Background: an optimization exercise with open tools, aiming at small area, a short achievable clock period and few clock cycles. Do not read the settings as production practice.
RTL that was checked went through simulation tests only; none was proved equivalent to the original.
Some runs may be left out. An edit can pass the tests and still lose a function that they never use.
The RTL of runs 2 to 5 was laid out without a check of its function.

===== design.v =====
`timescale 1ns / 1ps
module top(clk,rst,imem_addr,imem_data,led,halted);
        input clk;
        input rst;
        output [0:7] imem_addr;
        input [0:31] imem_data;
        output [0:7]led;
        output halted;
        reg [0:7] led;
        reg halted;
        reg [0:7] regfile [0:31];
        reg [0:7] pc;
		  reg [0:3] sw;
		  reg [0:31] temp;
		  reg [0:4] inp1;
		  reg [0:4] inp2;
		  reg [0:4] out;
		  reg [0:7] imm;
        reg [0:7] add;
        integer k;
        assign imem_addr = pc;
        reg [0:7] arr_add;
        always @(*) begin
                case (add)
                8'd0: arr_add = 8'b10011100;
                8'd1: arr_add = 8'b10001111;
                8'd2: arr_add = 8'b01110000;
                8'd3: arr_add = 8'b00111011;
                8'd4: arr_add = 8'b00100000;
                8'd5: arr_add = 8'b01010000;
                8'd6: arr_add = 8'b00000111;
                8'd7: arr_add = 8'b00001000;
                8'd8: arr_add = 8'b00001001;
                8'd9: arr_add = 8'b00001010;
                8'd10: arr_add = 8'b00000110;
                default: arr_add = 8'b00000000;
                endcase
        end
        always @(posedge clk) begin
                        if (rst) begin
                                pc<=12;
                                led<=1;
                                sw<=0;
                                halted<=0;
                                for (k=0; k<32; k=k+1)
                                        regfile[k]<=8'b00000000;
                        end
                        else begin
								if(sw==0) begin
									temp<=imem_data;
									sw<=sw+1;
								end
								if (sw==1) begin
									if(temp[0:5]==9) begin
										inp1<=temp[6:10];
										out<=temp[11:15];
										imm<=temp[24:31];
									end
									else if(temp[0:5]==0)begin
										if(temp[26:31]==42) begin
											inp1<=temp[6:10];
											out<=temp[16:20];
											inp2<=temp[11:15];
										end
										if(temp[26:31]==33) begin
											inp1<=temp[6:10];
											out<=temp[16:20];
											inp2<=temp[11:15];
										end
										if(temp[26:31]==8) begin
											inp1<=temp[6:10];
											out<=temp[16:20];
											inp2<=temp[11:15];
										end
									end
									else if (temp[0:5]==4)begin
										inp1<=temp[6:10];
										inp2<=temp[11:15];
										imm<=temp[24:31];
									end
									else if(temp[0:5]==35)begin
										inp1<=temp[6:10];
										out<=temp[11:15];
										imm<=temp[24:31];
									end
									else if (temp[0:5]==5)begin
										inp1<=temp[6:10];
										inp2<=temp[11:15];
										imm<=temp[24:31];
									end
									else if(temp[0:5]==3)begin
										imm<=temp[24:31];
									end
									sw<=sw+1;
								end
								if(sw==2) begin
									if(temp[0:5]==9) begin
										regfile[out]<=regfile[inp1]+imm;
										pc<=pc+1;
									end
									else if(temp[0:5]==0)begin
										if(temp[26:31]==42) begin
											if($signed(regfile[inp1])<$signed(regfile[inp2])) begin
												regfile[out]<=1;
												pc<=pc+1;
											end
											else begin
												regfile[out]<=0;
												pc<=pc+1;
											end
										end
										if(temp[26:31]==33) begin
											regfile[out]<=regfile[inp1]+regfile[inp2];
											pc<=pc+1;
										end
										if(temp[26:31]==8) begin
											pc<=regfile[31];
										end
									end
									else if (temp[0:5]==4)begin
										if(regfile[inp1]==regfile[inp2])begin
											pc<=pc+imm;
										end
										else begin
											pc<=pc+1;
										end
									end
									else if(temp[0:5]==35)begin
											add<=imm+regfile[inp1];
											pc<=pc+1;
									end
									else if (temp[0:5]==5)begin
										if(regfile[inp1] != regfile[inp2])begin
											pc<=pc+imm;
										end
										else begin
											pc<=pc+1;
										end
									end
									else if(temp[0:5]==3)begin
										regfile[31]<=pc+1;
										pc<=imm;
									end
									sw<=sw+1;
								end
                        if(sw==3) begin
									sw<=sw+1;
                        end
								if(sw==4) begin
									if(temp[0:5]==35)begin
										regfile[out]<=arr_add;
									end
									sw<=sw+1;
								end
                        if(sw==5) begin
									if(pc<14)begin
										sw<=0;
									end
									else begin
										sw<=6;
									end
                        end
								if(sw==6)begin
									led<=regfile[2];
									halted<=1;
								end
                        end
         end
endmodule

===== run.sh =====
#!/bin/bash
# synth_recipe.tcl (not shown) runs the flow's synth.tcl, then flattens the netlist and writes it again
# the make line also repeats each setting of config.mk as NAME=value (left out here)
make -C /OpenROAD-flow-scripts/flow DESIGN_CONFIG=/design/flow/config.mk WORK_HOME=/design/flow/orfs CLKGATE_MAP_FILE= SYNTH_SCRIPT=/design/flow/synth_recipe.tcl finish

===== config.mk =====
export PLATFORM = sky130hd
export DESIGN_NAME = top
export DESIGN_NICKNAME = top
export VERILOG_FILES = /design/flow/design.v
export SDC_FILE = /design/flow/constraint.sdc
export NUM_CORES = 4
export LEC_CHECK = 0
export CAP_MARGIN = 20
export CORE_MARGIN = 2
export CORE_UTILIZATION = 40
export SLEW_MARGIN = 20

===== constraint.sdc =====
create_clock -name core_clock -period 7.0 [get_ports {clk}]
set_input_delay 1.4000 -clock core_clock [delete_from_list [all_inputs] [get_ports {clk}]]
set_output_delay 1.4000 -clock core_clock [all_outputs]
set_load 0.01 [all_outputs]

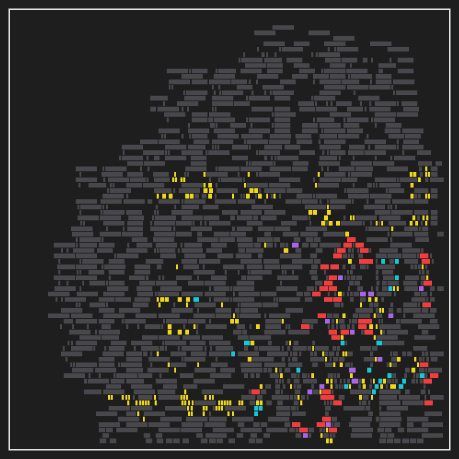
(run_1/gates.png)
(2 px per um)
non-inverting ao/oa cells -> purple  # cells 15
fa/ha/maj cells -> red  # cells 41
and/or cells -> cyan  # cells 22, where south-east
nand cells -> yellow  # cells 189

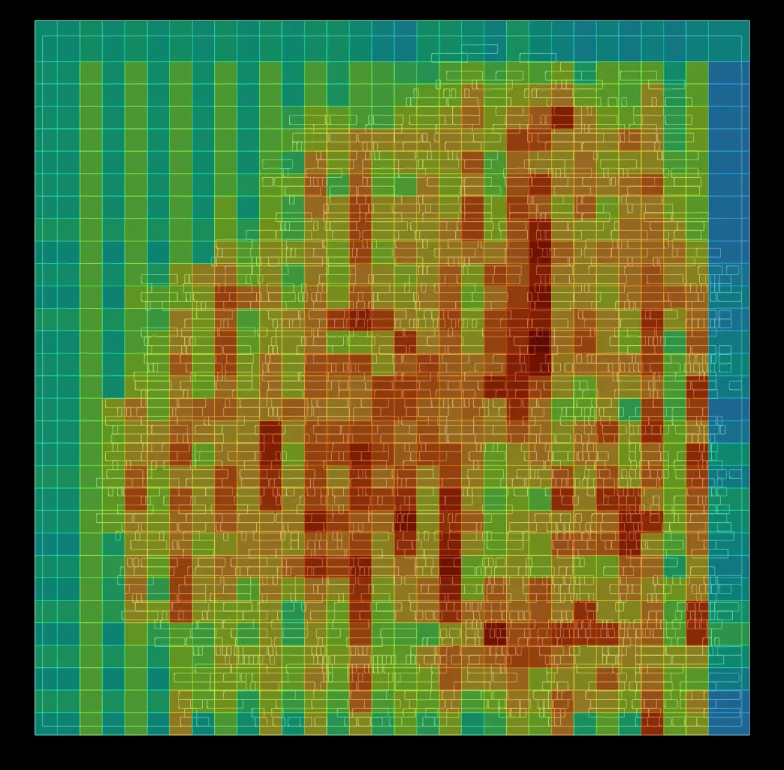
(run_1/congestion_map.png)
global routing usage on met2: 0.338
routing usage on met3: 0.0461
total global-route track usage: 0.212
global routing met1 resource utilization: 0.292

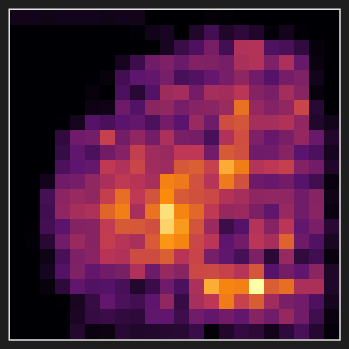
(run_1/route_heat.png)
(1.5 px per um) The die is cut into 22 by 22 equal tiles; black is low, pale yellow is high, scaled to the fullest tile. Values are wire area over tile area, all layers added.
mean over tiles = 0.17
tiles over half the peak = 14%
nearly empty tiles = 23%
emptiest ninth of the die = north-west
Routed wire per std cell: 24.3 um
final WL: 50.0 mm
total number of vias: 12200

==> metrics.md, run 1 <==
| Metric | Value |
|---|---|
| Total number of nets in the final design | around 1500 |
| Number of ordinary inverters in the final layout | ~40 |
| HP Start | temp[24] |
| NonClk Buf Share | 0.0334 |
| Hold-fix buffers at CTS | 0 |
| Fraction of final layout cells sized beyond drive strength 1 | 0.206 |
| Initial Util | 0.408 |
| Number of multi-input logic gates | between 900 and 1000 |
| Total setup buffers inserted after CTS | 0 |
| Number of I/O port buffers | between 40 and 50 |
| Largest area contributor in the netlist | edfxtp_1 |
| Setup crit start kind | flop |
| Worst path slowest cell | dfxtp_4 |
| Most utilized layer in the global route result | met2 |
| Critical Setup Path Class | flop to flop |
| Worst-case clock buffer depth | 3 |
| Dominant class by area | registers |
| Clock slew at reported path FFs | roughly 0.060 ns |
| Final setup violation count | 0 |
| Worst hold path class | flop to flop |
| GPL Wtd Cong | around 0.92 |
| Capture endpoint of the worst hold path | imm[0] |
| Most common cell in the synthesized netlist | edfxtp_1 |
| Outcome | timing/DRC/antenna clean |
| N_diodes | 0 |
| Number of stages on the worst hold path | 0 |
| Async SR Flop Fraction | 0 |
| RSZ-0062 raised after global routing | no |
| Worst R2R End | regfile[31][4] |
| Worst-case reg-to-reg path depth | 15 |
| Leading cell types by total area after synthesis | edfxtp_1 51%, mux4_2 19%, nor2_1 5.9% |
| Sequential fraction of the synthesis area | 0.553 |
| Post-Route Hold Slack | roughly 0.43 ns |
| Worst slack at placement | ~1.4 ns |
| Final worst setup slack | approximately 1.4 ns |
| Synthesized flop and latch total | about 360 |
| Time the final worst path needs with I/O delays and setup | roughly 5.6 ns |
| Routed met1 length | a little over 20 mm |
| Synthesized area divided by synthesized cell count | 13.3 um^2 |
| Top Layer Used | met4 |
| First-pass detailed-route iteration total | 5 |
| Largest driver fanout on the critical path | between 40 and 50 |
| Fraction of area in multi-input gates | 0.373 |
| Number of antenna violations at the first check in global routing | 0 |
| Antenna Nets Post-Route | 0 |
| Clock Network Area Fraction | 0.0633 |
| Data arrival time of the critical path | roughly 5.9 ns |
| Required @ worst endpoint | around 7.3 ns |
| Final Hold Vio Count | 0 |
| First DRT Iteration DRCs | about 1400 |
| Ranking of synthesized cells by instance count | 316 x edfxtp_1, 291 x nor2_1, 157 x mux4_2, 122 x nand2_1, 45 x a21oi_1 |
| Hpwl dp | around 35 mm |
| Sinks on the clock net | roughly 360 |
| Number of well taps | 600 |
| Mapped Nets | between 1000 and 1500 |
| Largest incremental delay on the critical path | 0.95 ns |
| Die W | 220 um |
| Number of cells in the finished layout apart from fillers | 2062 |
| Clock latency at the later pin of the worst-skew pair | roughly 0.57 ns |
| Register Area | between 10000 and 15000 um^2 |
| Number of primary I/O pins | 51 |
| Vias in the first global route | between 10000 and 15000 |
| Number of H-tree levels | 2 |
| Post-detailed-route via-to-cell ratio | just under 6 |
| Layout Utilization | 0.463 |
| Layout overhead on the synthesized area | 13.6% |
| Area of combinational cells with multiple inputs | between 7000 and 8000 um^2 |
| Cell-by-cell listing of the critical path | buf_4, mux4_2, mux4_2, mux2i_1, inv_1, ha_1, fa_1, a21o_1, a21oi_1, xnor2_1, nand2_1, o21ai_0, a21oi_4, buf_4, o22ai_1 |
| Post-placement cell area | approximately 20000 um^2 |
| Count of standard-cell rows | 78 |
| Worst setup path endpoint | regfile[31][4] |
| Ys Warns | 1 |
| Cell count along the critical path | 15 |
Testbench counts for the RTL of run 1, summed over its fixed seeds: cycles 286,912.
-- run 1: cell usage in the layout, fill, tap and decap left out, drive strengths merged, types with 4 or more instances in the layout --
master           n
o21bai           4
xnor2           14
a21o             8
a211oi           7
a311oi           4
nand4            4
dfxtp           39
clkdlybuf4s50   47
inv             42
and2             6
nand3           27
mux2i           20
o21ai           23
a21oi           45
and3             9
nor2b            5
nor3            11
o211ai           4
mux2             8
nor2           291
o221ai           6
mux4           157
buf             27
ha              38
xor2            11
nor3b            9
clkbuf          56
edfxtp         316
clkinv          11
bufinv           4
o22ai            9
nand2          155
-- run 1: cells by family (layout without fill, tap and decap cells) --
family          after synthesis  count (layout)  synth area share
fa+ha+maj                    41              41            0.0288
compound gates              137             137            0.0478
flops                       355             355             0.553
mux                         185             185             0.206
simple gates                531             531             0.124
buf+inv                     125             187            0.0281
xor+xnor                     26              26            0.0130
-- run 1: state kept, by name, summed over array words and instances, names as in the netlist, named ones only --
name / flops
out: 5
add: 8
inp2: 5
pc: 8
led: 8
inp1: 5
sw: 4
halted: 1
temp: 29
imm: 8
regfile: 256
==> inputs of run 2 (changes only) <==
==> design.v (replaced) <==
`timescale 1ns / 1ps
module top(clk,rst,imem_addr,imem_data,led,halted);
        input clk;
        input rst;
        output [0:7] imem_addr;
        input [0:31] imem_data;
        output [0:7] led;
        output halted;
        wire [31:0] ins = imem_data;
        wire [5:0] op  = ins[31:26];
        wire [4:0] rs  = ins[25:21];
        wire [4:0] rt  = ins[20:16];
        wire [4:0] rd  = ins[15:11];
        wire [7:0] imm = ins[7:0];
        wire [5:0] fn  = ins[5:0];
        reg  [7:0] R [0:31];
        reg  [7:0] x_a, x_b;           
        reg  [7:0] x_seq;              
        reg  [7:0] x_tgt;              
        reg  [4:0] x_dst;
        reg        x_we, x_lw, x_slt, x_jal, x_beq, x_bne, x_jr, x_w2;
        wire [7:0] sum = x_a + x_b;
        reg [7:0] rom;
        always @(*) begin
                case (sum)
                8'd0: rom = 8'b10011100;
                8'd1: rom = 8'b10001111;
                8'd2: rom = 8'b01110000;
                8'd3: rom = 8'b00111011;
                8'd4: rom = 8'b00100000;
                8'd5: rom = 8'b01010000;
                8'd6: rom = 8'b00000111;
                8'd7: rom = 8'b00001000;
                8'd8: rom = 8'b00001001;
                8'd9: rom = 8'b00001010;
                8'd10: rom = 8'b00000110;
                default: rom = 8'b00000000;
                endcase
        end
        wire lt = $signed(x_a) < $signed(x_b);
        wire [7:0] res = x_lw  ? rom :
                         x_slt ? {7'b0, lt} :
                         x_jal ? x_seq : sum;
        wire eq = (x_a == x_b);
        wire taken = x_jal | (x_beq & eq) | (x_bne & ~eq);
        wire [7:0] npc = x_jr ? R[31] : taken ? x_tgt : x_seq;
        wire stop = (npc >= 8'd14);
        assign imem_addr = npc;
        assign halted = stop & ~x_w2;
        assign led = R[2];
        wire d_lw   = op[5];                           
        wire d_addi = op[3];                           
        wire d_jal  = op[1] & ~op[5];                  
        wire d_beq  = op[2] & ~op[0];                  
        wire d_bne  = op[2] & op[0];                   
        wire d_r    = ~(op[5] | op[3] | op[2] | op[1]);  
        wire d_jr   = d_r & ~fn[5];                    
        wire d_slt  = d_r & fn[5] & fn[1];             
        wire d_we   = d_lw | d_addi | d_jal | (d_r & fn[5]);
        wire [4:0] d_dst = d_r ? rd : d_jal ? 5'd31 : rt;
        wire d_imm  = d_lw | d_addi;
        wire fwd_a = x_we & (x_dst == rs);
        wire fwd_b = x_we & (x_dst == rt);
        wire [7:0] rf_a = R[rs];
        wire [7:0] rf_b = R[rt];
        wire [7:0] d_a = fwd_a ? res : rf_a;
        wire [7:0] d_b = d_imm ? imm : fwd_b ? res : rf_b;
        always @(posedge clk) begin
                if (rst | stop) begin
                        x_we  <= 1'b0;
                        x_lw  <= 1'b0;
                        x_slt <= 1'b0;
                        x_jal <= 1'b0;
                        x_beq <= 1'b0;
                        x_bne <= 1'b0;
                        x_jr  <= 1'b0;
                        x_w2  <= 1'b0;
                        x_seq <= rst ? 8'd12 : npc;
                end
                else begin
                        x_we  <= d_we;
                        x_lw  <= d_lw;
                        x_slt <= d_slt;
                        x_jal <= d_jal;
                        x_beq <= d_beq;
                        x_bne <= d_bne;
                        x_jr  <= d_jr;
                        x_w2  <= d_we & (d_dst == 5'd2);
                        x_seq <= npc + 8'd1;
                end
                x_dst <= d_dst;
                x_a   <= d_a;
                x_b   <= d_b;
                x_tgt <= d_jal ? imm : npc + imm;
        end
        wire [7:0] wd = rst ? 8'd0 : res;
        genvar k;
        generate
                for (k = 0; k < 32; k = k + 1) begin : g_rf
                        always @(posedge clk)
                                if (rst | (x_we & (x_dst == k)))
                                        R[k] <= wd;
                end
        endgenerate
endmodule
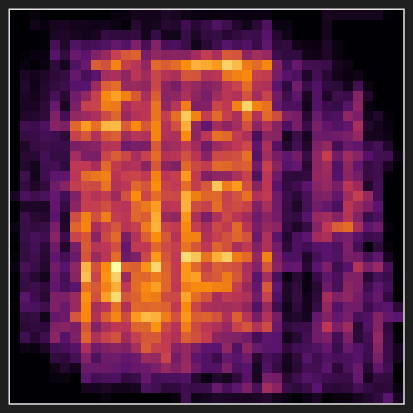
(run_2/route_heat.png)
(2 px per um) The die is cut into 39 by 39 equal tiles; black is low, pale yellow is high, scaled to the fullest tile. Values are wire area over tile area, all layers added.
emptiest ninth of the die = north-east
mean over tiles = 0.31
tiles over half the peak = 23%
densest ninth of the die = centre
fullest tile = 1.0
nearly empty tiles = 12%

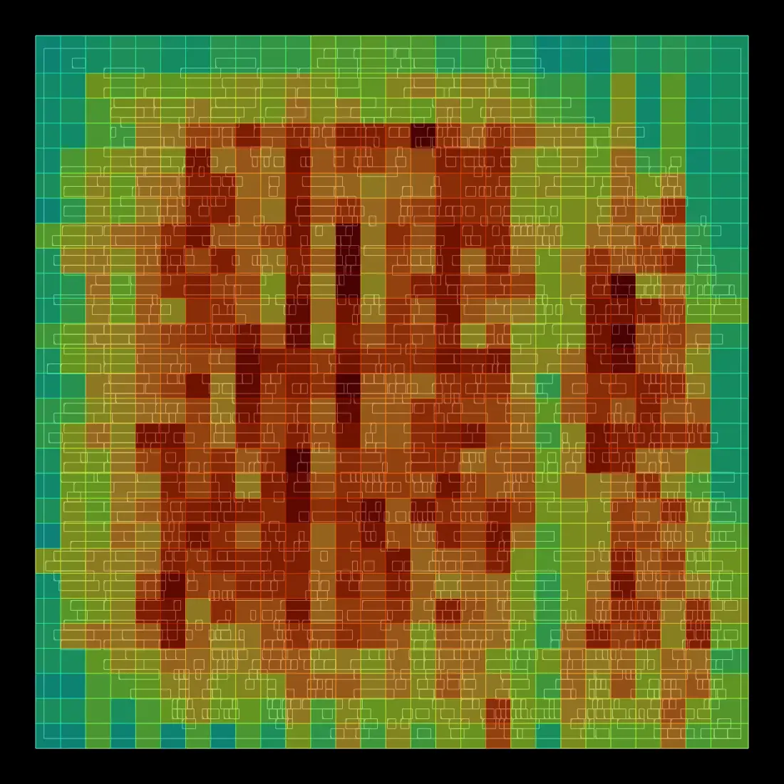
(run_2/congestion_map.png)
total global-route track usage: 0.349
global routing met1 resource utilization: 0.458

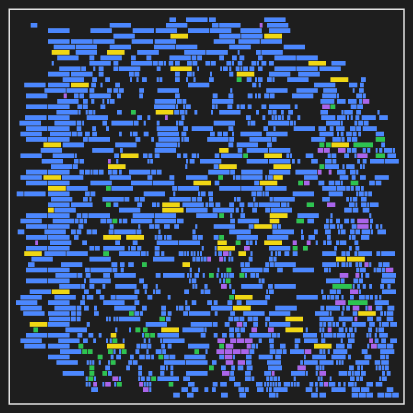
(run_2/sizing.png)
(2 px per um)
x2 -> purple  # cells 63, share 4.5%
x1 and smaller -> blue  # cells 1222, share 88%
x6 and larger -> yellow  # cells 50, share 3.6%
x3 and x4 -> green  # cells 58, share 4.2%
layout overhead on the synthesized area: 16.9%
final worst setup slack: 1.47 ns
area of all placed cells without fillers: 17400 um^2
total of plain and repair buffers excluding clock buffers: 93

==> metrics.md, run 2 <==
| Metric | Value |
|---|---|
| Sinks on the clock net | 301 (-15%) |
| Critical Setup Path Class | flop to output port |
| Most common cell in the synthesized netlist | edfxtp_1 |
| Number of stages on the worst hold path | 2 (+2) |
| First-pass detailed-route iteration total | 7 (+2) |
| Largest driver fanout on the critical path | 11 (-76%) |
| Worst path slowest cell | a2111oi_4 |
| Setup crit start kind | flop |
| Worst hold path class | flop to flop |
| # clk buffers | 44 |
| Hpwl dp | 48.2 mm (+37%) |
| Worst relative slew slack | 0.0998 |
| Vias in the first global route | 12000 (-0.050%) |
| Clock Network Area Fraction | 0.0692 (+0.00590) |
| Routed wire per std cell | 36.3 um (+50%) |
| Synthesized area divided by synthesized cell count | 11.6 um^2 (-13%) |
| Flip-flop count of the largest register after layout | 256 (unchanged) |
| Worst setup path endpoint | halted |
| Most common library cell in the layout ignoring fill and taps | edfxtp_1 |
| Commonest cells after routing, fill and taps aside | 256 x edfxtp_1, 222 x a22oi_1, 115 x nand2_1 |
| Number of I/O port buffers | 46 (-2.1%) |
| Number of primary I/O pins | 51 (unchanged) |
| HP Start | R[0][3] |
| Clock slew at reported path FFs | 0.06 ns (about the same) |
| Largest incremental delay on the critical path | 0.70 ns (-0.25 ns) |
| Antenna Nets Post-Route | 0 (unchanged) |
| Number of H-tree levels | 2 (unchanged) |
| Count of standard-cell rows | 70 (-10%) |
| Cell-by-cell listing of the critical path | inv_1, ha_1, nand4_1, o21ai_1, nand2_2, a2111oi_4, ha_1, o211ai_1, a21oi_1, clkdlybuf4s50_1 |
| Time the final worst path needs with I/O delays and setup | 5.53 ns (-0.0777 ns) |
| Clock latency at the later pin of the worst-skew pair | 0.53 ns (-0.04 ns) |
| Wire length on met3 | 8.47 mm |
| Number of multi-input logic gates | 910 (-1.1%) |
| Area of combinational cells with multiple inputs | 6050 um^2 (-23%) |
| Grt total ovfl | 0 |
| Total setup buffers inserted after CTS | 0 (unchanged) |
| Ranking of synthesized cells by instance count | 256 x edfxtp_1, 222 x a22oi_1, 115 x nand2_1, 107 x nor2_1, 45 x dfxtp_1 |
| Capture endpoint of the worst hold path | x_a[3] |
| Number of ordinary inverters in the final layout | 28 (-32%) |
| Fraction of area in multi-input gates | 0.349 (-0.0246) |
| Top Layer Used | met5 |
| Async SR Flop Fraction | 0 (unchanged) |
| Fraction of final layout cells sized beyond drive strength 1 | 0.123 (-0.0831) |
| Final WL | 67.7 mm (+35%) |
| Outcome | timing/DRC/antenna clean |
| Global routing usage on met2 | 0.526 (+0.188) |
| Die W | 197 um (-10%) |
| Register Area | 8590 um^2 (-16%) |
| Required @ worst endpoint | 5.60 ns (-1.70 ns) |
| Worst-case reg-to-reg path depth | 15 (unchanged) |
| Largest register by flop count | R |
| Hold-fix buffers at CTS | 0 (unchanged) |
| GPL Wtd Cong | 1.03 (+12%) |
| NonClk Buf Share | 0.0470 (+0.0136) |
| N_diodes | 3 (+3) |
| MaxCap Viol Count | 0 |
| Total number of nets in the final design | 1432 (-4.9%) |
| Synthesized flop and latch total | 301 (-15%) |
| Total number of vias | 12800 (+4.6%) |
| Ys Warns | 2 (+1) |
| Mapped Nets | 1343 (-8.9%) |
| Routed met1 length | 25.8 mm (+25%) |
| Number of well taps | 468 (-22%) |
| Share of the synthesized area in the top cell type | 0.518 |
| Worst R2R End | x_tgt[6] |
| RSZ-0062 raised after global routing | no |
| Data arrival time of the critical path | 4.13 ns (-1.78 ns) |
| Number of flops mapped to enable cells by yosys | 256 |
| Maximum number of pins on one net before global-route repair | 50 |
| Cell count along the critical path | 10 (-5) |
| Dominant class by area | registers |
| Die Y | between 150 and 200 um |
| Post-placement cell area | 16100 um^2 (-18%) |
| Post-detailed-route via-to-cell ratio | 6.87 (+16%) |
| Number of antenna violations at the first check in global routing | 4 (+4) |
| Post-Route Hold Slack | 0.602 ns (+0.170 ns) |
| Final setup violation count | 0 (unchanged) |
| Largest area contributor in the netlist | edfxtp_1 |
| Final Hold Vio Count | 0 (unchanged) |
| Routing usage on met3 | 0.105 (+0.0586) |
| Core area | around 37000 um^2 |
| Initial Util | 0.405 (-0.00224) |
| Fill cell count | approximately 3400 |
| First DRT Iteration DRCs | 1951 (+40%) |
| Leading cell types by total area after synthesis | edfxtp_1 52%, a22oi_1 11%, dfxtp_1 6.1% |
| Most utilized layer in the global route result | met2 |
| Sequential fraction of the synthesis area | 0.579 (+0.0259) |
| Worst-case clock buffer depth | 3 (unchanged) |
run 2: cell types whose count changed in the layout (fill, tap and decap cells not counted), sizes merged, moves of 17 or more:
cell | before | now
nand2b | 1 | 18
buf | 27 | 48
nor2 | 291 | 107
nor3 | 11 | 31
a22oi | 3 | 222
mux4 | 157 | 0
nand4 | 4 | 24
nand2 | 155 | 118
nor4 | 3 | 21
edfxtp | 316 | 256
run 2: per-stage QoR:
stage | worst slack, ns | utilization | std cells
global placement | 2.06 | 0.439 | 1796
floorplan | 2.95 | - | 1280
detailed placement | 2.02 | 0.440 | 1799
finish | 1.47 | 0.474 | 1864
global route | 1.26 | 0.474 | 1861
CTS | 1.46 | 0.473 | 1860
run 2: cells by family (layout without fill, tap and decap cells):
group,Yosys count,count (layout),synth area share
DFF,301,301,0.579
buffers and inverters,69,182,0.0195
and+or+nand+nor,448,448,0.154
adders and majority gates,29,29,0.0255
AOI/OAI and AO/OA,402,402,0.202
other,0,3,0
muxes,12,12,0.00860
xor gates and xnor gates,19,19,0.0112
==> inputs of run 3 (changes only) <==
--- a/config.mk
+++ b/config.mk
@@ -6,6 +6,8 @@
 export NUM_CORES = 4
 export LEC_CHECK = 0
+export ABC_CLOCK_PERIOD_IN_PS = 3000
 export CAP_MARGIN = 20
 export CORE_MARGIN = 2
 export CORE_UTILIZATION = 40
+export SETUP_SLACK_MARGIN = 4.0
 export SLEW_MARGIN = 20
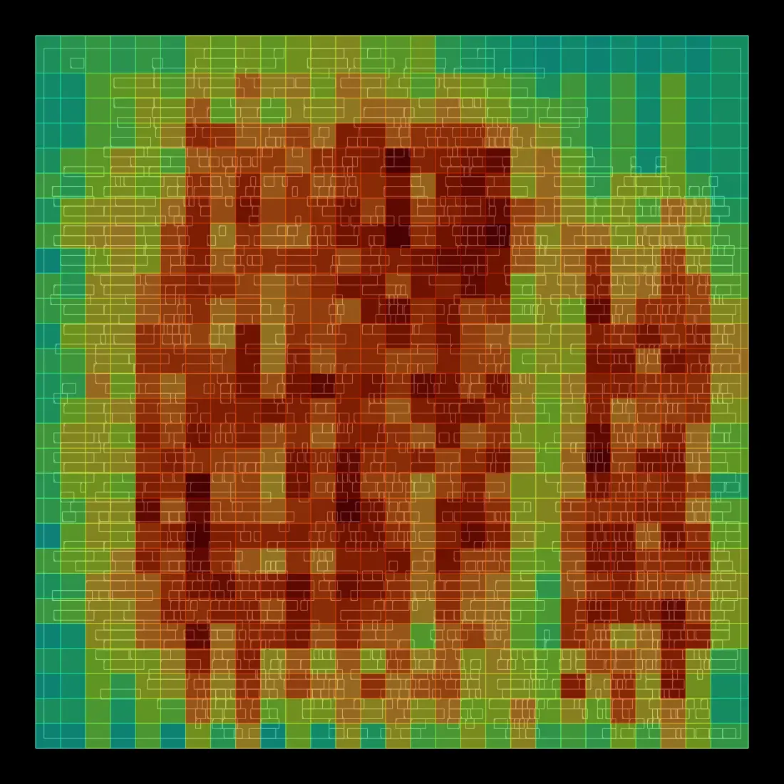
(run_3/congestion_map.png)
most utilized layer in the global route result: met2
total global-route track usage: 0.369
global routing usage on met2: 0.546
Layout Utilization: 0.548
Routed wire per std cell: 36.7 um

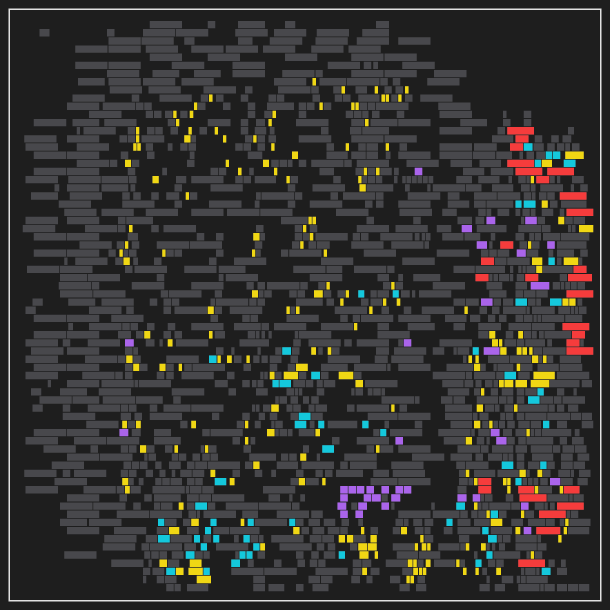
(run_3/gates.png)
(3 px per um)
fa/ha/maj cells -> red  # cells 29
nand cells -> yellow  # cells 203, where widely spread
and/or cells -> cyan  # cells 59
non-inverting ao/oa cells -> purple  # cells 37
number of cells in the finished layout apart from fillers: 1999
fraction of area in multi-input gates: 0.361
most common library cell in the layout ignoring fill and taps: edfxtp_1

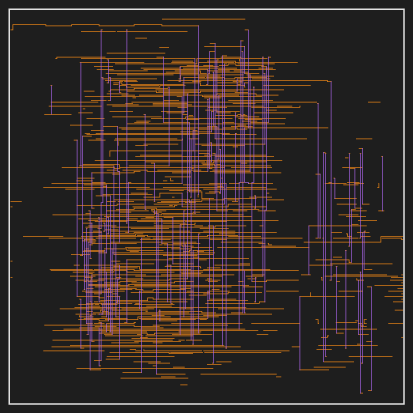
(run_3/layers.png)
(2 px per um) Two of the layers only.
M4 -> purple  # wire length 5120 um
M3 -> orange  # wire length 10200 um
total number of vias: 13900
final WL: 73.4 mm

==> metrics.md, run 3 <==
| Metric | Value |
|---|---|
| Fraction of final layout cells sized beyond drive strength 1 | 0.309 (+0.187) |
| Hold-fix buffers at CTS | 0 (unchanged) |
| Final worst setup slack | 2.65 ns (+1.18 ns) |
| Clock latency at the later pin of the worst-skew pair | 0.58 ns (+0.05 ns) |
| HP Start | R[0][3] |
| Mapped Nets | 1343 (unchanged) |
| Total setup buffers inserted after CTS | 95 (+95) |
| Final Hold Vio Count | 0 (unchanged) |
| Capture endpoint of the worst hold path | x_a[3] |
| Post-detailed-route via-to-cell ratio | 6.93 (+0.92%) |
| Xor/xnor cell area share of the yosys netlist | 0.0112 (unchanged) |
| Share of the synthesized area in the top cell type | 0.518 (unchanged) |
| Post-Route Hold Slack | 0.642 ns (+0.0394 ns) |
| Sequential fraction of the synthesis area | 0.579 (unchanged) |
| Number of flops mapped to enable cells by yosys | 256 (unchanged) |
| Cell-by-cell listing of the critical path | inv_2, ha_4, nand4_1, o21ai_2, nand2_4, a2111oi_4, ha_2, o211ai_1, a21oi_2, buf_2 |
| Die W | 197 um (unchanged) |
| Commonest cells after routing, fill and taps aside | 256 x edfxtp_1, 215 x a22oi_1, 118 x buf_4 |
| Final setup violation count | 0 (unchanged) |
| Share of synthesized cell area in and, or, nand and nor gates | 0.154 (unchanged) |
| Leading cell types by total area after synthesis | edfxtp_1 52%, a22oi_1 11%, dfxtp_1 6.1% |
| Resized cells post-CTS | ~270 |
| Wire length on met3 | 10.2 mm (+21%) |
| Sinks on the clock net | 301 (unchanged) |
| Number of I/O port buffers | 46 (unchanged) |
| Worst slack at placement | 2.22 ns (+0.207 ns) |
| Main combinational cell family by area after synthesis | compound AO/OA/AOI/OAI gates |
| Core area | 36600 um^2 (unchanged) |
| Synthesized flop and latch total | 301 (unchanged) |
| First-pass detailed-route iteration total | 7 (unchanged) |
| Most common cell in the synthesized netlist | edfxtp_1 |
| Clock slew at reported path FFs | 0.06 ns (about the same) |
| Vias in the first global route | 12900 (+7.1%) |
| Antenna Nets Post-Route | 0 (unchanged) |
| Grt total ovfl | 0 (unchanged) |
| Maximum number of pins on one net before global-route repair | 56 (+12%) |
| Worst hold path class | flop to flop |
| Number of stages on the worst hold path | 2 (unchanged) |
| GPL Wtd Cong | 1.06 (+2.3%) |
| Worst R2R End | x_tgt[7] |
| Setup crit start kind | flop |
| Top Layer Used | met4 |
| Number of antenna violations at the first check in global routing | 1 (-3) |
| Area of all placed cells without fillers | 20100 um^2 (+16%) |
| Count of standard-cell rows | 70 (unchanged) |
| Worst setup path endpoint | halted |
| Largest register by flop count | R |
| Ranking of synthesized cells by instance count | 256 x edfxtp_1, 222 x a22oi_1, 115 x nand2_1, 107 x nor2_1, 45 x dfxtp_1 |
| Cell count along the critical path | 10 (unchanged) |
| Flip-flop count of the largest register after layout | 256 (unchanged) |
| Initial Util | 0.405 (unchanged) |
| Hpwl dp | 48.0 mm (-0.56%) |
| Worst relative slew slack | 0.232 (+0.132) |
| Ys Warns | 2 (unchanged) |
| Time the final worst path needs with I/O delays and setup | 4.35 ns (-1.18 ns) |
| Compound-cell area share of the yosys netlist | 0.202 (unchanged) |
| MaxCap Viol Count | 0 (unchanged) |
| Critical Setup Path Class | flop to output port |
| Post-placement cell area | 16300 um^2 (+0.99%) |
| Largest incremental delay on the critical path | 0.38 ns (-0.32 ns) |
| Largest area contributor in the netlist | edfxtp_1 |
| Placed Cells incl. Taps | 1785 (-0.78%) |
| Routed met1 length | 27.2 mm (+5.7%) |
| Layout overhead on the synthesized area | 35.1% |
| Worst-case clock buffer depth | 3 (unchanged) |
| Total number of nets in the final design | 1565 (+9.3%) |
| Worst-case reg-to-reg path depth | 20 (+5) |
| Adder-cell share of the synthesized area | 0.0255 (unchanged) |
| Worst path slowest cell | a2111oi_4 |
| RSZ-0062 raised after global routing | yes |
| Number of primary I/O pins | 51 (unchanged) |
| Number of pins with negative max-slew slack in the final report | 0 |
| First DRT Iteration DRCs | 2189 (+12%) |
| Outcome | timing/DRC/antenna clean |
| Routing usage on met3 | 0.130 (+0.0252) |
## run 3: cell count changes in the layout (fill, tap and decap cells not counted), moves of 15 or more
cell,before,now
clkdlybuf4s50_1,45,25
buf_4,45,118
nor2_2,5,21
nor2_4,2,34
nor2_1,100,55
buf_12,0,16
buf_6,2,47
ha_1,27,12
## run 3: cell families after synthesis
| kind of cell | count (synthesis) |
|---|---|
| AND/OR/NAND/NOR | 448 |
| buffers and inverters | 69 |
| AO/OA/AOI/OAI | 402 |
| adder cells (fa/ha/maj) | 29 |
| flip-flops | 301 |
| multiplexers | 12 |
| XOR/XNOR | 19 |
## run 3: area by class of cell
type	count	area, um^2
repair buffers	219	2220
flip-flops and latches	301	8610
fillers	3067	16600
clock inverters	22	307
diodes	2	5.00
multi-input cells	916	7240
inverters	28	108
clock buffers	43	980
well taps	468	586
==> inputs of run 4 (changes only) <==
--- a/design.v
+++ b/design.v
@@ -15,9 +15,8 @@
         wire [5:0] fn  = ins[5:0];
         reg  [7:0] R [0:31];
+        reg  [7:0] pc;
         reg  [7:0] x_a, x_b;           
-        reg  [7:0] x_seq;              
-        reg  [7:0] x_tgt;              
         reg  [4:0] x_dst;
-        reg        x_we, x_lw, x_slt, x_jal, x_beq, x_bne, x_jr, x_w2;
+        reg        x_we, x_lw, x_slt, x_w2;
         wire [7:0] sum = x_a + x_b;
         reg [7:0] rom;
@@ -40,13 +39,6 @@
         wire lt = $signed(x_a) < $signed(x_b);
         wire [7:0] res = x_lw  ? rom :
-                         x_slt ? {7'b0, lt} :
-                         x_jal ? x_seq : sum;
-        wire eq = (x_a == x_b);
-        wire taken = x_jal | (x_beq & eq) | (x_bne & ~eq);
-        wire [7:0] npc = x_jr ? R[31] : taken ? x_tgt : x_seq;
-        wire stop = (npc >= 8'd14);
-        assign imem_addr = npc;
-        assign halted = stop & ~x_w2;
-        assign led = R[2];
+                         x_slt ? {7'b0, lt} : sum;
+        wire stop = (pc >= 8'd14);
         wire d_lw   = op[5];                           
         wire d_addi = op[3];                           
@@ -60,10 +52,23 @@
         wire [4:0] d_dst = d_r ? rd : d_jal ? 5'd31 : rt;
         wire d_imm  = d_lw | d_addi;
-        wire fwd_a = x_we & (x_dst == rs);
-        wire fwd_b = x_we & (x_dst == rt);
+        wire fwd_a  = x_we & (x_dst == rs);
+        wire fwd_b  = x_we & (x_dst == rt);
+        wire fwd_31 = x_we & (x_dst == 5'd31);
         wire [7:0] rf_a = R[rs];
         wire [7:0] rf_b = R[rt];
         wire [7:0] d_a = fwd_a ? res : rf_a;
-        wire [7:0] d_b = d_imm ? imm : fwd_b ? res : rf_b;
+        wire [7:0] d_b = fwd_b ? res : rf_b;
+        wire [7:0] r31 = fwd_31 ? res : R[31];
+        wire eq_rr = (rf_a == rf_b);
+        wire eq_xr = (res == rf_b);
+        wire eq_rx = (rf_a == res);
+        wire eq = fwd_a ? (fwd_b | eq_xr) : (fwd_b ? eq_rx : eq_rr);
+        wire [7:0] pc1 = pc + 8'd1;
+        wire [7:0] tgt = d_jal ? imm : pc + imm;
+        wire taken = d_jal | (d_beq & eq) | (d_bne & ~eq);
+        wire [7:0] npc = d_jr ? r31 : taken ? tgt : pc1;
+        assign imem_addr = pc;
+        assign halted = stop & ~x_w2;
+        assign led = R[2];
         always @(posedge clk) begin
                 if (rst | stop) begin
@@ -71,10 +76,6 @@
                         x_lw  <= 1'b0;
                         x_slt <= 1'b0;
-                        x_jal <= 1'b0;
-                        x_beq <= 1'b0;
-                        x_bne <= 1'b0;
-                        x_jr  <= 1'b0;
                         x_w2  <= 1'b0;
-                        x_seq <= rst ? 8'd12 : npc;
+                        if (rst) pc <= 8'd12;
                 end
                 else begin
@@ -82,15 +83,10 @@
                         x_lw  <= d_lw;
                         x_slt <= d_slt;
-                        x_jal <= d_jal;
-                        x_beq <= d_beq;
-                        x_bne <= d_bne;
-                        x_jr  <= d_jr;
                         x_w2  <= d_we & (d_dst == 5'd2);
-                        x_seq <= npc + 8'd1;
+                        pc    <= npc;
                 end
                 x_dst <= d_dst;
-                x_a   <= d_a;
-                x_b   <= d_b;
-                x_tgt <= d_jal ? imm : npc + imm;
+                x_a   <= d_jal ? pc1 : d_a;
+                x_b   <= d_imm ? imm : d_jal ? 8'd0 : d_b;
         end
         wire [7:0] wd = rst ? 8'd0 : res;
--- a/config.mk
+++ b/config.mk
@@ -6,8 +6,6 @@
 export NUM_CORES = 4
 export LEC_CHECK = 0
-export ABC_CLOCK_PERIOD_IN_PS = 3000
 export CAP_MARGIN = 20
 export CORE_MARGIN = 2
 export CORE_UTILIZATION = 40
-export SETUP_SLACK_MARGIN = 4.0
 export SLEW_MARGIN = 20
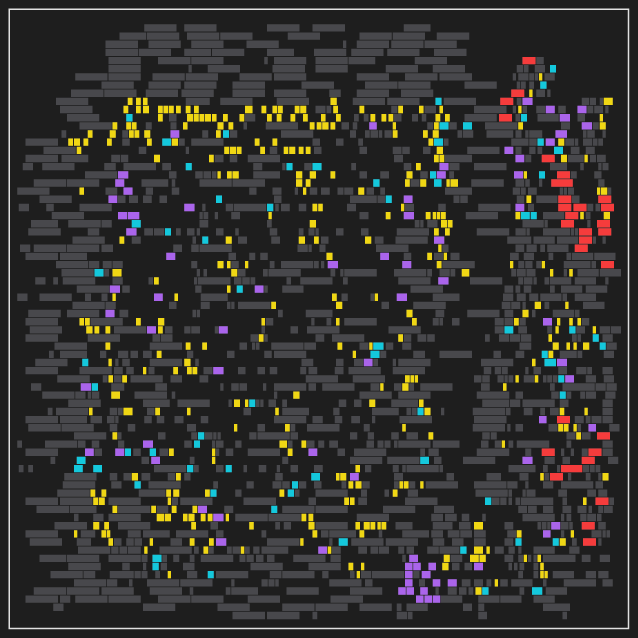
(run_4/gates.png)
(3 px per um)
and/or cells -> cyan  # cells 69, where widely spread
nand cells -> yellow  # cells 329, where widely spread
fa/ha/maj cells -> red  # cells 30
non-inverting ao/oa cells -> purple  # cells 75, where widely spread

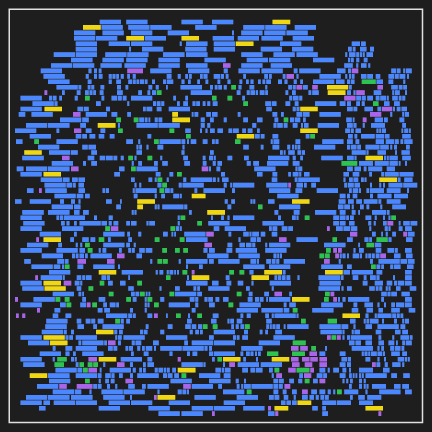
(run_4/sizing.png)
(2 px per um)
x6 and larger -> yellow  # cells 45, share 2.8%
x3 and x4 -> green  # cells 100, share 6.2%
x2 -> purple  # cells 84, share 5.2%
x1 and smaller -> blue  # cells 1379, share 86%
area of all placed cells without fillers: 18900 um^2
total of plain and repair buffers excluding clock buffers: 134
final worst setup slack: 1.25 ns
layout overhead on the synthesized area: 15.7%

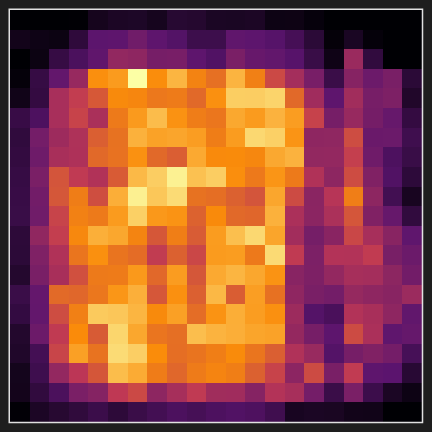
(run_4/route_heat.png)
(2 px per um) The die is cut into 21 by 21 equal tiles; black is low, pale yellow is high, scaled to the fullest tile. Values are wire area over tile area, all layers added.
Routed wire per std cell: 39.5 um
total global-route track usage: 0.400

==> metrics.md, run 4 <==
| Metric | Value |
|---|---|
| Outcome | timing/DRC/antenna clean |
| Mapped Nets | 1586 (+18%) |
| Most common library cell in the layout ignoring fill and taps | edfxtp_1 |
| HP Start | pc[7] |
| Setup crit start kind | input port |
| Commonest cells after routing, fill and taps aside | 264 x edfxtp_1, 163 x nand3_1, 88 x nand2_1 |
| Ranking of synthesized cells by instance count | 264 x edfxtp_1, 163 x nand3_1, 92 x nor2_1, 88 x nand2_1 |
| Maximum number of pins on one net before global-route repair | 44 (-21%) |
| Count of standard-cell rows | 73 (+4.3%) |
| Sequential fraction of the synthesis area | 0.517 (-0.0617) |
| Post-Route Hold Slack | 0.792 ns (+0.150 ns) |
| Number of antenna violations at the first check in global routing | 4 (+3) |
| Final WL | 84.3 mm (+15%) |
| Synth unique cells | 89 |
| Final Hold Vio Count | 0 (unchanged) |
| Die W | 206 um (+4.7%) |
| Worst-case clock buffer depth | 3 (unchanged) |
| Resized cells post-CTS | 0 (-100%) |
| Total number of vias | 14900 (+7.9%) |
| Clock slew at reported path FFs | 0.06 ns (about the same) |
| Flip-flop count of the largest register after layout | 256 (unchanged) |
| Post-detailed-route via-to-cell ratio | 7.01 (+1.1%) |
| Worst relative slew slack | 0.126 (-0.106) |
| RSZ-0062 raised after global routing | no |
| Number of flops mapped to enable cells by yosys | 264 (+3.1%) |
| Time the final worst path needs with I/O delays and setup | 5.75 ns (+1.40 ns) |
| Register Area | 8430 um^2 (-2.1%) |
| Worst setup path endpoint | pc[1] |
| Worst hold path class | flop to flop |
| Fill cell count | 3774 (+23%) |
| Worst-case reg-to-reg path depth | 15 (-25%) |
| Share of the synthesized area in the top cell type | 0.486 (-0.0317) |
| MaxCap Viol Count | 0 (unchanged) |
| Layout Utilization | 0.472 (-0.0762) |
| Number of cells in the finished layout apart from fillers | 2133 (+6.7%) |
| Largest register by flop count | R |
| Clock latency at the later pin of the worst-skew pair | 0.55 ns (-0.03 ns) |
| Number of stages on the worst hold path | 2 (unchanged) |
| Total setup buffers inserted after CTS | 0 (-100%) |
| GPL Wtd Cong | 1.02 (-3.1%) |
| Antenna Nets Post-Route | 0 (unchanged) |
| First DRT Iteration DRCs | 2159 (-1.4%) |
| Final setup violation count | 0 (unchanged) |
| Total number of nets in the final design | 1646 (+5.2%) |
| Core area | 40000 um^2 (+9.3%) |
| Vias in the first global route | 14300 (+11%) |
| First-pass detailed-route iteration total | 6 (-1) |
| Largest incremental delay on the critical path | 0.98 ns (+0.60 ns) |
| Worst path slowest cell | nor3_4 |
| Ys Warns | 2 (unchanged) |
| Number of pins with negative max-slew slack in the final report | 0 (unchanged) |
| Number of primary I/O pins | 51 (unchanged) |
| Fraction of final layout cells sized beyond drive strength 1 | 0.142 (-0.167) |
| Leading cell types by total area after synthesis | edfxtp_1 49%, nand3_1 5.0%, dfxtp_1 3.1% |
| N_diodes | 0 (-2) |
| Sinks on the clock net | 289 (-4.0%) |
| Cell-by-cell listing of the critical path | buf_2, buf_4, nor3_4, nand2_1, nor2_1, a31oi_1, or3b_1, a2111oi_0, nand4_1, and3_4, o21ai_4, mux2i_1, a32o_1 |
| Worst slack at placement | 0.895 ns (-1.33 ns) |
| Required @ worst endpoint | around 7.3 ns |
| Initial Util | 0.408 (+0.00211) |
| Placed Cells incl. Taps | 2069 (+16%) |
| Grt total ovfl | 0 (unchanged) |
| Worst R2R End | pc[1] |
| Post-placement cell area | 17700 um^2 (+8.7%) |
| Critical Setup Path Class | input port to flop |
| Capture endpoint of the worst hold path | x_a[7] |
| Area of combinational cells with multiple inputs | 7410 um^2 (+2.4%) |
run 4: worst max-delay path, delay by kind of cell:
family          cells  cell delay [ns]
compound gates      4             1.12
simple gates        6             2.84
buf+inv             2             0.49
mux                 1             0.13
run 4: final cells by class:
type,instances,area share
clock inverter,22,0.0103
multi-input combinational,1089,0.393
sequential,289,0.447
timing repair buffer,134,0.0588
tap,525,0.0348
inverter,32,0.00637
clock buffer,42,0.0501
run 4: per-layer routing:
layer,GRT usage,part of all wire,up-vias
met5,0,0.00018,-
li1,-,-,6075
met3,0.107,0.11,325
met1,0.483,0.36,7383
met2,0.617,0.44,1162
met4,0.290,0.087,2
run 4: cell families after synthesis:
logic type / share of synthesized area
AOI/OAI and AO/OA: 0.171
xor gates and xnor gates: 0.0231
adders and majority gates: 0.0239
buffers and inverters: 0.0378
DFF: 0.517
muxes: 0.0401
and+or+nand+nor: 0.187
==> inputs of run 5 (changes only) <==
--- a/config.mk
+++ b/config.mk
@@ -9,3 +9,4 @@
 export CORE_MARGIN = 2
 export CORE_UTILIZATION = 40
+export SETUP_SLACK_MARGIN = 3.6
 export SLEW_MARGIN = 20
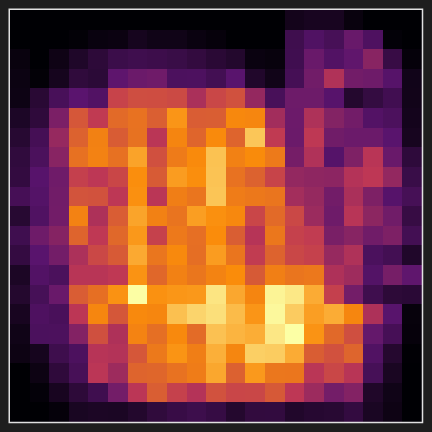
(run_5/route_heat.png)
(2 px per um) The die is cut into 21 by 21 equal tiles; black is low, pale yellow is high, scaled to the fullest tile. Values are wire area over tile area, all layers added.
mean over tiles = 0.37
nearly empty tiles = 9.5%
fullest tile = 0.94

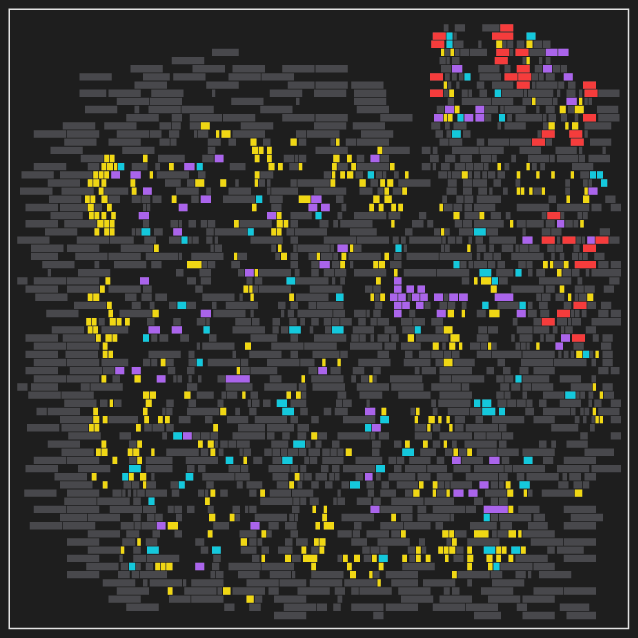
(run_5/gates.png)
(3 px per um)
number of cells in the finished layout apart from fillers: 2258
fraction of area in multi-input gates: 0.383

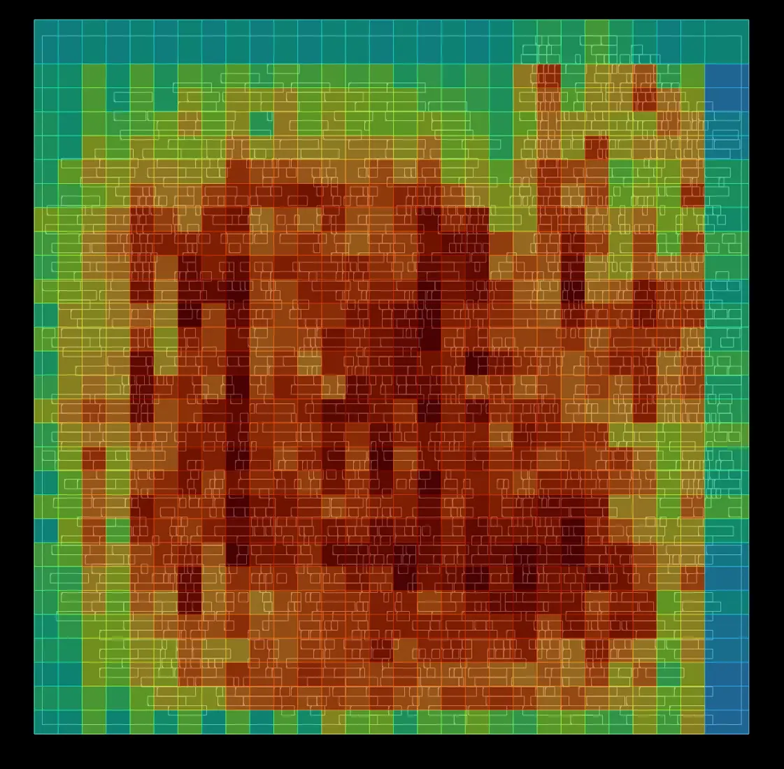
(run_5/congestion_map.png)
total global-route track usage: 0.393
routing usage on met3: 0.135
Routed wire per std cell: 37.9 um
global routing met1 resource utilization: 0.510
Layout Utilization: 0.531

==> metrics.md, run 5 <==
| Metric | Value |
|---|---|
| Commonest cells after routing, fill and taps aside | 264 x edfxtp_1, 159 x nand3_1, 150 x buf_4 |
| Post-detailed-route via-to-cell ratio | 7.10 (+1.4%) |
| Count of standard-cell rows | 73 (unchanged) |
| First-pass detailed-route iteration total | 9 (+3) |
| Share of the synthesized area in the top cell type | 0.486 (unchanged) |
| Critical Setup Path Class | input port to flop |
| Data arrival time of the critical path | just under 5 ns |
| Worst path slowest cell | nor3b_4 |
| Final clock skew | 0.0369 ns |
| Ranking of synthesized cells by instance count | 264 x edfxtp_1, 163 x nand3_1, 92 x nor2_1, 88 x nand2_1 |
| Global routing usage on met2 | 0.551 (-0.0663) |
| First DRT Iteration DRCs | 3096 (+43%) |
| Sequential fraction of the synthesis area | 0.517 (unchanged) |
| Initial Util | 0.408 (unchanged) |
| Area of all placed cells without fillers | 21200 um^2 (+13%) |
| Share of synthesized cell area in and, or, nand and nor gates | 0.187 (unchanged) |
| Total number of vias | 16000 (+7.3%) |
| Leading cell types by total area after synthesis | edfxtp_1 49%, nand3_1 5.0%, dfxtp_1 3.1% |
| Hpwl dp | ~57 mm |
| Worst-case clock buffer depth | 3 (unchanged) |
| Worst slack at placement | 0.769 ns (-0.127 ns) |
| Required @ worst endpoint | 7.29 ns (about the same) |
| Detailed route wirelength on metal2 | 33.9 mm (-7.8%) |
| Core area | 40000 um^2 (unchanged) |
| Number of pins with negative max-slew slack in the final report | 0 (unchanged) |
| Worst relative slew slack | 0.201 (+0.0748) |
| Sinks on the clock net | 289 (unchanged) |
| Cell-by-cell listing of the critical path | buf_16, nor3b_4, buf_6, nand3_1, nand4_1, nor4_4, a31oi_4, buf_6, nand3_1, a2111oi_4, nand4_1, and3_4, o21ai_4, mux2i_1, o41ai_2 |
| Total number of nets in the final design | 1770 (+7.5%) |
| Worst hold path class | flop to flop |
| Hold-fix buffers at CTS | 0 |
| Final worst setup slack | 2.48 ns (+1.23 ns) |
| Endpoint kind of the worst setup timing path | flop |
| Most utilized layer in the global route result | met2 |
| Largest area contributor in the netlist | edfxtp_1 |
| Synthesized flop and latch total | roughly 290 |
| GPL Wtd Cong | 1.05 (+2.7%) |
| Multiplexer fraction of the synthesized cell area | 0.0401 (unchanged) |
| Outcome | timing/DRC/antenna clean |
| Most common cell in the synthesized netlist | edfxtp_1 |
| Post-Route Hold Slack | 0.687 ns (-0.105 ns) |
| Top Layer Used | met5 |
| Final WL | 85.7 mm (+1.6%) |
| MaxCap Viol Count | 0 (unchanged) |
| Flip-flop count of the largest register after layout | 256 (unchanged) |
| Clock latency at the later pin of the worst-skew pair | 0.60 ns (+0.05 ns) |
| Die footprint | approximately 42000 um^2 |
| Compound-cell area share of the yosys netlist | 0.171 (unchanged) |
| Final setup violation count | 0 (unchanged) |
| Grt total ovfl | 0 (unchanged) |
| Number of flops mapped to enable cells by yosys | 264 (unchanged) |
| Post-placement cell area | 17700 um^2 (+0.11%) |
| Wire length on met3 | 12.9 mm (+37%) |
| DRC violation count after routing | 0 |
| Layout overhead on the synthesized area | 30.2% |
| Final period utilization | 0.646 |
| Worst Max-Slew Pin Slew | around 1.2 ns |
| Vias in the first global route | 14500 (+1.8%) |
| Antenna Nets Post-Route | 0 (unchanged) |
| Placed Cells incl. Taps | 2070 (+0.048%) |
| Worst path buffer plus inverter count | 3 (+1) |
| Async SR Flop Fraction | 0 |
| Ys Warns | 2 (unchanged) |
| Xor/xnor cell area share of the yosys netlist | 0.0231 (unchanged) |
| Commonest register cell after synthesis | edfxtp_1 |
| Mapped Nets | 1586 (unchanged) |
| Clock slew at reported path FFs | 0.06 ns (about the same) |
| Number of antenna violations at the first check in global routing | 2 (-2) |
| Cell family contributing the most delay on the critical path | simple AND/OR/NAND/NOR gates |
| Adder-cell share of the synthesized area | 0.0239 (unchanged) |
| Die Y | slightly above 200 um |
| Number of primary I/O pins | 51 (unchanged) |
| CTS Buf Count | 34 |
| Die W | 206 um (unchanged) |
| Final Hold Vio Count | 0 (unchanged) |
| Synth unique cells | 89 (unchanged) |
| RSZ-0062 raised after global routing | yes |
| Time the final worst path needs with I/O delays and setup | 4.52 ns (-1.23 ns) |
| Fraction of final layout cells sized beyond drive strength 1 | 0.264 (+0.122) |
| Setup crit start kind | input port |
| Wire length of the first global-routing pass | 114 mm |
| Routed met1 length | 31.3 mm (+1.8%) |
| Most common library cell in the layout ignoring fill and taps | edfxtp_1 |
| Maximum number of pins on one net before global-route repair | 45 (+2.3%) |
| Main combinational cell family by area after synthesis | simple AND/OR/NAND/NOR gates |
| Largest incremental delay on the critical path | 0.58 ns (-0.40 ns) |
| Maximum clock frequency | between 200 and 250 MHz |
| Gate count of the mapped netlist | 1522 |
| Number of I/O port buffers | 46 |
| Largest register by flop count | R |
## run 5: cell counts after synthesis
No cell type changed its count.
## run 5: path summary, 6_finish.rpt
path | start | endpoint | slack (ns) | cells past startpoint
worst max register to register | x_b[1] | pc[0] | 2.77 | 14
worst max-delay path | imem_data[13] | pc[0] | 2.48 | 15
worst min register to register | pc[0] | x_a[0] | 0.69 | 2
worst min-delay path | pc[0] | x_a[0] | 0.69 | 2
## run 5: repair_timing
item,CTS,global route
hold endpoints to repair,0,0
pin swaps,32,42
gates cloned,5,7
endpoints found under the setup margin,153,143
buffers inserted,36,77
gates resized for setup,182,94
## run 5: area by class of cell
class	instances	area [um^2]
inverters	32	120
repair buffers	257	2760
fillers	3549	18800
flip-flops and latches	289	8430
well taps	525	657
clock buffers	39	891
diodes	2	5.00
clock inverters	22	240
multi-input cells	1092	8130
==> inputs of run 6 (changes only) <==
--- a/design.v
+++ b/design.v
@@ -17,6 +17,7 @@
         reg  [7:0] pc;
         reg  [7:0] x_a, x_b;           
+        reg  [7:0] x_alt;              
         reg  [4:0] x_dst;
-        reg        x_we, x_lw, x_slt, x_w2;
+        reg        x_we, x_lw, x_slt, x_w2, x_br, x_bne, x_pt;
         wire [7:0] sum = x_a + x_b;
         reg [7:0] rom;
@@ -40,9 +41,11 @@
         wire [7:0] res = x_lw  ? rom :
                          x_slt ? {7'b0, lt} : sum;
+        wire eq = (x_a == x_b);
+        wire miss = x_br & (eq ^ x_bne ^ x_pt);
         wire stop = (pc >= 8'd14);
         wire d_lw   = op[5];                           
         wire d_addi = op[3];                           
         wire d_jal  = op[1] & ~op[5];                  
-        wire d_beq  = op[2] & ~op[0];                  
+        wire d_br   = op[2];                           
         wire d_bne  = op[2] & op[0];                   
         wire d_r    = ~(op[5] | op[3] | op[2] | op[1]);  
@@ -52,4 +55,5 @@
         wire [4:0] d_dst = d_r ? rd : d_jal ? 5'd31 : rt;
         wire d_imm  = d_lw | d_addi;
+        wire d_pt   = imm[7];                          
         wire fwd_a  = x_we & (x_dst == rs);
         wire fwd_b  = x_we & (x_dst == rt);
@@ -60,22 +64,19 @@
         wire [7:0] d_b = fwd_b ? res : rf_b;
         wire [7:0] r31 = fwd_31 ? res : R[31];
-        wire eq_rr = (rf_a == rf_b);
-        wire eq_xr = (res == rf_b);
-        wire eq_rx = (rf_a == res);
-        wire eq = fwd_a ? (fwd_b | eq_xr) : (fwd_b ? eq_rx : eq_rr);
         wire [7:0] pc1 = pc + 8'd1;
-        wire [7:0] tgt = d_jal ? imm : pc + imm;
-        wire taken = d_jal | (d_beq & eq) | (d_bne & ~eq);
-        wire [7:0] npc = d_jr ? r31 : taken ? tgt : pc1;
+        wire [7:0] pci = pc + imm;
+        wire [7:0] npc = d_jr ? r31 : d_jal ? imm : (d_br & d_pt) ? pci : pc1;
         assign imem_addr = pc;
-        assign halted = stop & ~x_w2;
+        assign halted = stop & ~x_br & ~x_w2;
         assign led = R[2];
         always @(posedge clk) begin
-                if (rst | stop) begin
+                if (rst | miss | stop) begin
                         x_we  <= 1'b0;
                         x_lw  <= 1'b0;
                         x_slt <= 1'b0;
                         x_w2  <= 1'b0;
+                        x_br  <= 1'b0;
                         if (rst) pc <= 8'd12;
+                        else if (miss) pc <= x_alt;
                 end
                 else begin
@@ -84,6 +85,10 @@
                         x_slt <= d_slt;
                         x_w2  <= d_we & (d_dst == 5'd2);
+                        x_br  <= d_br;
                         pc    <= npc;
                 end
+                x_bne <= d_bne;
+                x_pt  <= d_pt;
+                x_alt <= d_pt ? pc1 : pci;
                 x_dst <= d_dst;
                 x_a   <= d_jal ? pc1 : d_a;
--- a/config.mk
+++ b/config.mk
@@ -9,4 +9,4 @@
 export CORE_MARGIN = 2
 export CORE_UTILIZATION = 40
-export SETUP_SLACK_MARGIN = 3.6
+export SETUP_SLACK_MARGIN = 4.0
 export SLEW_MARGIN = 20
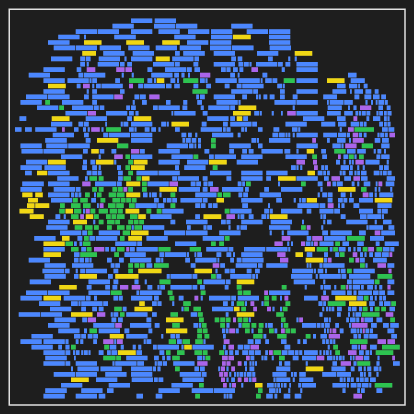
(run_6/sizing.png)
(2 px per um)
total of plain and repair buffers excluding clock buffers: 204
final worst setup slack: 3.94 ns
area of all placed cells without fillers: 19400 um^2

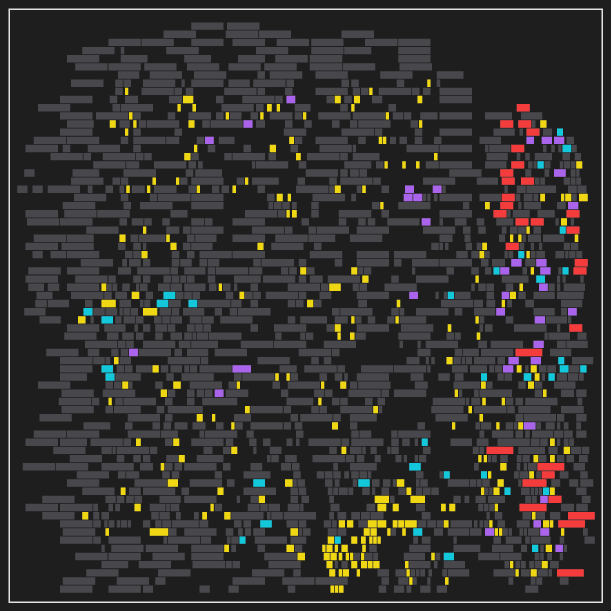
(run_6/gates.png)
(3 px per um)
number of cells in the finished layout apart from fillers: 2006
fraction of area in multi-input gates: 0.360

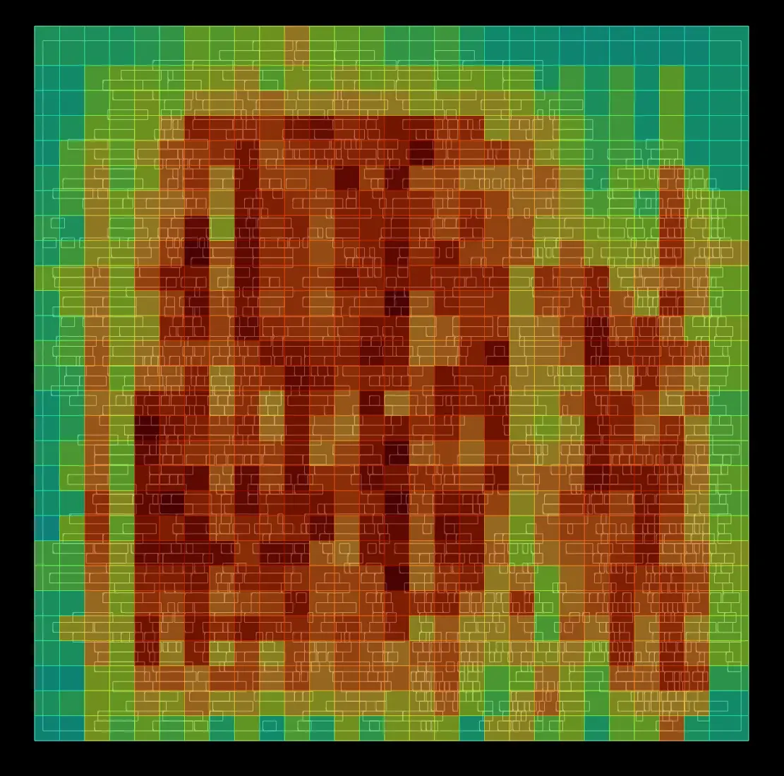
(run_6/congestion_map.png)
Routed wire per std cell: 36.9 um
global routing met1 resource utilization: 0.475
global routing usage on met2: 0.563
Layout Utilization: 0.527

==> metrics.md, run 6 <==
| Metric | Value |
|---|---|
| Core area | 36700 um^2 (-8.3%) |
| Clock latency at the later pin of the worst-skew pair | 0.55 ns (-0.05 ns) |
| Required @ worst endpoint | 7.41 ns (+0.12 ns) |
| Worst reg2reg startpoint | x_b[1] |
| Wire length of the first global-routing pass | 101 mm (-11%) |
| Count of standard-cell rows | 70 (-4.1%) |
| Final Hold Vio Count | 0 (unchanged) |
| Commonest register cell after synthesis | edfxtp_1 |
| Worst path slowest cell | a222oi_1 |
| Total number of vias | 13900 (-14%) |
| DRC violation count after routing | 0 (unchanged) |
| Post-placement cell area | 16300 um^2 (-7.9%) |
| Share of synthesized cell area in and, or, nand and nor gates | 0.153 (-0.0343) |
| Sequential fraction of the synthesis area | 0.580 (+0.0628) |
| Sinks on the clock net | 300 (+3.8%) |
| Worst-case clock buffer depth | 3 (unchanged) |
| Maximum clock frequency | 326 MHz (+48%) |
| Most common cell in the synthesized netlist | edfxtp_1 |
| Synthesized flop and latch total | 300 (+3.8%) |
| Gate count of the mapped netlist | 1324 (-13%) |
| Layout overhead on the synthesized area | 29.7% |
| Post-Route Hold Slack | 0.575 ns (-0.112 ns) |
| GPL Wtd Cong | 1.04 (-1.3%) |
| Die footprint | 38900 um^2 (-8.3%) |
| Outcome | timing/DRC/antenna clean |
| Total global-route track usage | 0.379 (-0.0140) |
| Ys Warns | 2 (unchanged) |
| Antenna Nets Post-Route | 0 (unchanged) |
| Main combinational cell family by area after synthesis | compound AO/OA/AOI/OAI gates |
| Number of I/O port buffers | 46 (unchanged) |
| Total number of nets in the final design | 1578 (-11%) |
| Setup crit start kind | input port |
| Final WL | 74.0 mm (-14%) |
| Mapped Nets | 1388 (-12%) |
| Number of flops mapped to enable cells by yosys | 264 (unchanged) |
| Die W | 197 um (-4.3%) |
| Maximum number of pins on one net before global-route repair | 33 (-27%) |
| HP Start | x_alt[0] |
| Flip-flop count of the largest register after layout | 256 (unchanged) |
| Grt total ovfl | 0 (unchanged) |
| Most common library cell in the layout ignoring fill and taps | edfxtp_1 |
| Worst hold path class | flop to flop |
| Initial Util | 0.407 (-0.00103) |
| CTS Buf Count | 35 (+2.9%) |
| Compound-cell area share of the yosys netlist | 0.196 (+0.0253) |
| Crit path launch | imem_data[8] |
| Cell family contributing the most delay on the critical path | compound AO/OA/AOI/OAI gates |
| Number of primary I/O pins | 51 (unchanged) |
| Largest register by flop count | R |
| Final period utilization | 0.438 (-0.209) |
| Commonest cells after routing, fill and taps aside | 264 x edfxtp_1, 198 x a22oi_1, 132 x buf_4 |
| Largest incremental delay on the critical path | 0.57 ns (about the same) |
| First DRT Iteration DRCs | 2120 (-32%) |
| Leading cell types by total area after synthesis | edfxtp_1 53%, a22oi_1 11%, dfxtp_1 4.8% |
| Async SR Flop Fraction | 0 (unchanged) |
Testbench counts for the RTL of run 6, summed over its fixed seeds: cycles 53,224.
run 6: path summary, 6_finish.rpt:
path	end	slack (ns)	cells after the start
hold / removal	pc[0]	0.57	2
setup reg to reg	R[5][0]	4.13	10
hold reg to reg	pc[0]	0.57	2
setup / recovery	x_a[6]	3.94	9
run 6: area by class of cell:
cell class              instances  area (um^2)  area share
inverters                      27          101     0.00524
well taps                     468          586      0.0303
flip-flops and latches        300         8650       0.447
clock inverters                20          226      0.0117
diodes                          1         2.50    0.000129
clock buffers                  40          895      0.0462
multi-input cells             946         6970       0.360
repair buffers                204         1920      0.0992
run 6: cells by family after synthesis:
kind of cell | count (synthesis)
compound gates | 405
xor+xnor | 31
fa+ha+maj | 30
buf+inv | 78
flops | 300
mux | 8
simple gates | 472
run 6: routing by layer:
layer	global-route usage	part of all wire	up-vias
met3	0.128	0.14	320
met5	0	0.0011	-
met1	0.475	0.35	6691
li1	-	-	5639
met4	0.237	0.079	2
met2	0.563	0.42	1198
run 6: what timing repair did:
item	4_1_cts	5_1_grt
gates resized for setup	241	89
pin swaps	35	35
endpoints found under the setup margin	473	312
setup buffers	56	35
gates cloned	2	1
hold buffers	0	0
==> inputs of run 7 (changes only) <==
--- a/config.mk
+++ b/config.mk
@@ -9,4 +9,5 @@
 export CORE_MARGIN = 2
 export CORE_UTILIZATION = 40
+export PLACE_DENSITY = 0.7
 export SETUP_SLACK_MARGIN = 4.0
 export SLEW_MARGIN = 20
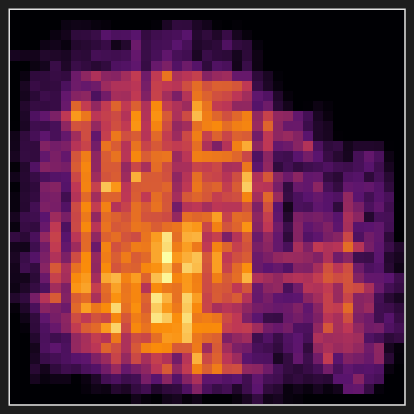
(run_7/route_heat.png)
(2 px per um) The die is cut into 39 by 39 equal tiles; black is low, pale yellow is high, scaled to the fullest tile. Values are wire area over tile area, all layers added.
tiles over half the peak = 28%
nearly empty tiles = 19%
emptiest ninth of the die = north-east
mean over tiles = 0.35
densest ninth of the die = centre
fullest tile = 1.1
Routed wire per std cell: 36.2 um
total number of vias: 14000
final WL: 72.4 mm
total global-route track usage: 0.369

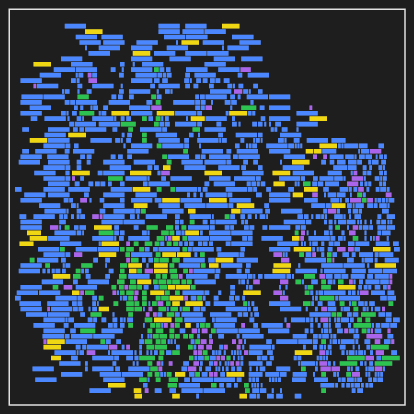
(run_7/sizing.png)
(2 px per um)
total of plain and repair buffers excluding clock buffers: 189
layout overhead on the synthesized area: 28.4%
area of all placed cells without fillers: 19200 um^2

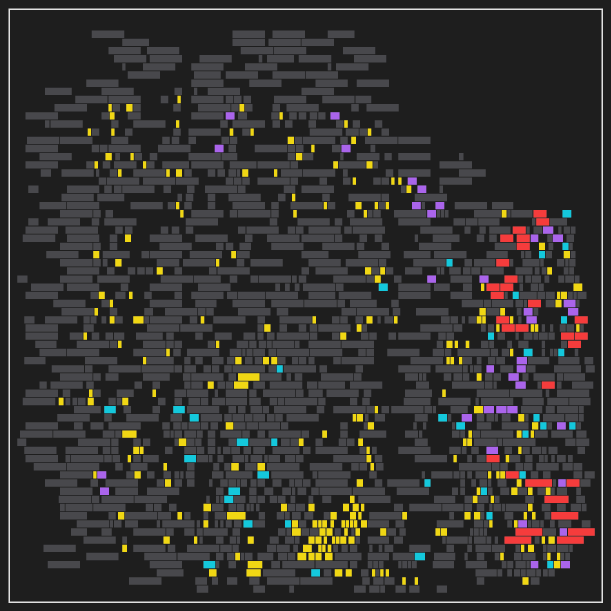
(run_7/gates.png)
(3 px per um)
non-inverting ao/oa cells -> purple  # cells 36
fa/ha/maj cells -> red  # cells 30
nand cells -> yellow  # cells 229, where widely spread
and/or cells -> cyan  # cells 36

==> metrics.md, run 7 <==
| Metric | Value |
|---|---|
| Setup crit start kind | input port |
| Outcome | timing/DRC/antenna clean |
| Number of well taps | 468 (unchanged) |
| Worst-case reg-to-reg path depth | 9 (-1) |
| Global routing met1 resource utilization | 0.438 (-0.0374) |
| Total negative setup slack | 0 ns |
| Fraction of area in multi-input gates | 0.360 (-0.000449) |
| FF-to-FF setup slack | 4.09 ns (-0.04 ns) |
| Maximum number of pins on one net before global-route repair | 39 (+18%) |
| DRC violation count after routing | 0 (unchanged) |
| Final worst setup slack | 3.89 ns (-0.0466 ns) |
| Global routing usage on met2 | 0.554 (-0.00916) |
| Proportion of cell area occupied by registers | 0.451 (+0.00446) |
| Total number of sequential cells | 300 (unchanged) |
| Required @ worst endpoint | 7.48 ns (+0.07 ns) |
| Leading cell types by total area after synthesis | edfxtp_1 53%, a22oi_1 11%, dfxtp_1 4.8% |
| Sequential fraction of the synthesis area | 0.580 (unchanged) |
| Capture endpoint of the worst hold path | pc[1] |
| GPL Wtd Cong | 1.06 (+2.4%) |
| First DRT Iteration DRCs | 2209 (+4.2%) |
| Worst reg2reg startpoint | x_b[4] |
| Top Layer Used | met5 |
| Core area | 36700 um^2 (unchanged) |
| Number of multi-input logic gates | 948 (+0.21%) |
| Most common library cell in the layout ignoring fill and taps | edfxtp_1 |
| Clock latency at the later pin of the worst-skew pair | 0.55 ns (about the same) |
| Die footprint | 38900 um^2 (unchanged) |
| Worst hold path class | flop to flop |
| Gate count of the mapped netlist | 1324 (unchanged) |
| Adder-cell share of the synthesized area | 0.0257 |
| Antenna Nets Post-Route | 0 (unchanged) |
| Cell family contributing the most delay on the critical path | simple AND/OR/NAND/NOR gates |
| Final period utilization | 0.444 (+0.00666) |
| Detailed route wirelength on metal2 | 30.6 mm (-2.6%) |
| Number of ordinary inverters in the final layout | 27 (unchanged) |
| Worst relative slew slack | 0.237 |
| Worst R2R End | pc[2] |
| Initial Util | 0.407 (unchanged) |
| Worst path slowest cell | nor2_2 |
| Routing usage on met3 | 0.134 (+0.00598) |
| Number of H-tree levels | 2 |
| Count of standard-cell rows | 70 (unchanged) |
| CTS Buf Count | 36 (+2.9%) |
| Clock Network Area Fraction | 0.0607 (+0.00280) |
| Most common cell in the synthesized netlist | edfxtp_1 |
| Async SR Flop Fraction | 0 (unchanged) |
| NonClk Buf Share | 0.0919 (-0.00730) |
| Main combinational cell family by area after synthesis | compound AO/OA/AOI/OAI gates |
| Most utilized layer in the global route result | met2 |
| Routed met1 length | 24.2 mm (-7.2%) |
| N_diodes | 2 (+1) |
| Number of cells in the finished layout apart from fillers | 1998 (-0.40%) |
| Flip-flop count of the largest register after layout | 256 (unchanged) |
| Total number of nets in the final design | 1566 (-0.76%) |
| Wire length of the first global-routing pass | 99.5 mm (-1.4%) |
| Crit path launch | imem_data[14] |
| Area of combinational cells with multiple inputs | 6900 um^2 (-1.1%) |
| Compound-cell area share of the yosys netlist | 0.196 (unchanged) |
| Number of primary I/O pins | 51 (unchanged) |
| Synthesized flop and latch total | 300 (unchanged) |
| Die W | 197 um (unchanged) |
| Sinks on the clock net | 300 (unchanged) |
| Dominant class by area | registers |
| Mapped Nets | 1388 (unchanged) |
| Wire length on met3 | 10.8 mm (+1.9%) |
| Largest register by flop count | R |
| Number of I/O port buffers | 46 (unchanged) |
| Ys Warns | 2 (unchanged) |
| Register Area | 8650 um^2 (unchanged) |
| Post-placement cell area | 16300 um^2 (about the same) |
| # clk buffers | 46 (+15%) |
| Final Hold Vio Count | 0 (unchanged) |
| Worst-case clock buffer depth | 3 (unchanged) |
| Largest incremental delay on the critical path | 0.50 ns (-0.07 ns) |
| Commonest cells after routing, fill and taps aside | 264 x edfxtp_1, 205 x a22oi_1, 119 x buf_4 |
| HP Start | x_alt[1] |
| Cell-by-cell listing of the critical path | buf_6, or3_4, nor2_2, buf_4, a221oi_1, nand3_1, nor2_1, a211oi_1, a221o_1 |
| Commonest register cell after synthesis | edfxtp_1 |
| Number of flops mapped to enable cells by yosys | 264 (unchanged) |
| Grt total ovfl | 0 (unchanged) |
| Share of synthesized cell area in and, or, nand and nor gates | 0.153 (unchanged) |
==> run 7: cell types whose count changed in the layout (fill, tap and decap cells not counted), moves of 4 or more <==
cell             change
a22oi_1              +7
a22oi_2              -7
buf_4               -13
clkdlybuf4s50_1      -4
clkinv_1             -5
nor2_1               -4
nor2_2               +6
==> run 7: timing repair <==
item                       4_1_cts  5_1_grt
setup endpoints to repair      444      475
gates cloned                     2        1
buffers inserted                35       46
gates resized for setup        239       85
hold buffers                     0        0
pin swaps                       26       34
==> run 7: how the worst max path moves through the flow <==
stage | endpoint | slack (ns)
after global placement | x_a[7] | 1.99
after CTS | pc[3] | 3.89
final | x_b[6] | 3.89
after floorplan | pc[6] | 3.98
after detailed placement | x_a[7] | 2.00
after global routing | halted | 3.84
==> run 7: through the flow <==
step           hold WS (ns)   util
2_1_floorplan         0.515      -
3_3_place_gp          0.549  0.443
3_5_place_dp          0.561  0.444
4_1_cts               0.582  0.502
5_1_grt               0.611  0.522
6_report              0.595  0.522
==> inputs of run 8 (changes only) <==
--- a/config.mk
+++ b/config.mk
@@ -9,5 +9,4 @@
 export CORE_MARGIN = 2
 export CORE_UTILIZATION = 40
-export PLACE_DENSITY = 0.7
-export SETUP_SLACK_MARGIN = 4.0
+export SETUP_SLACK_MARGIN = 4.4
 export SLEW_MARGIN = 20
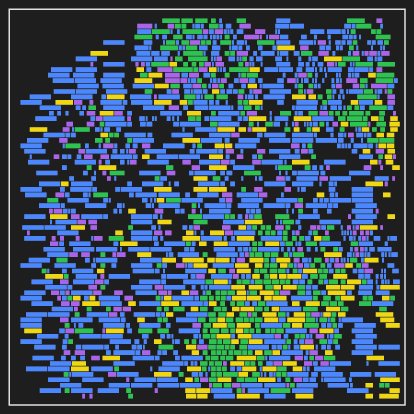
(run_8/sizing.png)
(2 px per um)
x2 -> purple  # cells 220, share 13%
x3 and x4 -> green  # cells 381, share 22%
x6 and larger -> yellow  # cells 199, share 12%
x1 and smaller -> blue  # cells 930, share 54%
total of plain and repair buffers excluding clock buffers: 385
area of all placed cells without fillers: 23000 um^2

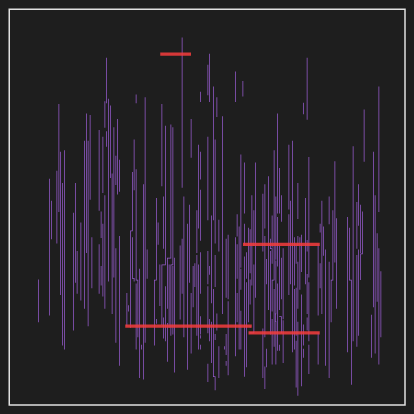
(run_8/layers.png)
(2 px per um) Two of the layers only.
M4 -> purple  # wire length 7530 um
M5 -> red  # wire length 146 um

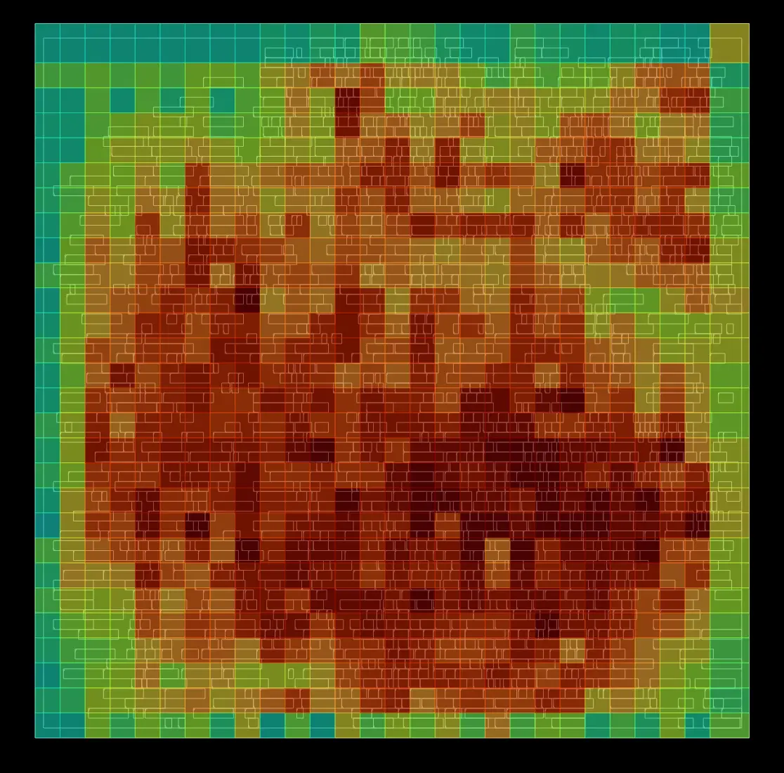
(run_8/congestion_map.png)
Routed wire per std cell: 38.6 um
global routing met1 resource utilization: 0.534
Layout Utilization: 0.626

==> metrics.md, run 8 <==
| Metric | Value |
|---|---|
| Worst hold path class | flop to flop |
| Total number of nets in the final design | 1767 (+13%) |
| Synthesized cell area | ~15000 um^2 |
| Time the final worst path needs with I/O delays and setup | slightly above 3 ns |
| Placed Cells incl. Taps | between 1500 and 2000 |
| Area of combinational cells with multiple inputs | 8370 um^2 (+21%) |
| Clock latency at the later pin of the worst-skew pair | 0.57 ns (+0.02 ns) |
| Largest register by flop count | R |
| Fraction of area in multi-input gates | 0.364 (+0.00421) |
| Outcome | timing/DRC/antenna clean |
| DRC violation count after routing | 0 (unchanged) |
| Number of primary I/O pins | 51 (unchanged) |
| Total number of sequential cells | 300 (unchanged) |
| First DRT Iteration DRCs | 2714 (+23%) |
| Layout overhead on the synthesized area | 54.0% |
| Number of H-tree levels | 2 (unchanged) |
| Global routing usage on met2 | 0.595 (+0.0412) |
| Leading cell types by total area after synthesis | edfxtp_1 53%, a22oi_1 11%, dfxtp_1 4.8% |
| Total global-route track usage | 0.421 (+0.0519) |
| Commonest cells after routing, fill and taps aside | 264 x edfxtp_1, 205 x buf_4, 144 x a22oi_1 |
| Compound-cell area share of the yosys netlist | 0.196 (unchanged) |
| Final Hold Vio Count | 0 (unchanged) |
| Data arrival time of the critical path | ~1.7 ns |
| Share of the synthesized area in the top cell type | 0.531 |
| Wire length on met3 | 13.1 mm (+21%) |
| Core area | 36700 um^2 (unchanged) |
| Antenna Nets Post-Route | 0 (unchanged) |
| Async SR Flop Fraction | 0 (unchanged) |
| Share of synthesized cell area in and, or, nand and nor gates | 0.153 (unchanged) |
| Number of well taps | 468 (unchanged) |
| N_diodes | 2 (unchanged) |
| Final worst setup slack | 3.90 ns (+0.00764 ns) |
| Number of cells in the finished layout apart from fillers | 2200 (+10%) |
| HP Start | x_alt[1] |
| Post-placement cell area | 16600 um^2 (+1.7%) |
| Final WL | 84.8 mm (+17%) |
| Adder-cell share of the synthesized area | 0.0257 (unchanged) |
| TritonCTS clock tree | built |
| Largest driver fanout on the critical path | 3 |
| Worst-case clock buffer depth | 3 (unchanged) |
| Grt total ovfl | 0 (unchanged) |
| Most utilized layer in the global route result | met2 |
| Final clock skew | ~0.022 ns |
| Worst reg2reg startpoint | pc[0] |
| Number of flops mapped to enable cells by yosys | 264 (unchanged) |
| Detailed route wirelength on metal2 | 34.6 mm (+13%) |
| Final period utilization | 0.443 (-0.00109) |
| Ys Warns | 2 (unchanged) |
| RSZ-0062 raised after global routing | yes |
| Main combinational cell family by area after synthesis | compound AO/OA/AOI/OAI gates |
| Routing usage on met3 | 0.157 (+0.0230) |
| Worst slack at placement | 1.81 ns |
| Clock Network Area Fraction | 0.0486 (-0.0121) |
| NonClk Buf Share | 0.180 (+0.0885) |
| Setup crit start kind | flop |
| Maximum number of pins on one net before global-route repair | 35 (-10%) |
| Synth unique cells | 72 |
| Fill cell count | between 2000 and 3000 |
| Sinks on the clock net | 300 (unchanged) |
| Gate count of the mapped netlist | 1324 (unchanged) |
| Count of standard-cell rows | 70 (unchanged) |
| Xor/xnor cell area share of the yosys netlist | 0.0182 |
| Total negative setup slack | 0 ns (unchanged) |
| Dominant class by area | registers |
| Synthesized flop and latch total | 300 (unchanged) |
| Commonest register cell after synthesis | edfxtp_1 |
| Required @ worst endpoint | 5.60 ns (-1.88 ns) |
| Routed met1 length | 29.5 mm (+22%) |
| Proportion of cell area occupied by registers | 0.377 (-0.0746) |
| Sequential fraction of the synthesis area | 0.580 (unchanged) |
| Wire length of the first global-routing pass | 111 mm (+12%) |
| Initial Util | 0.407 (unchanged) |
| Mapped Nets | 1388 (unchanged) |
| # clk buffers | 50 (+8.7%) |
| Post-Route Hold Slack | 0.603 ns (+0.00739 ns) |
| Worst relative slew slack | 0.270 (+0.0328) |
| Maximum clock frequency | 322 MHz |
| Clock Tree Root | clkbuf_16 |
| Total number of vias | 15500 (+11%) |
| Number of I/O port buffers | 46 (unchanged) |
| Number of multi-input logic gates | 953 (+0.53%) |
| Hold-fix buffers at CTS | 0 (unchanged) |
| Most common cell in the synthesized netlist | edfxtp_1 |
| Most common library cell in the layout ignoring fill and taps | edfxtp_1 |
| CTS Buf Count | 36 (unchanged) |
| Top Layer Used | met5 |
| GPL Wtd Cong | 0.966 (-9.2%) |
| Number of ordinary inverters in the final layout | 27 (unchanged) |
| Crit path launch | pc[1] |
| Die W | 197 um (unchanged) |
| Flip-flop count of the largest register after layout | 256 (unchanged) |
| Register Area | 8650 um^2 (about the same) |
| Die footprint | 38900 um^2 (unchanged) |
run 8: cell count changes in the layout (fill, tap and decap cells not counted), moves of 12 or more:
cell	change
a22oi_1	-61
buf_12	+46
buf_2	+14
nor2_1	-18
buf_4	+86
buf_6	+63
nor2_2	-19
a22oi_2	+61
clkdlybuf4s50_1	-13
nand2_1	-17
nor2_4	+40
ha_1	-12
run 8: critical path: stages, from the launching register on:
cell	delay [ns]
edfxtp_1	0.48
ha_4	0.20
o211ai_1	0.21
a211oi_2	0.10
buf_2	0.15
run 8: kinds of logic after synthesis:
family | count (synthesis)
AO/OA/AOI/OAI | 405
XOR/XNOR | 31
adder cells (fa/ha/maj) | 30
buffers and inverters | 78
flip-flops | 300
multiplexers | 8
AND/OR/NAND/NOR | 472
run 8: what timing repair did:
action,4_1_cts,5_1_grt
resized for setup,481,173
buffers inserted,231,77
setup endpoints to repair,575,324
endpoints found under the hold margin,0,0
pin swaps,174,126
gates cloned,8,5
run 8: worst paths after layout:
path	to	slack [ns]	depth (start not counted)
min reg2reg	pc[1]	0.60	2
max	halted	3.90	4
min	pc[1]	0.60	2
max reg2reg	pc[6]	4.32	13
==> inputs of run 9 (changes only) <==
--- a/config.mk
+++ b/config.mk
@@ -9,4 +9,6 @@
 export CORE_MARGIN = 2
 export CORE_UTILIZATION = 40
-export SETUP_SLACK_MARGIN = 4.4
+export CTS_CLUSTER_DIAMETER = 100
+export CTS_CLUSTER_SIZE = 25
+export SETUP_SLACK_MARGIN = 4.0
 export SLEW_MARGIN = 20
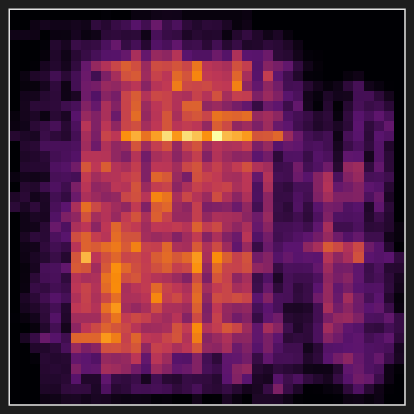
(run_9/route_heat.png)
(2 px per um) The die is cut into 39 by 39 equal tiles; black is low, pale yellow is high, scaled to the fullest tile. Values are wire area over tile area, all layers added.
tiles over half the peak = 16%
fullest tile = 1.3
mean over tiles = 0.34
densest ninth of the die = centre
emptiest ninth of the die = north-east
nearly empty tiles = 12%
total global-route track usage: 0.371
final WL: 73.2 mm
total number of vias: 13600

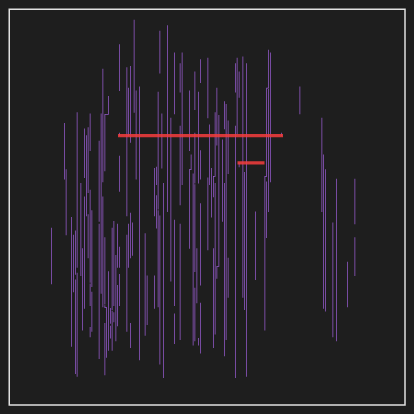
(run_9/layers.png)
(2 px per um) Two of the layers only.
Routed wire per std cell: 37.6 um

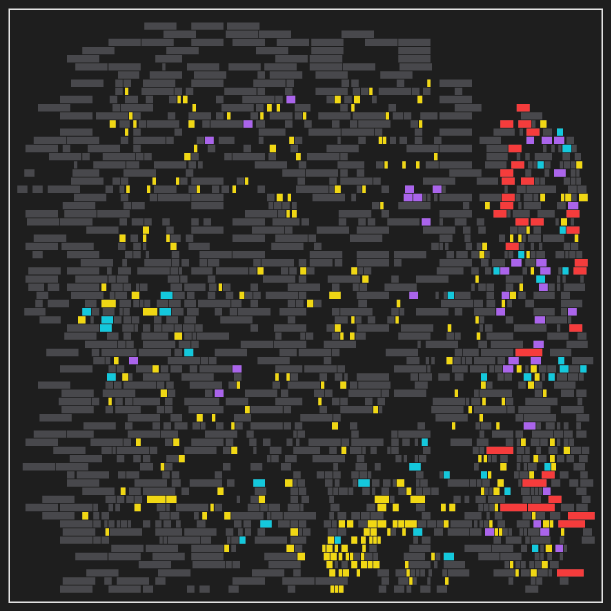
(run_9/gates.png)
(3 px per um)
non-inverting ao/oa cells -> purple  # cells 36
fa/ha/maj cells -> red  # cells 30, where a column on the right
and/or cells -> cyan  # cells 36
nand cells -> yellow  # cells 229, where widely spread

==> metrics.md, run 9 <==
| Metric | Value |
|---|---|
| Synthesized flop and latch total | 300 (unchanged) |
| Required @ worst endpoint | 7.44 ns (+1.84 ns) |
| Number of I/O port buffers | 46 (unchanged) |
| Outcome | timing/DRC/antenna clean |
| Synthesized cell area | 14900 um^2 (unchanged) |
| Worst setup path endpoint | x_a[6] |
| Worst hold path class | flop to flop |
| Largest incremental delay on the critical path | 0.65 ns (+0.17 ns) |
| Maximum clock frequency | 315 MHz (-2.3%) |
| Share of synthesized cell area in and, or, nand and nor gates | 0.153 (unchanged) |
| Leading cell types by total area after synthesis | edfxtp_1 53%, a22oi_1 11%, dfxtp_1 4.8% |
| Cell-by-cell listing of the critical path | buf_8, buf_12, or3b_4, nor2_4, a222oi_1, nand3_1, nor3_4, a211oi_2, a221o_1 |
| Data arrival time of the critical path | 3.61 ns (+1.91 ns) |
| Sinks on the clock net | 300 (unchanged) |
| Number of H-tree levels | 1 (-1) |
| Cell count along the critical path | 9 (+5) |
| Die footprint | 38900 um^2 (unchanged) |
| Wire length of the first global-routing pass | 99.4 mm (-11%) |
| Wire length on met3 | 9.52 mm (-27%) |
| CTS Buf Count | 16 (-56%) |
| Total number of nets in the final design | 1533 (-13%) |
| Share of the synthesized area in the top cell type | 0.531 (unchanged) |
| Antenna Nets Post-Route | 0 (unchanged) |
| Largest driver fanout on the critical path | 5 (+2) |
| RSZ-0062 raised after global routing | yes |
| Capture endpoint of the worst hold path | pc[1] |
| Number of well taps | 468 (unchanged) |
| Worst-case reg-to-reg path depth | 10 (-3) |
| TritonCTS clock tree | built |
| Routing usage on met3 | 0.112 (-0.0449) |
| Final Hold Vio Count | 0 (unchanged) |
| Worst-case clock buffer depth | 3 (unchanged) |
| Number of flops mapped to enable cells by yosys | 264 (unchanged) |
| Final period utilization | 0.454 (+0.0105) |
| Grt total ovfl | 0 (unchanged) |
| Final clock skew | 0.0328 ns (+0.0104 ns) |
| Time the final worst path needs with I/O delays and setup | 3.18 ns (+0.0736 ns) |
| Maximum number of pins on one net before global-route repair | 33 (-5.7%) |
| Compound-cell area share of the yosys netlist | 0.196 (unchanged) |
| Worst path slowest cell | a222oi_1 |
| Synth unique cells | 72 (unchanged) |
| Resized cells post-CTS | 231 (-52%) |
| Worst reg2reg startpoint | x_b[1] |
| Worst R2R End | R[22][0] |
| Number of ordinary inverters in the final layout | 27 (unchanged) |
| Flip-flop count of the largest register after layout | 256 (unchanged) |
| NonClk Buf Share | 0.0901 (-0.0903) |
| HP Start | x_alt[1] |
| Clock Network Area Fraction | 0.0276 (-0.0210) |
| Largest register by flop count | R |
| Cell family contributing the most delay on the critical path | compound AO/OA/AOI/OAI gates |
| # clk buffers | 25 (-50%) |
| Critical Setup Path Class | input port to flop |
| Total negative setup slack | 0 ns (unchanged) |
| Clock Tree Root | clkbuf_16 |
| Worst path buffer plus inverter count | 2 (+1) |
| Sequential fraction of the synthesis area | 0.580 (unchanged) |
| Global routing met1 resource utilization | 0.474 (-0.0603) |
| Total of plain and repair buffers excluding clock buffers | 178 (-54%) |
| Total setup buffers inserted after CTS | 42 (-82%) |
| Most common cell in the synthesized netlist | edfxtp_1 |
| Most common library cell in the layout ignoring fill and taps | edfxtp_1 |
| Layout overhead on the synthesized area | 23.5% |
| GPL Wtd Cong | 1.04 (+7.5%) |
| Ys Warns | 2 (unchanged) |
| Number of multi-input logic gates | 946 (-0.73%) |
| Die W | 197 um (unchanged) |
| FF-to-FF setup slack | 4.12 ns (-0.20 ns) |
| Gate count of the mapped netlist | 1324 (unchanged) |
| N_diodes | 1 (-1) |
| Fraction of area in multi-input gates | 0.376 (+0.0114) |
| Adder-cell share of the synthesized area | 0.0257 (unchanged) |
| Total number of sequential cells | 300 (unchanged) |
| Dominant class by area | registers |
| Crit path launch | imem_data[8] |
| Top Layer Used | met5 |
| Clock latency at the later pin of the worst-skew pair | 0.55 ns (-0.02 ns) |
| Fill cell count | 3320 (+20%) |
| Hold-fix buffers at CTS | 0 (unchanged) |
| Setup crit start kind | input port |
| First DRT Iteration DRCs | 2176 (-20%) |
| Detailed route wirelength on metal2 | 31.4 mm (-9.2%) |
| Global routing usage on met2 | 0.564 (-0.0311) |
| Register Area | 8650 um^2 (about the same) |
| Mapped Nets | 1388 (unchanged) |
| Commonest cells after routing, fill and taps aside | 264 x edfxtp_1, 204 x a22oi_1, 115 x buf_4 |
| DRC violation count after routing | 0 (unchanged) |
| Core area | 36700 um^2 (unchanged) |
| Most utilized layer in the global route result | met2 |
| Proportion of cell area occupied by registers | 0.469 (+0.0926) |
| Main combinational cell family by area after synthesis | compound AO/OA/AOI/OAI gates |
run 9: changes by cell type in the layout (fill, tap and decap cells not counted), moves of 12 or more:
| cell | change |
|---|---|
| a22oi_1 | +60 |
| nand2_1 | +18 |
| buf_4 | -90 |
| nor2_1 | +23 |
| a22oi_2 | -60 |
| buf_12 | -54 |
| clkdlybuf4s50_1 | +15 |
| nor2_2 | +12 |
| buf_6 | -64 |
| clkbuf_16 | -20 |
| buf_2 | -14 |
| nor2_4 | -39 |
run 9: worst min-delay path, cell delays in order, from the launching register on:
cell     delay (ns)
dfxtp_1        0.31
a31oi_1        0.11
o21ai_1        0.07
run 9: stage by stage:
stage / instance area [um^2] / util / cells / setup WS (ns) / hold WS [ns]
final: 18400 / 0.502 / 1948 / 3.82 / 0.576
after global routing: 18400 / 0.502 / 1947 / 3.85 / 0.590
after CTS: 17900 / 0.487 / 1924 / 3.90 / 0.584
after detailed placement: 16300 / 0.444 / 1851 / 1.86 / 0.563
after global placement: 16300 / 0.444 / 1850 / 1.83 / 0.554
after floorplan: 15000 / - / 1324 / 3.98 / 0.515
==> inputs of run 10 (changes only) <==
--- a/config.mk
+++ b/config.mk
@@ -9,6 +9,6 @@
 export CORE_MARGIN = 2
 export CORE_UTILIZATION = 40
-export CTS_CLUSTER_DIAMETER = 100
-export CTS_CLUSTER_SIZE = 25
+export CTS_CLUSTER_DIAMETER = 80
+export CTS_CLUSTER_SIZE = 20
 export SETUP_SLACK_MARGIN = 4.0
 export SLEW_MARGIN = 20
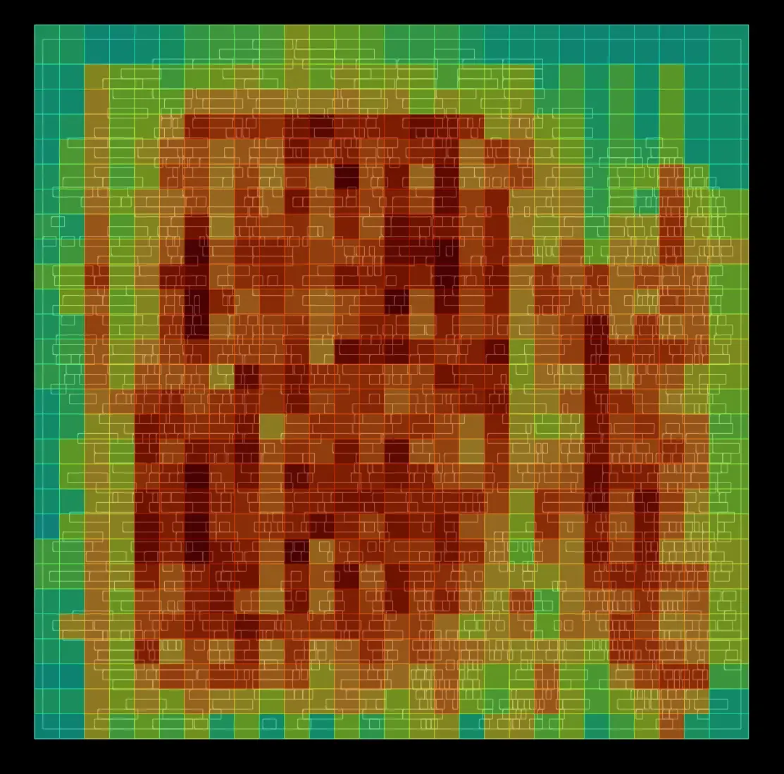
(run_10/congestion_map.png)
total global-route track usage: 0.374
global routing usage on met2: 0.566
Layout Utilization: 0.507
global routing met1 resource utilization: 0.476
Routed wire per std cell: 37.6 um

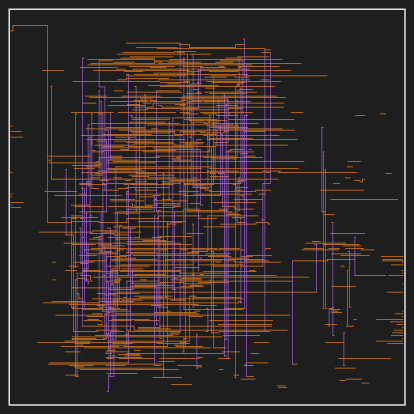
(run_10/layers.png)
(2 px per um) Two of the layers only.
M3 -> orange  # wire length 9890 um
M4 -> purple  # wire length 5430 um
final WL: 73.4 mm
total number of vias: 13700

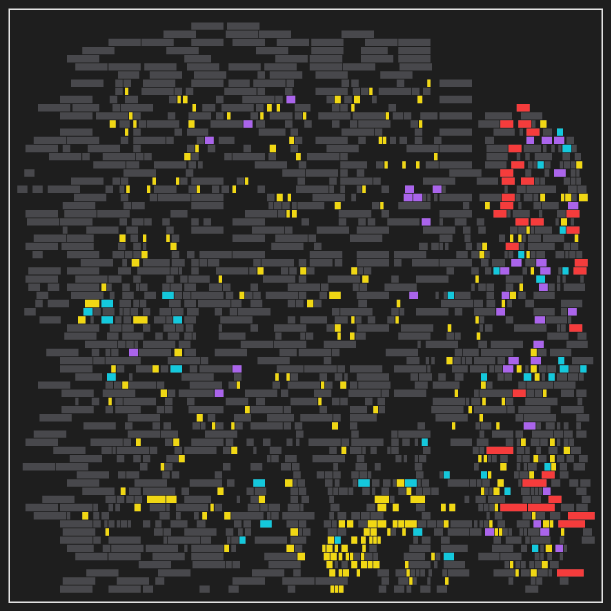
(run_10/gates.png)
(3 px per um)
fa/ha/maj cells -> red  # cells 30, where a column on the right
nand cells -> yellow  # cells 229, where widely spread
non-inverting ao/oa cells -> purple  # cells 36
and/or cells -> cyan  # cells 36

==> metrics.md, run 10 <==
| Metric | Value |
|---|---|
| Outcome | timing/DRC/antenna clean |
| Number of I/O port buffers | 46 (unchanged) |
| Main combinational cell family by area after synthesis | compound AO/OA/AOI/OAI gates |
| Layout overhead on the synthesized area | 24.8% |
| Final period utilization | 0.443 (-0.0111) |
| Data arrival time of the critical path | 1.70 ns (-1.91 ns) |
| Setup crit start kind | flop |
| Synthesized cell area | 14900 um^2 (unchanged) |
| GPL Wtd Cong | 1.04 (unchanged) |
| Flip-flop count of the largest register after layout | 256 (unchanged) |
| Mapped Nets | 1388 (unchanged) |
| Total number of nets in the final design | 1535 (+0.13%) |
| Compound-cell area share of the yosys netlist | 0.196 (unchanged) |
| Required @ worst endpoint | 5.60 ns (-1.84 ns) |
| Die W | 197 um (unchanged) |
| Largest incremental delay on the critical path | 0.60 ns (-0.05 ns) |
| Wire length of the first global-routing pass | 99.6 mm (+0.28%) |
| Cell count along the critical path | 1 (-8) |
| DRC violation count after routing | 0 (unchanged) |
| Cell-by-cell listing of the critical path | clkdlybuf4s50_1 |
| Final Hold Vio Count | 0 (unchanged) |
| Core area | 36700 um^2 (unchanged) |
| Worst path slowest cell | clkdlybuf4s50_1 |
| N_diodes | 0 (-1) |
| Capture endpoint of the worst hold path | pc[0] |
| Clock Tree Root | clkbuf_16 |
| Total negative setup slack | 0 ns (unchanged) |
| Share of the synthesized area in the top cell type | 0.531 (unchanged) |
| Number of flops mapped to enable cells by yosys | 264 (unchanged) |
| Worst path buffer plus inverter count | 1 (-1) |
| Hold-fix buffers at CTS | 0 (unchanged) |
| Largest register by flop count | R |
| Share of synthesized cell area in and, or, nand and nor gates | 0.153 (unchanged) |
| Synth unique cells | 72 (unchanged) |
| Largest driver fanout on the critical path | 5 (unchanged) |
| Adder-cell share of the synthesized area | 0.0257 (unchanged) |
| HP Start | x_alt[0] |
| First DRT Iteration DRCs | 2047 (-5.9%) |
| Worst R2R End | R[19][0] |
| Cell family contributing the most delay on the critical path | buffers and inverters |
| Commonest cells after routing, fill and taps aside | 264 x edfxtp_1, 202 x a22oi_1, 111 x buf_4 |
| Worst hold path class | flop to flop |
| Sinks on the clock net | 300 (unchanged) |
| Critical Setup Path Class | flop to output port |
| Worst-case reg-to-reg path depth | 10 (unchanged) |
| Maximum clock frequency | 323 MHz (+2.5%) |
| Number of cells in the finished layout apart from fillers | 1953 (+0.26%) |
| Most common cell in the synthesized netlist | edfxtp_1 |
| TritonCTS clock tree | built |
| Placed Cells incl. Taps | 1851 (unchanged) |
| Synthesized flop and latch total | 300 (unchanged) |
| Time the final worst path needs with I/O delays and setup | 3.10 ns (-0.0776 ns) |
| Worst-case clock buffer depth | 3 (unchanged) |
| Fill cell count | 3271 (-1.5%) |
| Ys Warns | 2 (unchanged) |
| Die footprint | 38900 um^2 (unchanged) |
| Post-Route Hold Slack | 0.587 ns (+0.0101 ns) |
| Clock latency at the later pin of the worst-skew pair | 0.57 ns (+0.02 ns) |
| Antenna Nets Post-Route | 0 (unchanged) |
| Crit path launch | pc[6] |
| Leading cell types by total area after synthesis | edfxtp_1 53%, a22oi_1 11%, dfxtp_1 4.8% |
-- run 10: routing by layer --
metal  global-route usage  wire length, um  vias to the layer above
met1                0.476            26700                     6630
met3                0.116             9890                      290
met2                0.566            31400                     1242
met5                    0                0                        -
met4                0.210             5430                        0
li1                     -                -                     5535
-- run 10: what timing repair did --
item,4_1_cts,5_1_grt
hold endpoints to repair,0,0
pin swaps,29,30
setup endpoints to repair,474,295
resized for setup,230,81
setup buffers,40,20
gates cloned,3,1
-- run 10: per-stage QoR --
stage | area, um^2 | util | setup WS (ns)
global route | 18600 | 0.507 | 3.81
floorplan | 15000 | - | 3.98
CTS | 18100 | 0.492 | 3.89
finish | 18600 | 0.507 | 3.90
detailed placement | 16300 | 0.444 | 1.86
global placement | 16300 | 0.444 | 1.83
-- run 10: layout make-up --
cell class                      count  area [um^2]  share of cell area
Sequential cell                   300         8650               0.465
Multi-Input combinational cell    946         6940               0.373
Timing Repair Buffer              174         1620              0.0870
Clock buffer                       27          591              0.0317
Tap cell                          468          586              0.0315
Clock inverter                     11          128             0.00686
Inverter                           27          101             0.00544
==> inputs of run 11 (changes only) <==
--- a/config.mk
+++ b/config.mk
@@ -11,4 +11,4 @@
 export CTS_CLUSTER_DIAMETER = 80
 export CTS_CLUSTER_SIZE = 20
-export SETUP_SLACK_MARGIN = 4.0
+export SETUP_SLACK_MARGIN = 4.2
 export SLEW_MARGIN = 20
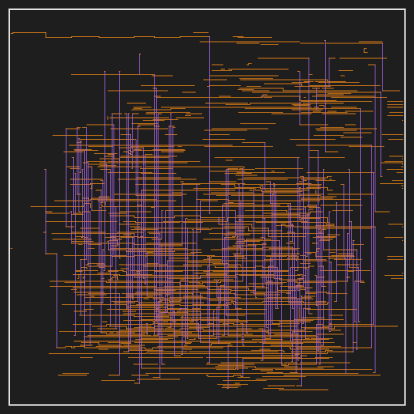
(run_11/layers.png)
(2 px per um) Two of the layers only.
M3 -> orange  # wire length 11800 um
M4 -> purple  # wire length 6930 um

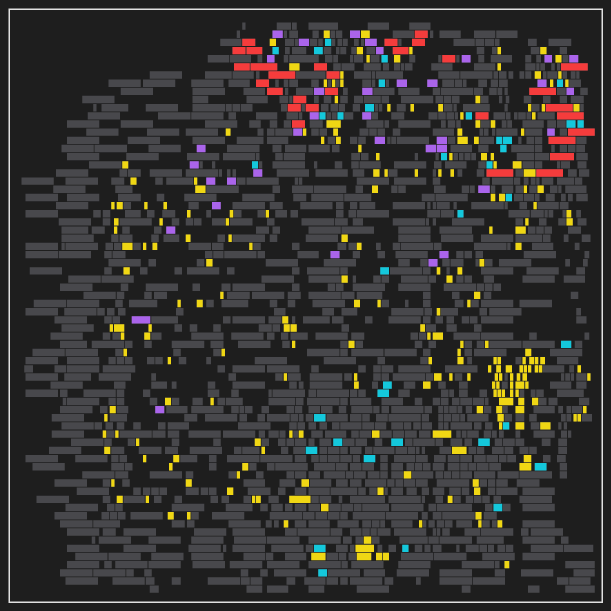
(run_11/gates.png)
(3 px per um)
non-inverting ao/oa cells -> purple  # cells 36
nand cells -> yellow  # cells 229, where widely spread
and/or cells -> cyan  # cells 36
fa/ha/maj cells -> red  # cells 30

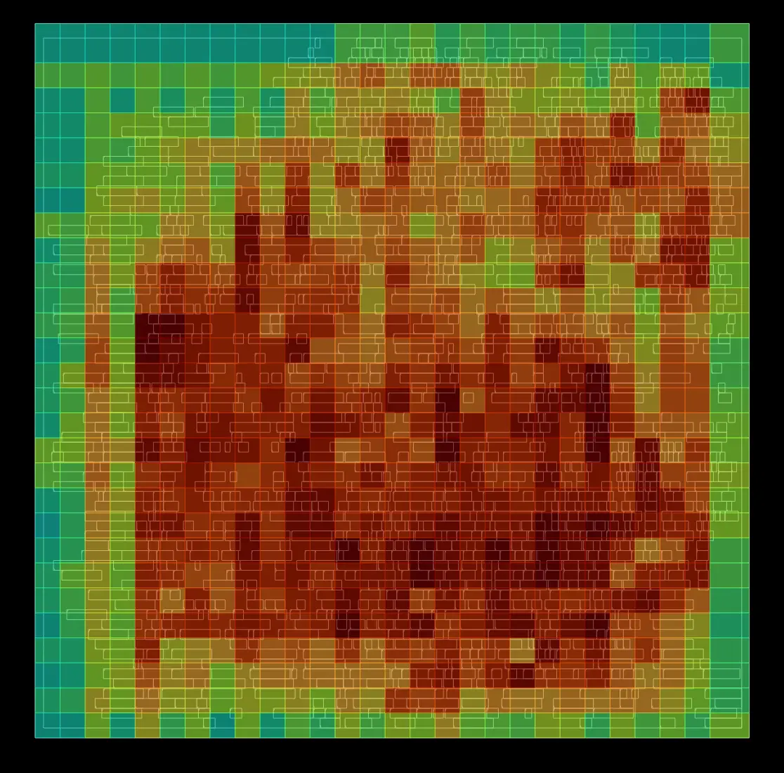
(run_11/congestion_map.png)
total global-route track usage: 0.402
global routing usage on met2: 0.567
routing usage on met3: 0.144
Routed wire per std cell: 38.0 um
Layout Utilization: 0.565

==> metrics.md, run 11 <==
| Metric | Value |
|---|---|
| Maximum clock frequency | 315 MHz (-2.3%) |
| Wire length on met3 | 11.8 mm (+20%) |
| Compound-cell area share of the yosys netlist | 0.196 (unchanged) |
| Time the final worst path needs with I/O delays and setup | 3.17 ns (+0.0734 ns) |
| Placed Cells incl. Taps | 1813 (-2.1%) |
| Sinks on the clock net | 300 (unchanged) |
| Layout overhead on the synthesized area | 39.0% |
| Register Area | 8650 um^2 (unchanged) |
| N_diodes | 1 (+1) |
| Flip-flop count of the largest register after layout | 256 (unchanged) |
| Proportion of cell area occupied by registers | 0.417 (-0.0475) |
| Mapped Nets | 1388 (unchanged) |
| Final period utilization | 0.453 (+0.0105) |
| First DRT Iteration DRCs | 2541 (+24%) |
| Final WL | 79.6 mm (+8.4%) |
| Cell count along the critical path | 12 (+11) |
| Number of H-tree levels | 1 |
| NonClk Buf Share | 0.152 (+0.0654) |
| Wire length of the first global-routing pass | 107 mm (+7.1%) |
| Cell family contributing the most delay on the critical path | simple AND/OR/NAND/NOR gates |
| Top Layer Used | met4 |
| Area of combinational cells with multiple inputs | 7590 um^2 (+9.3%) |
| Total number of sequential cells | 300 (unchanged) |
| Number of cells in the finished layout apart from fillers | 2091 (+7.1%) |
| Synthesized cell area | 14900 um^2 (unchanged) |
| Worst-case clock buffer depth | 3 (unchanged) |
| Required @ worst endpoint | 7.45 ns (+1.85 ns) |
| # clk buffers | 28 (+3.7%) |
| Adder-cell share of the synthesized area | 0.0257 (unchanged) |
| Dominant class by area | registers |
| Leading cell types by total area after synthesis | edfxtp_1 53%, a22oi_1 11%, dfxtp_1 4.8% |
| Outcome | timing/DRC/antenna clean |
| Commonest cells after routing, fill and taps aside | 264 x edfxtp_1, 184 x a22oi_1, 183 x buf_4 |
| Data arrival time of the critical path | 3.62 ns (+1.92 ns) |
| Number of well taps | 468 (unchanged) |
| TritonCTS clock tree | built |
| Largest driver fanout on the critical path | 6 (+1) |
| Share of synthesized cell area in and, or, nand and nor gates | 0.153 (unchanged) |
| Global routing met1 resource utilization | 0.519 (+0.0435) |
| Number of ordinary inverters in the final layout | 28 (+3.7%) |
| Main combinational cell family by area after synthesis | compound AO/OA/AOI/OAI gates |
| Total of plain and repair buffers excluding clock buffers | 307 (+76%) |
| Cell-by-cell listing of the critical path | buf_12, buf_12, buf_8, buf_6, nand3b_1, buf_6, nor2_4, a22oi_1, nand4_1, nor4_2, a211oi_2, a221o_1 |
| Worst path slowest cell | nor4_2 |
| Total number of vias | 14700 (+7.0%) |
| GPL Wtd Cong | 1.02 (-2.2%) |
| Largest area contributor in the netlist | edfxtp_1 |
| Die W | 197 um (unchanged) |
| Share of the synthesized area in the top cell type | 0.531 (unchanged) |
| Antenna Nets Post-Route | 0 (unchanged) |
| Setup crit start kind | input port |
| Most utilized layer in the global route result | met2 |
| Clock latency at the later pin of the worst-skew pair | 0.56 ns (about the same) |
| Core area | 36700 um^2 (unchanged) |
| Largest incremental delay on the critical path | 0.45 ns (-0.15 ns) |
| Crit path launch | imem_data[9] |
| Number of multi-input logic gates | 949 (+0.32%) |
| Fraction of area in multi-input gates | 0.366 (-0.00700) |
| Detailed route wirelength on metal2 | 32.2 mm (+2.6%) |
| Worst path buffer plus inverter count | 5 (+4) |
| Most common cell in the synthesized netlist | edfxtp_1 |
| HP Start | x_alt[6] |
| Worst hold path class | flop to flop |
| Worst-case reg-to-reg path depth | 10 (unchanged) |
| Number of flops mapped to enable cells by yosys | 264 (unchanged) |
| Routed met1 length | 28.6 mm (+7.1%) |
| Clock Network Area Fraction | 0.0308 (-0.00781) |
| Critical Setup Path Class | input port to flop |
==> run 11: repair_timing <==
action / in CTS / in global routing
setup endpoints to repair: 571 / 365
pin swaps: 86 / 93
hold buffers: 0 / 0
gates cloned: 6 / 3
setup buffers: 171 / 59
resized for setup: 310 / 110
==> run 11: metrics by stage <==
step	util	hold WS, ns	worst slack, ns	cell area [um^2]
CTS	0.535	0.604	3.89	19600
floorplan	-	0.515	3.99	15700
finish	0.565	0.599	3.83	20700
global route	0.565	0.614	3.82	20700
global placement	0.450	0.552	2.00	16500
detailed placement	0.450	0.583	1.96	16500
==> run 11: path summary, 6_finish.rpt <==
kind,end,slack (ns)
max,x_a[7],3.83
min,pc[6],0.60
max reg2reg,R[30][4],4.23
min reg2reg,pc[6],0.60
==> run 11: cell families after synthesis <==
| logic type | Yosys count |
|---|---|
| AO/OA/AOI/OAI | 405 |
| adder cells (fa/ha/maj) | 30 |
| multiplexers | 8 |
| XOR/XNOR | 31 |
| AND/OR/NAND/NOR | 472 |
| buffers and inverters | 78 |
| flip-flops | 300 |
==> inputs of run 12 (changes only) <==
--- a/config.mk
+++ b/config.mk
@@ -6,9 +6,9 @@
 export NUM_CORES = 4
 export LEC_CHECK = 0
-export CAP_MARGIN = 20
+export CAP_MARGIN = 10
 export CORE_MARGIN = 2
 export CORE_UTILIZATION = 40
 export CTS_CLUSTER_DIAMETER = 80
 export CTS_CLUSTER_SIZE = 20
-export SETUP_SLACK_MARGIN = 4.2
-export SLEW_MARGIN = 20
+export SETUP_SLACK_MARGIN = 3.8
+export SLEW_MARGIN = 10
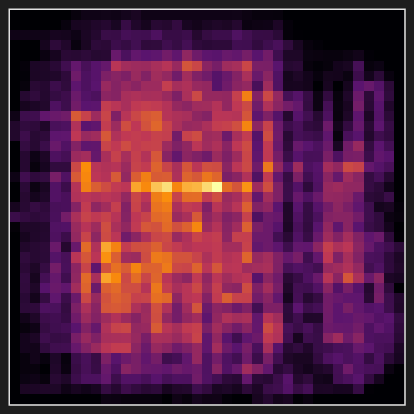
(run_12/route_heat.png)
(2 px per um) The die is cut into 39 by 39 equal tiles; black is low, pale yellow is high, scaled to the fullest tile. Values are wire area over tile area, all layers added.
densest ninth of the die = centre
tiles over half the peak = 15%
fullest tile = 1.3
nearly empty tiles = 10%

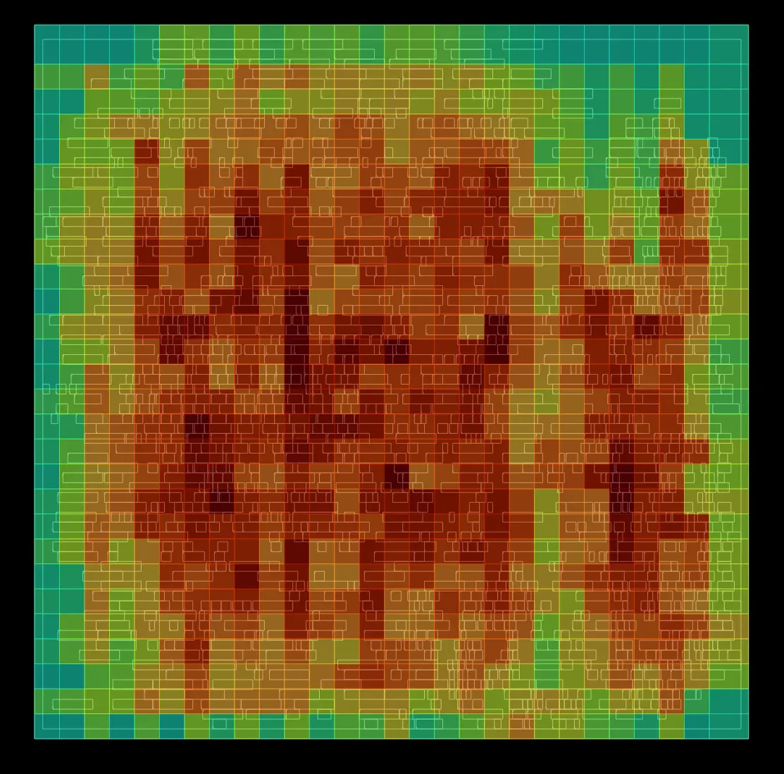
(run_12/congestion_map.png)
Routed wire per std cell: 37.9 um
routing usage on met3: 0.117

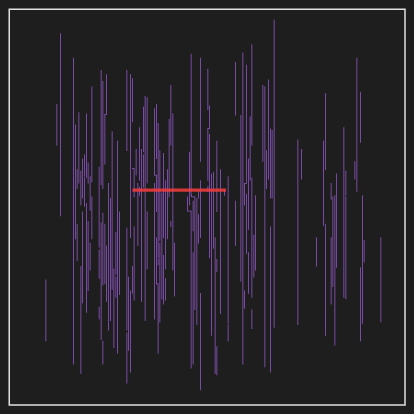
(run_12/layers.png)
(2 px per um) Two of the layers only.
M5 -> red  # wire length 45.1 um
M4 -> purple  # wire length 6220 um

==> metrics.md, run 12 <==
| Metric | Value |
|---|---|
| Synthesized cell area | 14900 um^2 (unchanged) |
| Mapped Nets | 1388 (unchanged) |
| Worst slack at placement | 2.06 ns (+0.0997 ns) |
| Total global-route track usage | 0.388 (-0.0144) |
| Leading cell types by total area after synthesis | edfxtp_1 53%, a22oi_1 11%, dfxtp_1 4.8% |
| TritonCTS clock tree | built |
| Top Layer Used | met5 |
| Wire length on met3 | 10.3 mm (-13%) |
| Total number of vias | 13800 (-5.5%) |
| Capture endpoint of the worst hold path | pc[1] |
| Outcome | timing/DRC/antenna clean |
| Number of H-tree levels | 1 (unchanged) |
| Time the final worst path needs with I/O delays and setup | 3.27 ns (+0.0995 ns) |
| Largest driver fanout on the critical path | 11 (+5) |
| Routed met1 length | 27.1 mm (-5.4%) |
| Post-placement cell area | 16300 um^2 (-1.4%) |
| Flip-flop count of the largest register after layout | 256 (unchanged) |
| HP Start | x_alt[1] |
| Largest area contributor in the netlist | edfxtp_1 |
| Sinks on the clock net | 300 (unchanged) |
| Final WL | 75.7 mm (-4.8%) |
| Hold-fix buffers at CTS | 0 (unchanged) |
| Critical Setup Path Class | input port to flop |
| N_diodes | 0 (-1) |
| Layout overhead on the synthesized area | 26.3% |
| Die W | 197 um (unchanged) |
| Final period utilization | 0.467 (+0.0142) |
| Most common cell in the synthesized netlist | edfxtp_1 |
| Placed Cells incl. Taps | 1850 (+2.0%) |
| Final worst setup slack | 3.73 ns (-0.0995 ns) |
| Global routing usage on met2 | 0.585 (+0.0181) |
| Worst path buffer plus inverter count | 4 (-1) |
| Wire length of the first global-routing pass | 103 mm (-3.3%) |
| Worst R2R End | R[13][0] |
| Worst hold path class | flop to flop |
| Share of the synthesized area in the top cell type | 0.531 (unchanged) |
-- run 12: cell counts after synthesis --
Identical to the previous run, type by type.
-- run 12: worst max-delay path by stage --
stage	depth (start not counted)	endpoint	startpoint	slack (ns)
global placement	9	x_a[4]	imem_data[10]	2.00
global route	10	x_b[7]	imem_data[14]	3.77
floorplan	10	pc[6]	imem_data[31]	3.83
detailed placement	9	x_b[3]	imem_data[15]	2.06
finish	11	x_b[2]	imem_data[14]	3.73
CTS	9	x_b[3]	imem_data[11]	3.77
-- run 12: kinds of logic after synthesis --
kind of cell | share of synthesized area
fa+ha+maj | 0.0257
compound gates | 0.196
simple gates | 0.153
buf+inv | 0.0217
flops | 0.580
xor+xnor | 0.0182
mux | 0.00554
-- run 12: repair_timing --
item                                    CTS  global route
pin swaps                                45            13
gates resized for setup                 237            37
setup buffers                            77            27
endpoints found under the setup margin  234           150
cloned                                    4             1
-- run 12: layout make-up --
class / instances / area, um^2 / area share
flip-flops and latches: 300 / 8650 / 0.459
multi-input cells: 947 / 6870 / 0.365
repair buffers: 217 / 1980 / 0.105
clock buffers: 29 / 587 / 0.0311
well taps: 468 / 586 / 0.0311
inverters: 27 / 101 / 0.00538
clock inverters: 8 / 70.1 / 0.00372

==> notes/layouts.md <==
Pictures saved along the way, in no particular order.

Cells by drive strength.
(a)
(2 px per um)
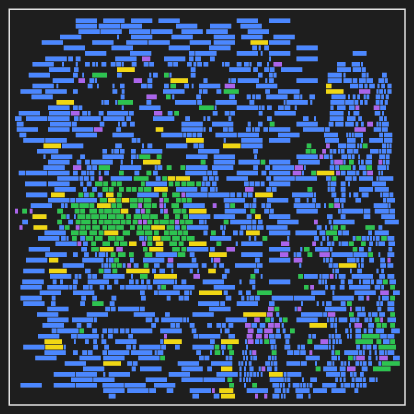
(b)
(2 px per um)
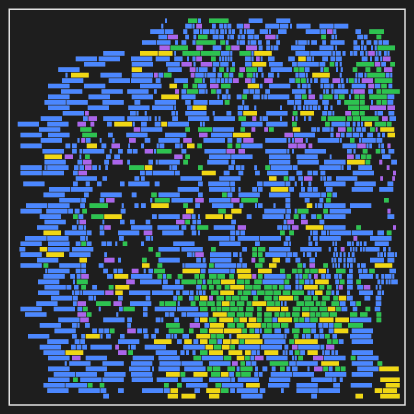
(c)
(2 px per um)
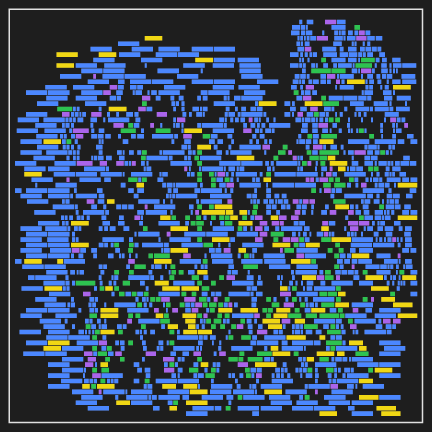
(d)
(1.5 px per um)
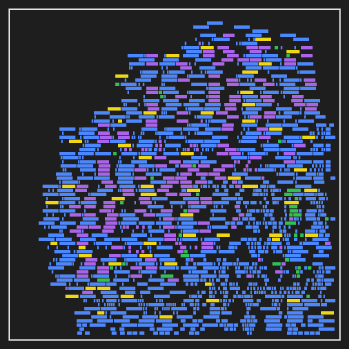
(e)
(2 px per um)
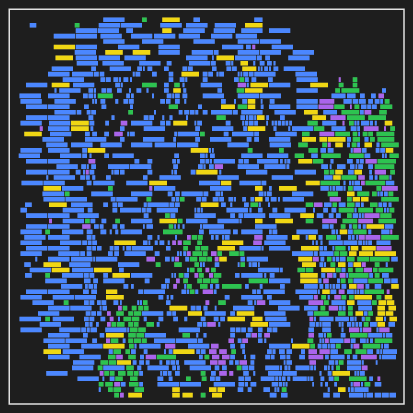
| picture | from |
|---|---|
| (e) | run 3 |
| (d) | run 1 |
| (b) | run 11 |
| (c) | run 5 |
| (a) | run 12 |

[port drivers added, routing unchanged]
Ports are ideal in the flow. The routed layouts listed here were re-timed in OpenROAD.
Step 1: set_driving_cell puts a clkbuf_16 on clk and a buf_2 on each other input, an assumption about the parent block.
Step 2 times the ports against the registers' clock, not the clock port: input delays grow and output delays shrink by t, the midpoint of the rising clock arrivals with the driver on.
a / b / c = ideal ports / drivers / drivers and shift; a / b = the first two.
| run | shift t [ns] | slack for setup (ns) | worst setup path at the end | clock arrival spread, ns | pins driven straight from the clock port |
|---|---|---|---|---|---|
| run 1 | 0.611 | 1.391 / 1.391 / 1.391 | register to register | 0.024 / 0.025 | 1 |
| run 2 | 0.573 | 1.469 / 1.416 / 1.873 | input to register | 0.025 / 0.025 | 1 |
| run 3 | 0.615 | 2.648 / 2.595 / 3.209 | register to output | 0.033 / 0.033 | 1 |
| run 4 | 0.602 | 1.247 / 1.280 / 0.678 | input to register | 0.020 / 0.020 | 1 |
| run 5 | 0.635 | 2.476 / 2.353 / 1.719 | input to register | 0.037 / 0.037 | 1 |
| run 6 | 0.589 | 3.936 / 3.890 / 3.361 | input to register | 0.021 / 0.021 | 1 |
| run 7 | 0.587 | 3.890 / 3.845 / 3.318 | input to register | 0.035 / 0.035 | 1 |
| run 8 | 0.612 | 3.897 / 3.843 / 3.304 | input to register | 0.023 / 0.022 | 1 |
| run 9 | 0.589 | 3.824 / 3.837 / 3.248 | input to register | 0.033 / 0.032 | 1 |
| run 10 | 0.615 | 3.901 / 3.843 / 3.312 | input to register | 0.028 / 0.029 | 1 |
| run 11 | 0.609 | 3.828 / 3.824 / 3.223 | input to register | 0.021 / 0.021 | 1 |
| run 12 | 0.591 | 3.728 / 3.769 / 3.178 | input to register | 0.023 / 0.023 | 1 |
After both steps every run listed still meets setup and hold. For run 5, which loses most, drivers alone change the setup slack by -0.123 ns; drivers and shift together by -0.757 ns.
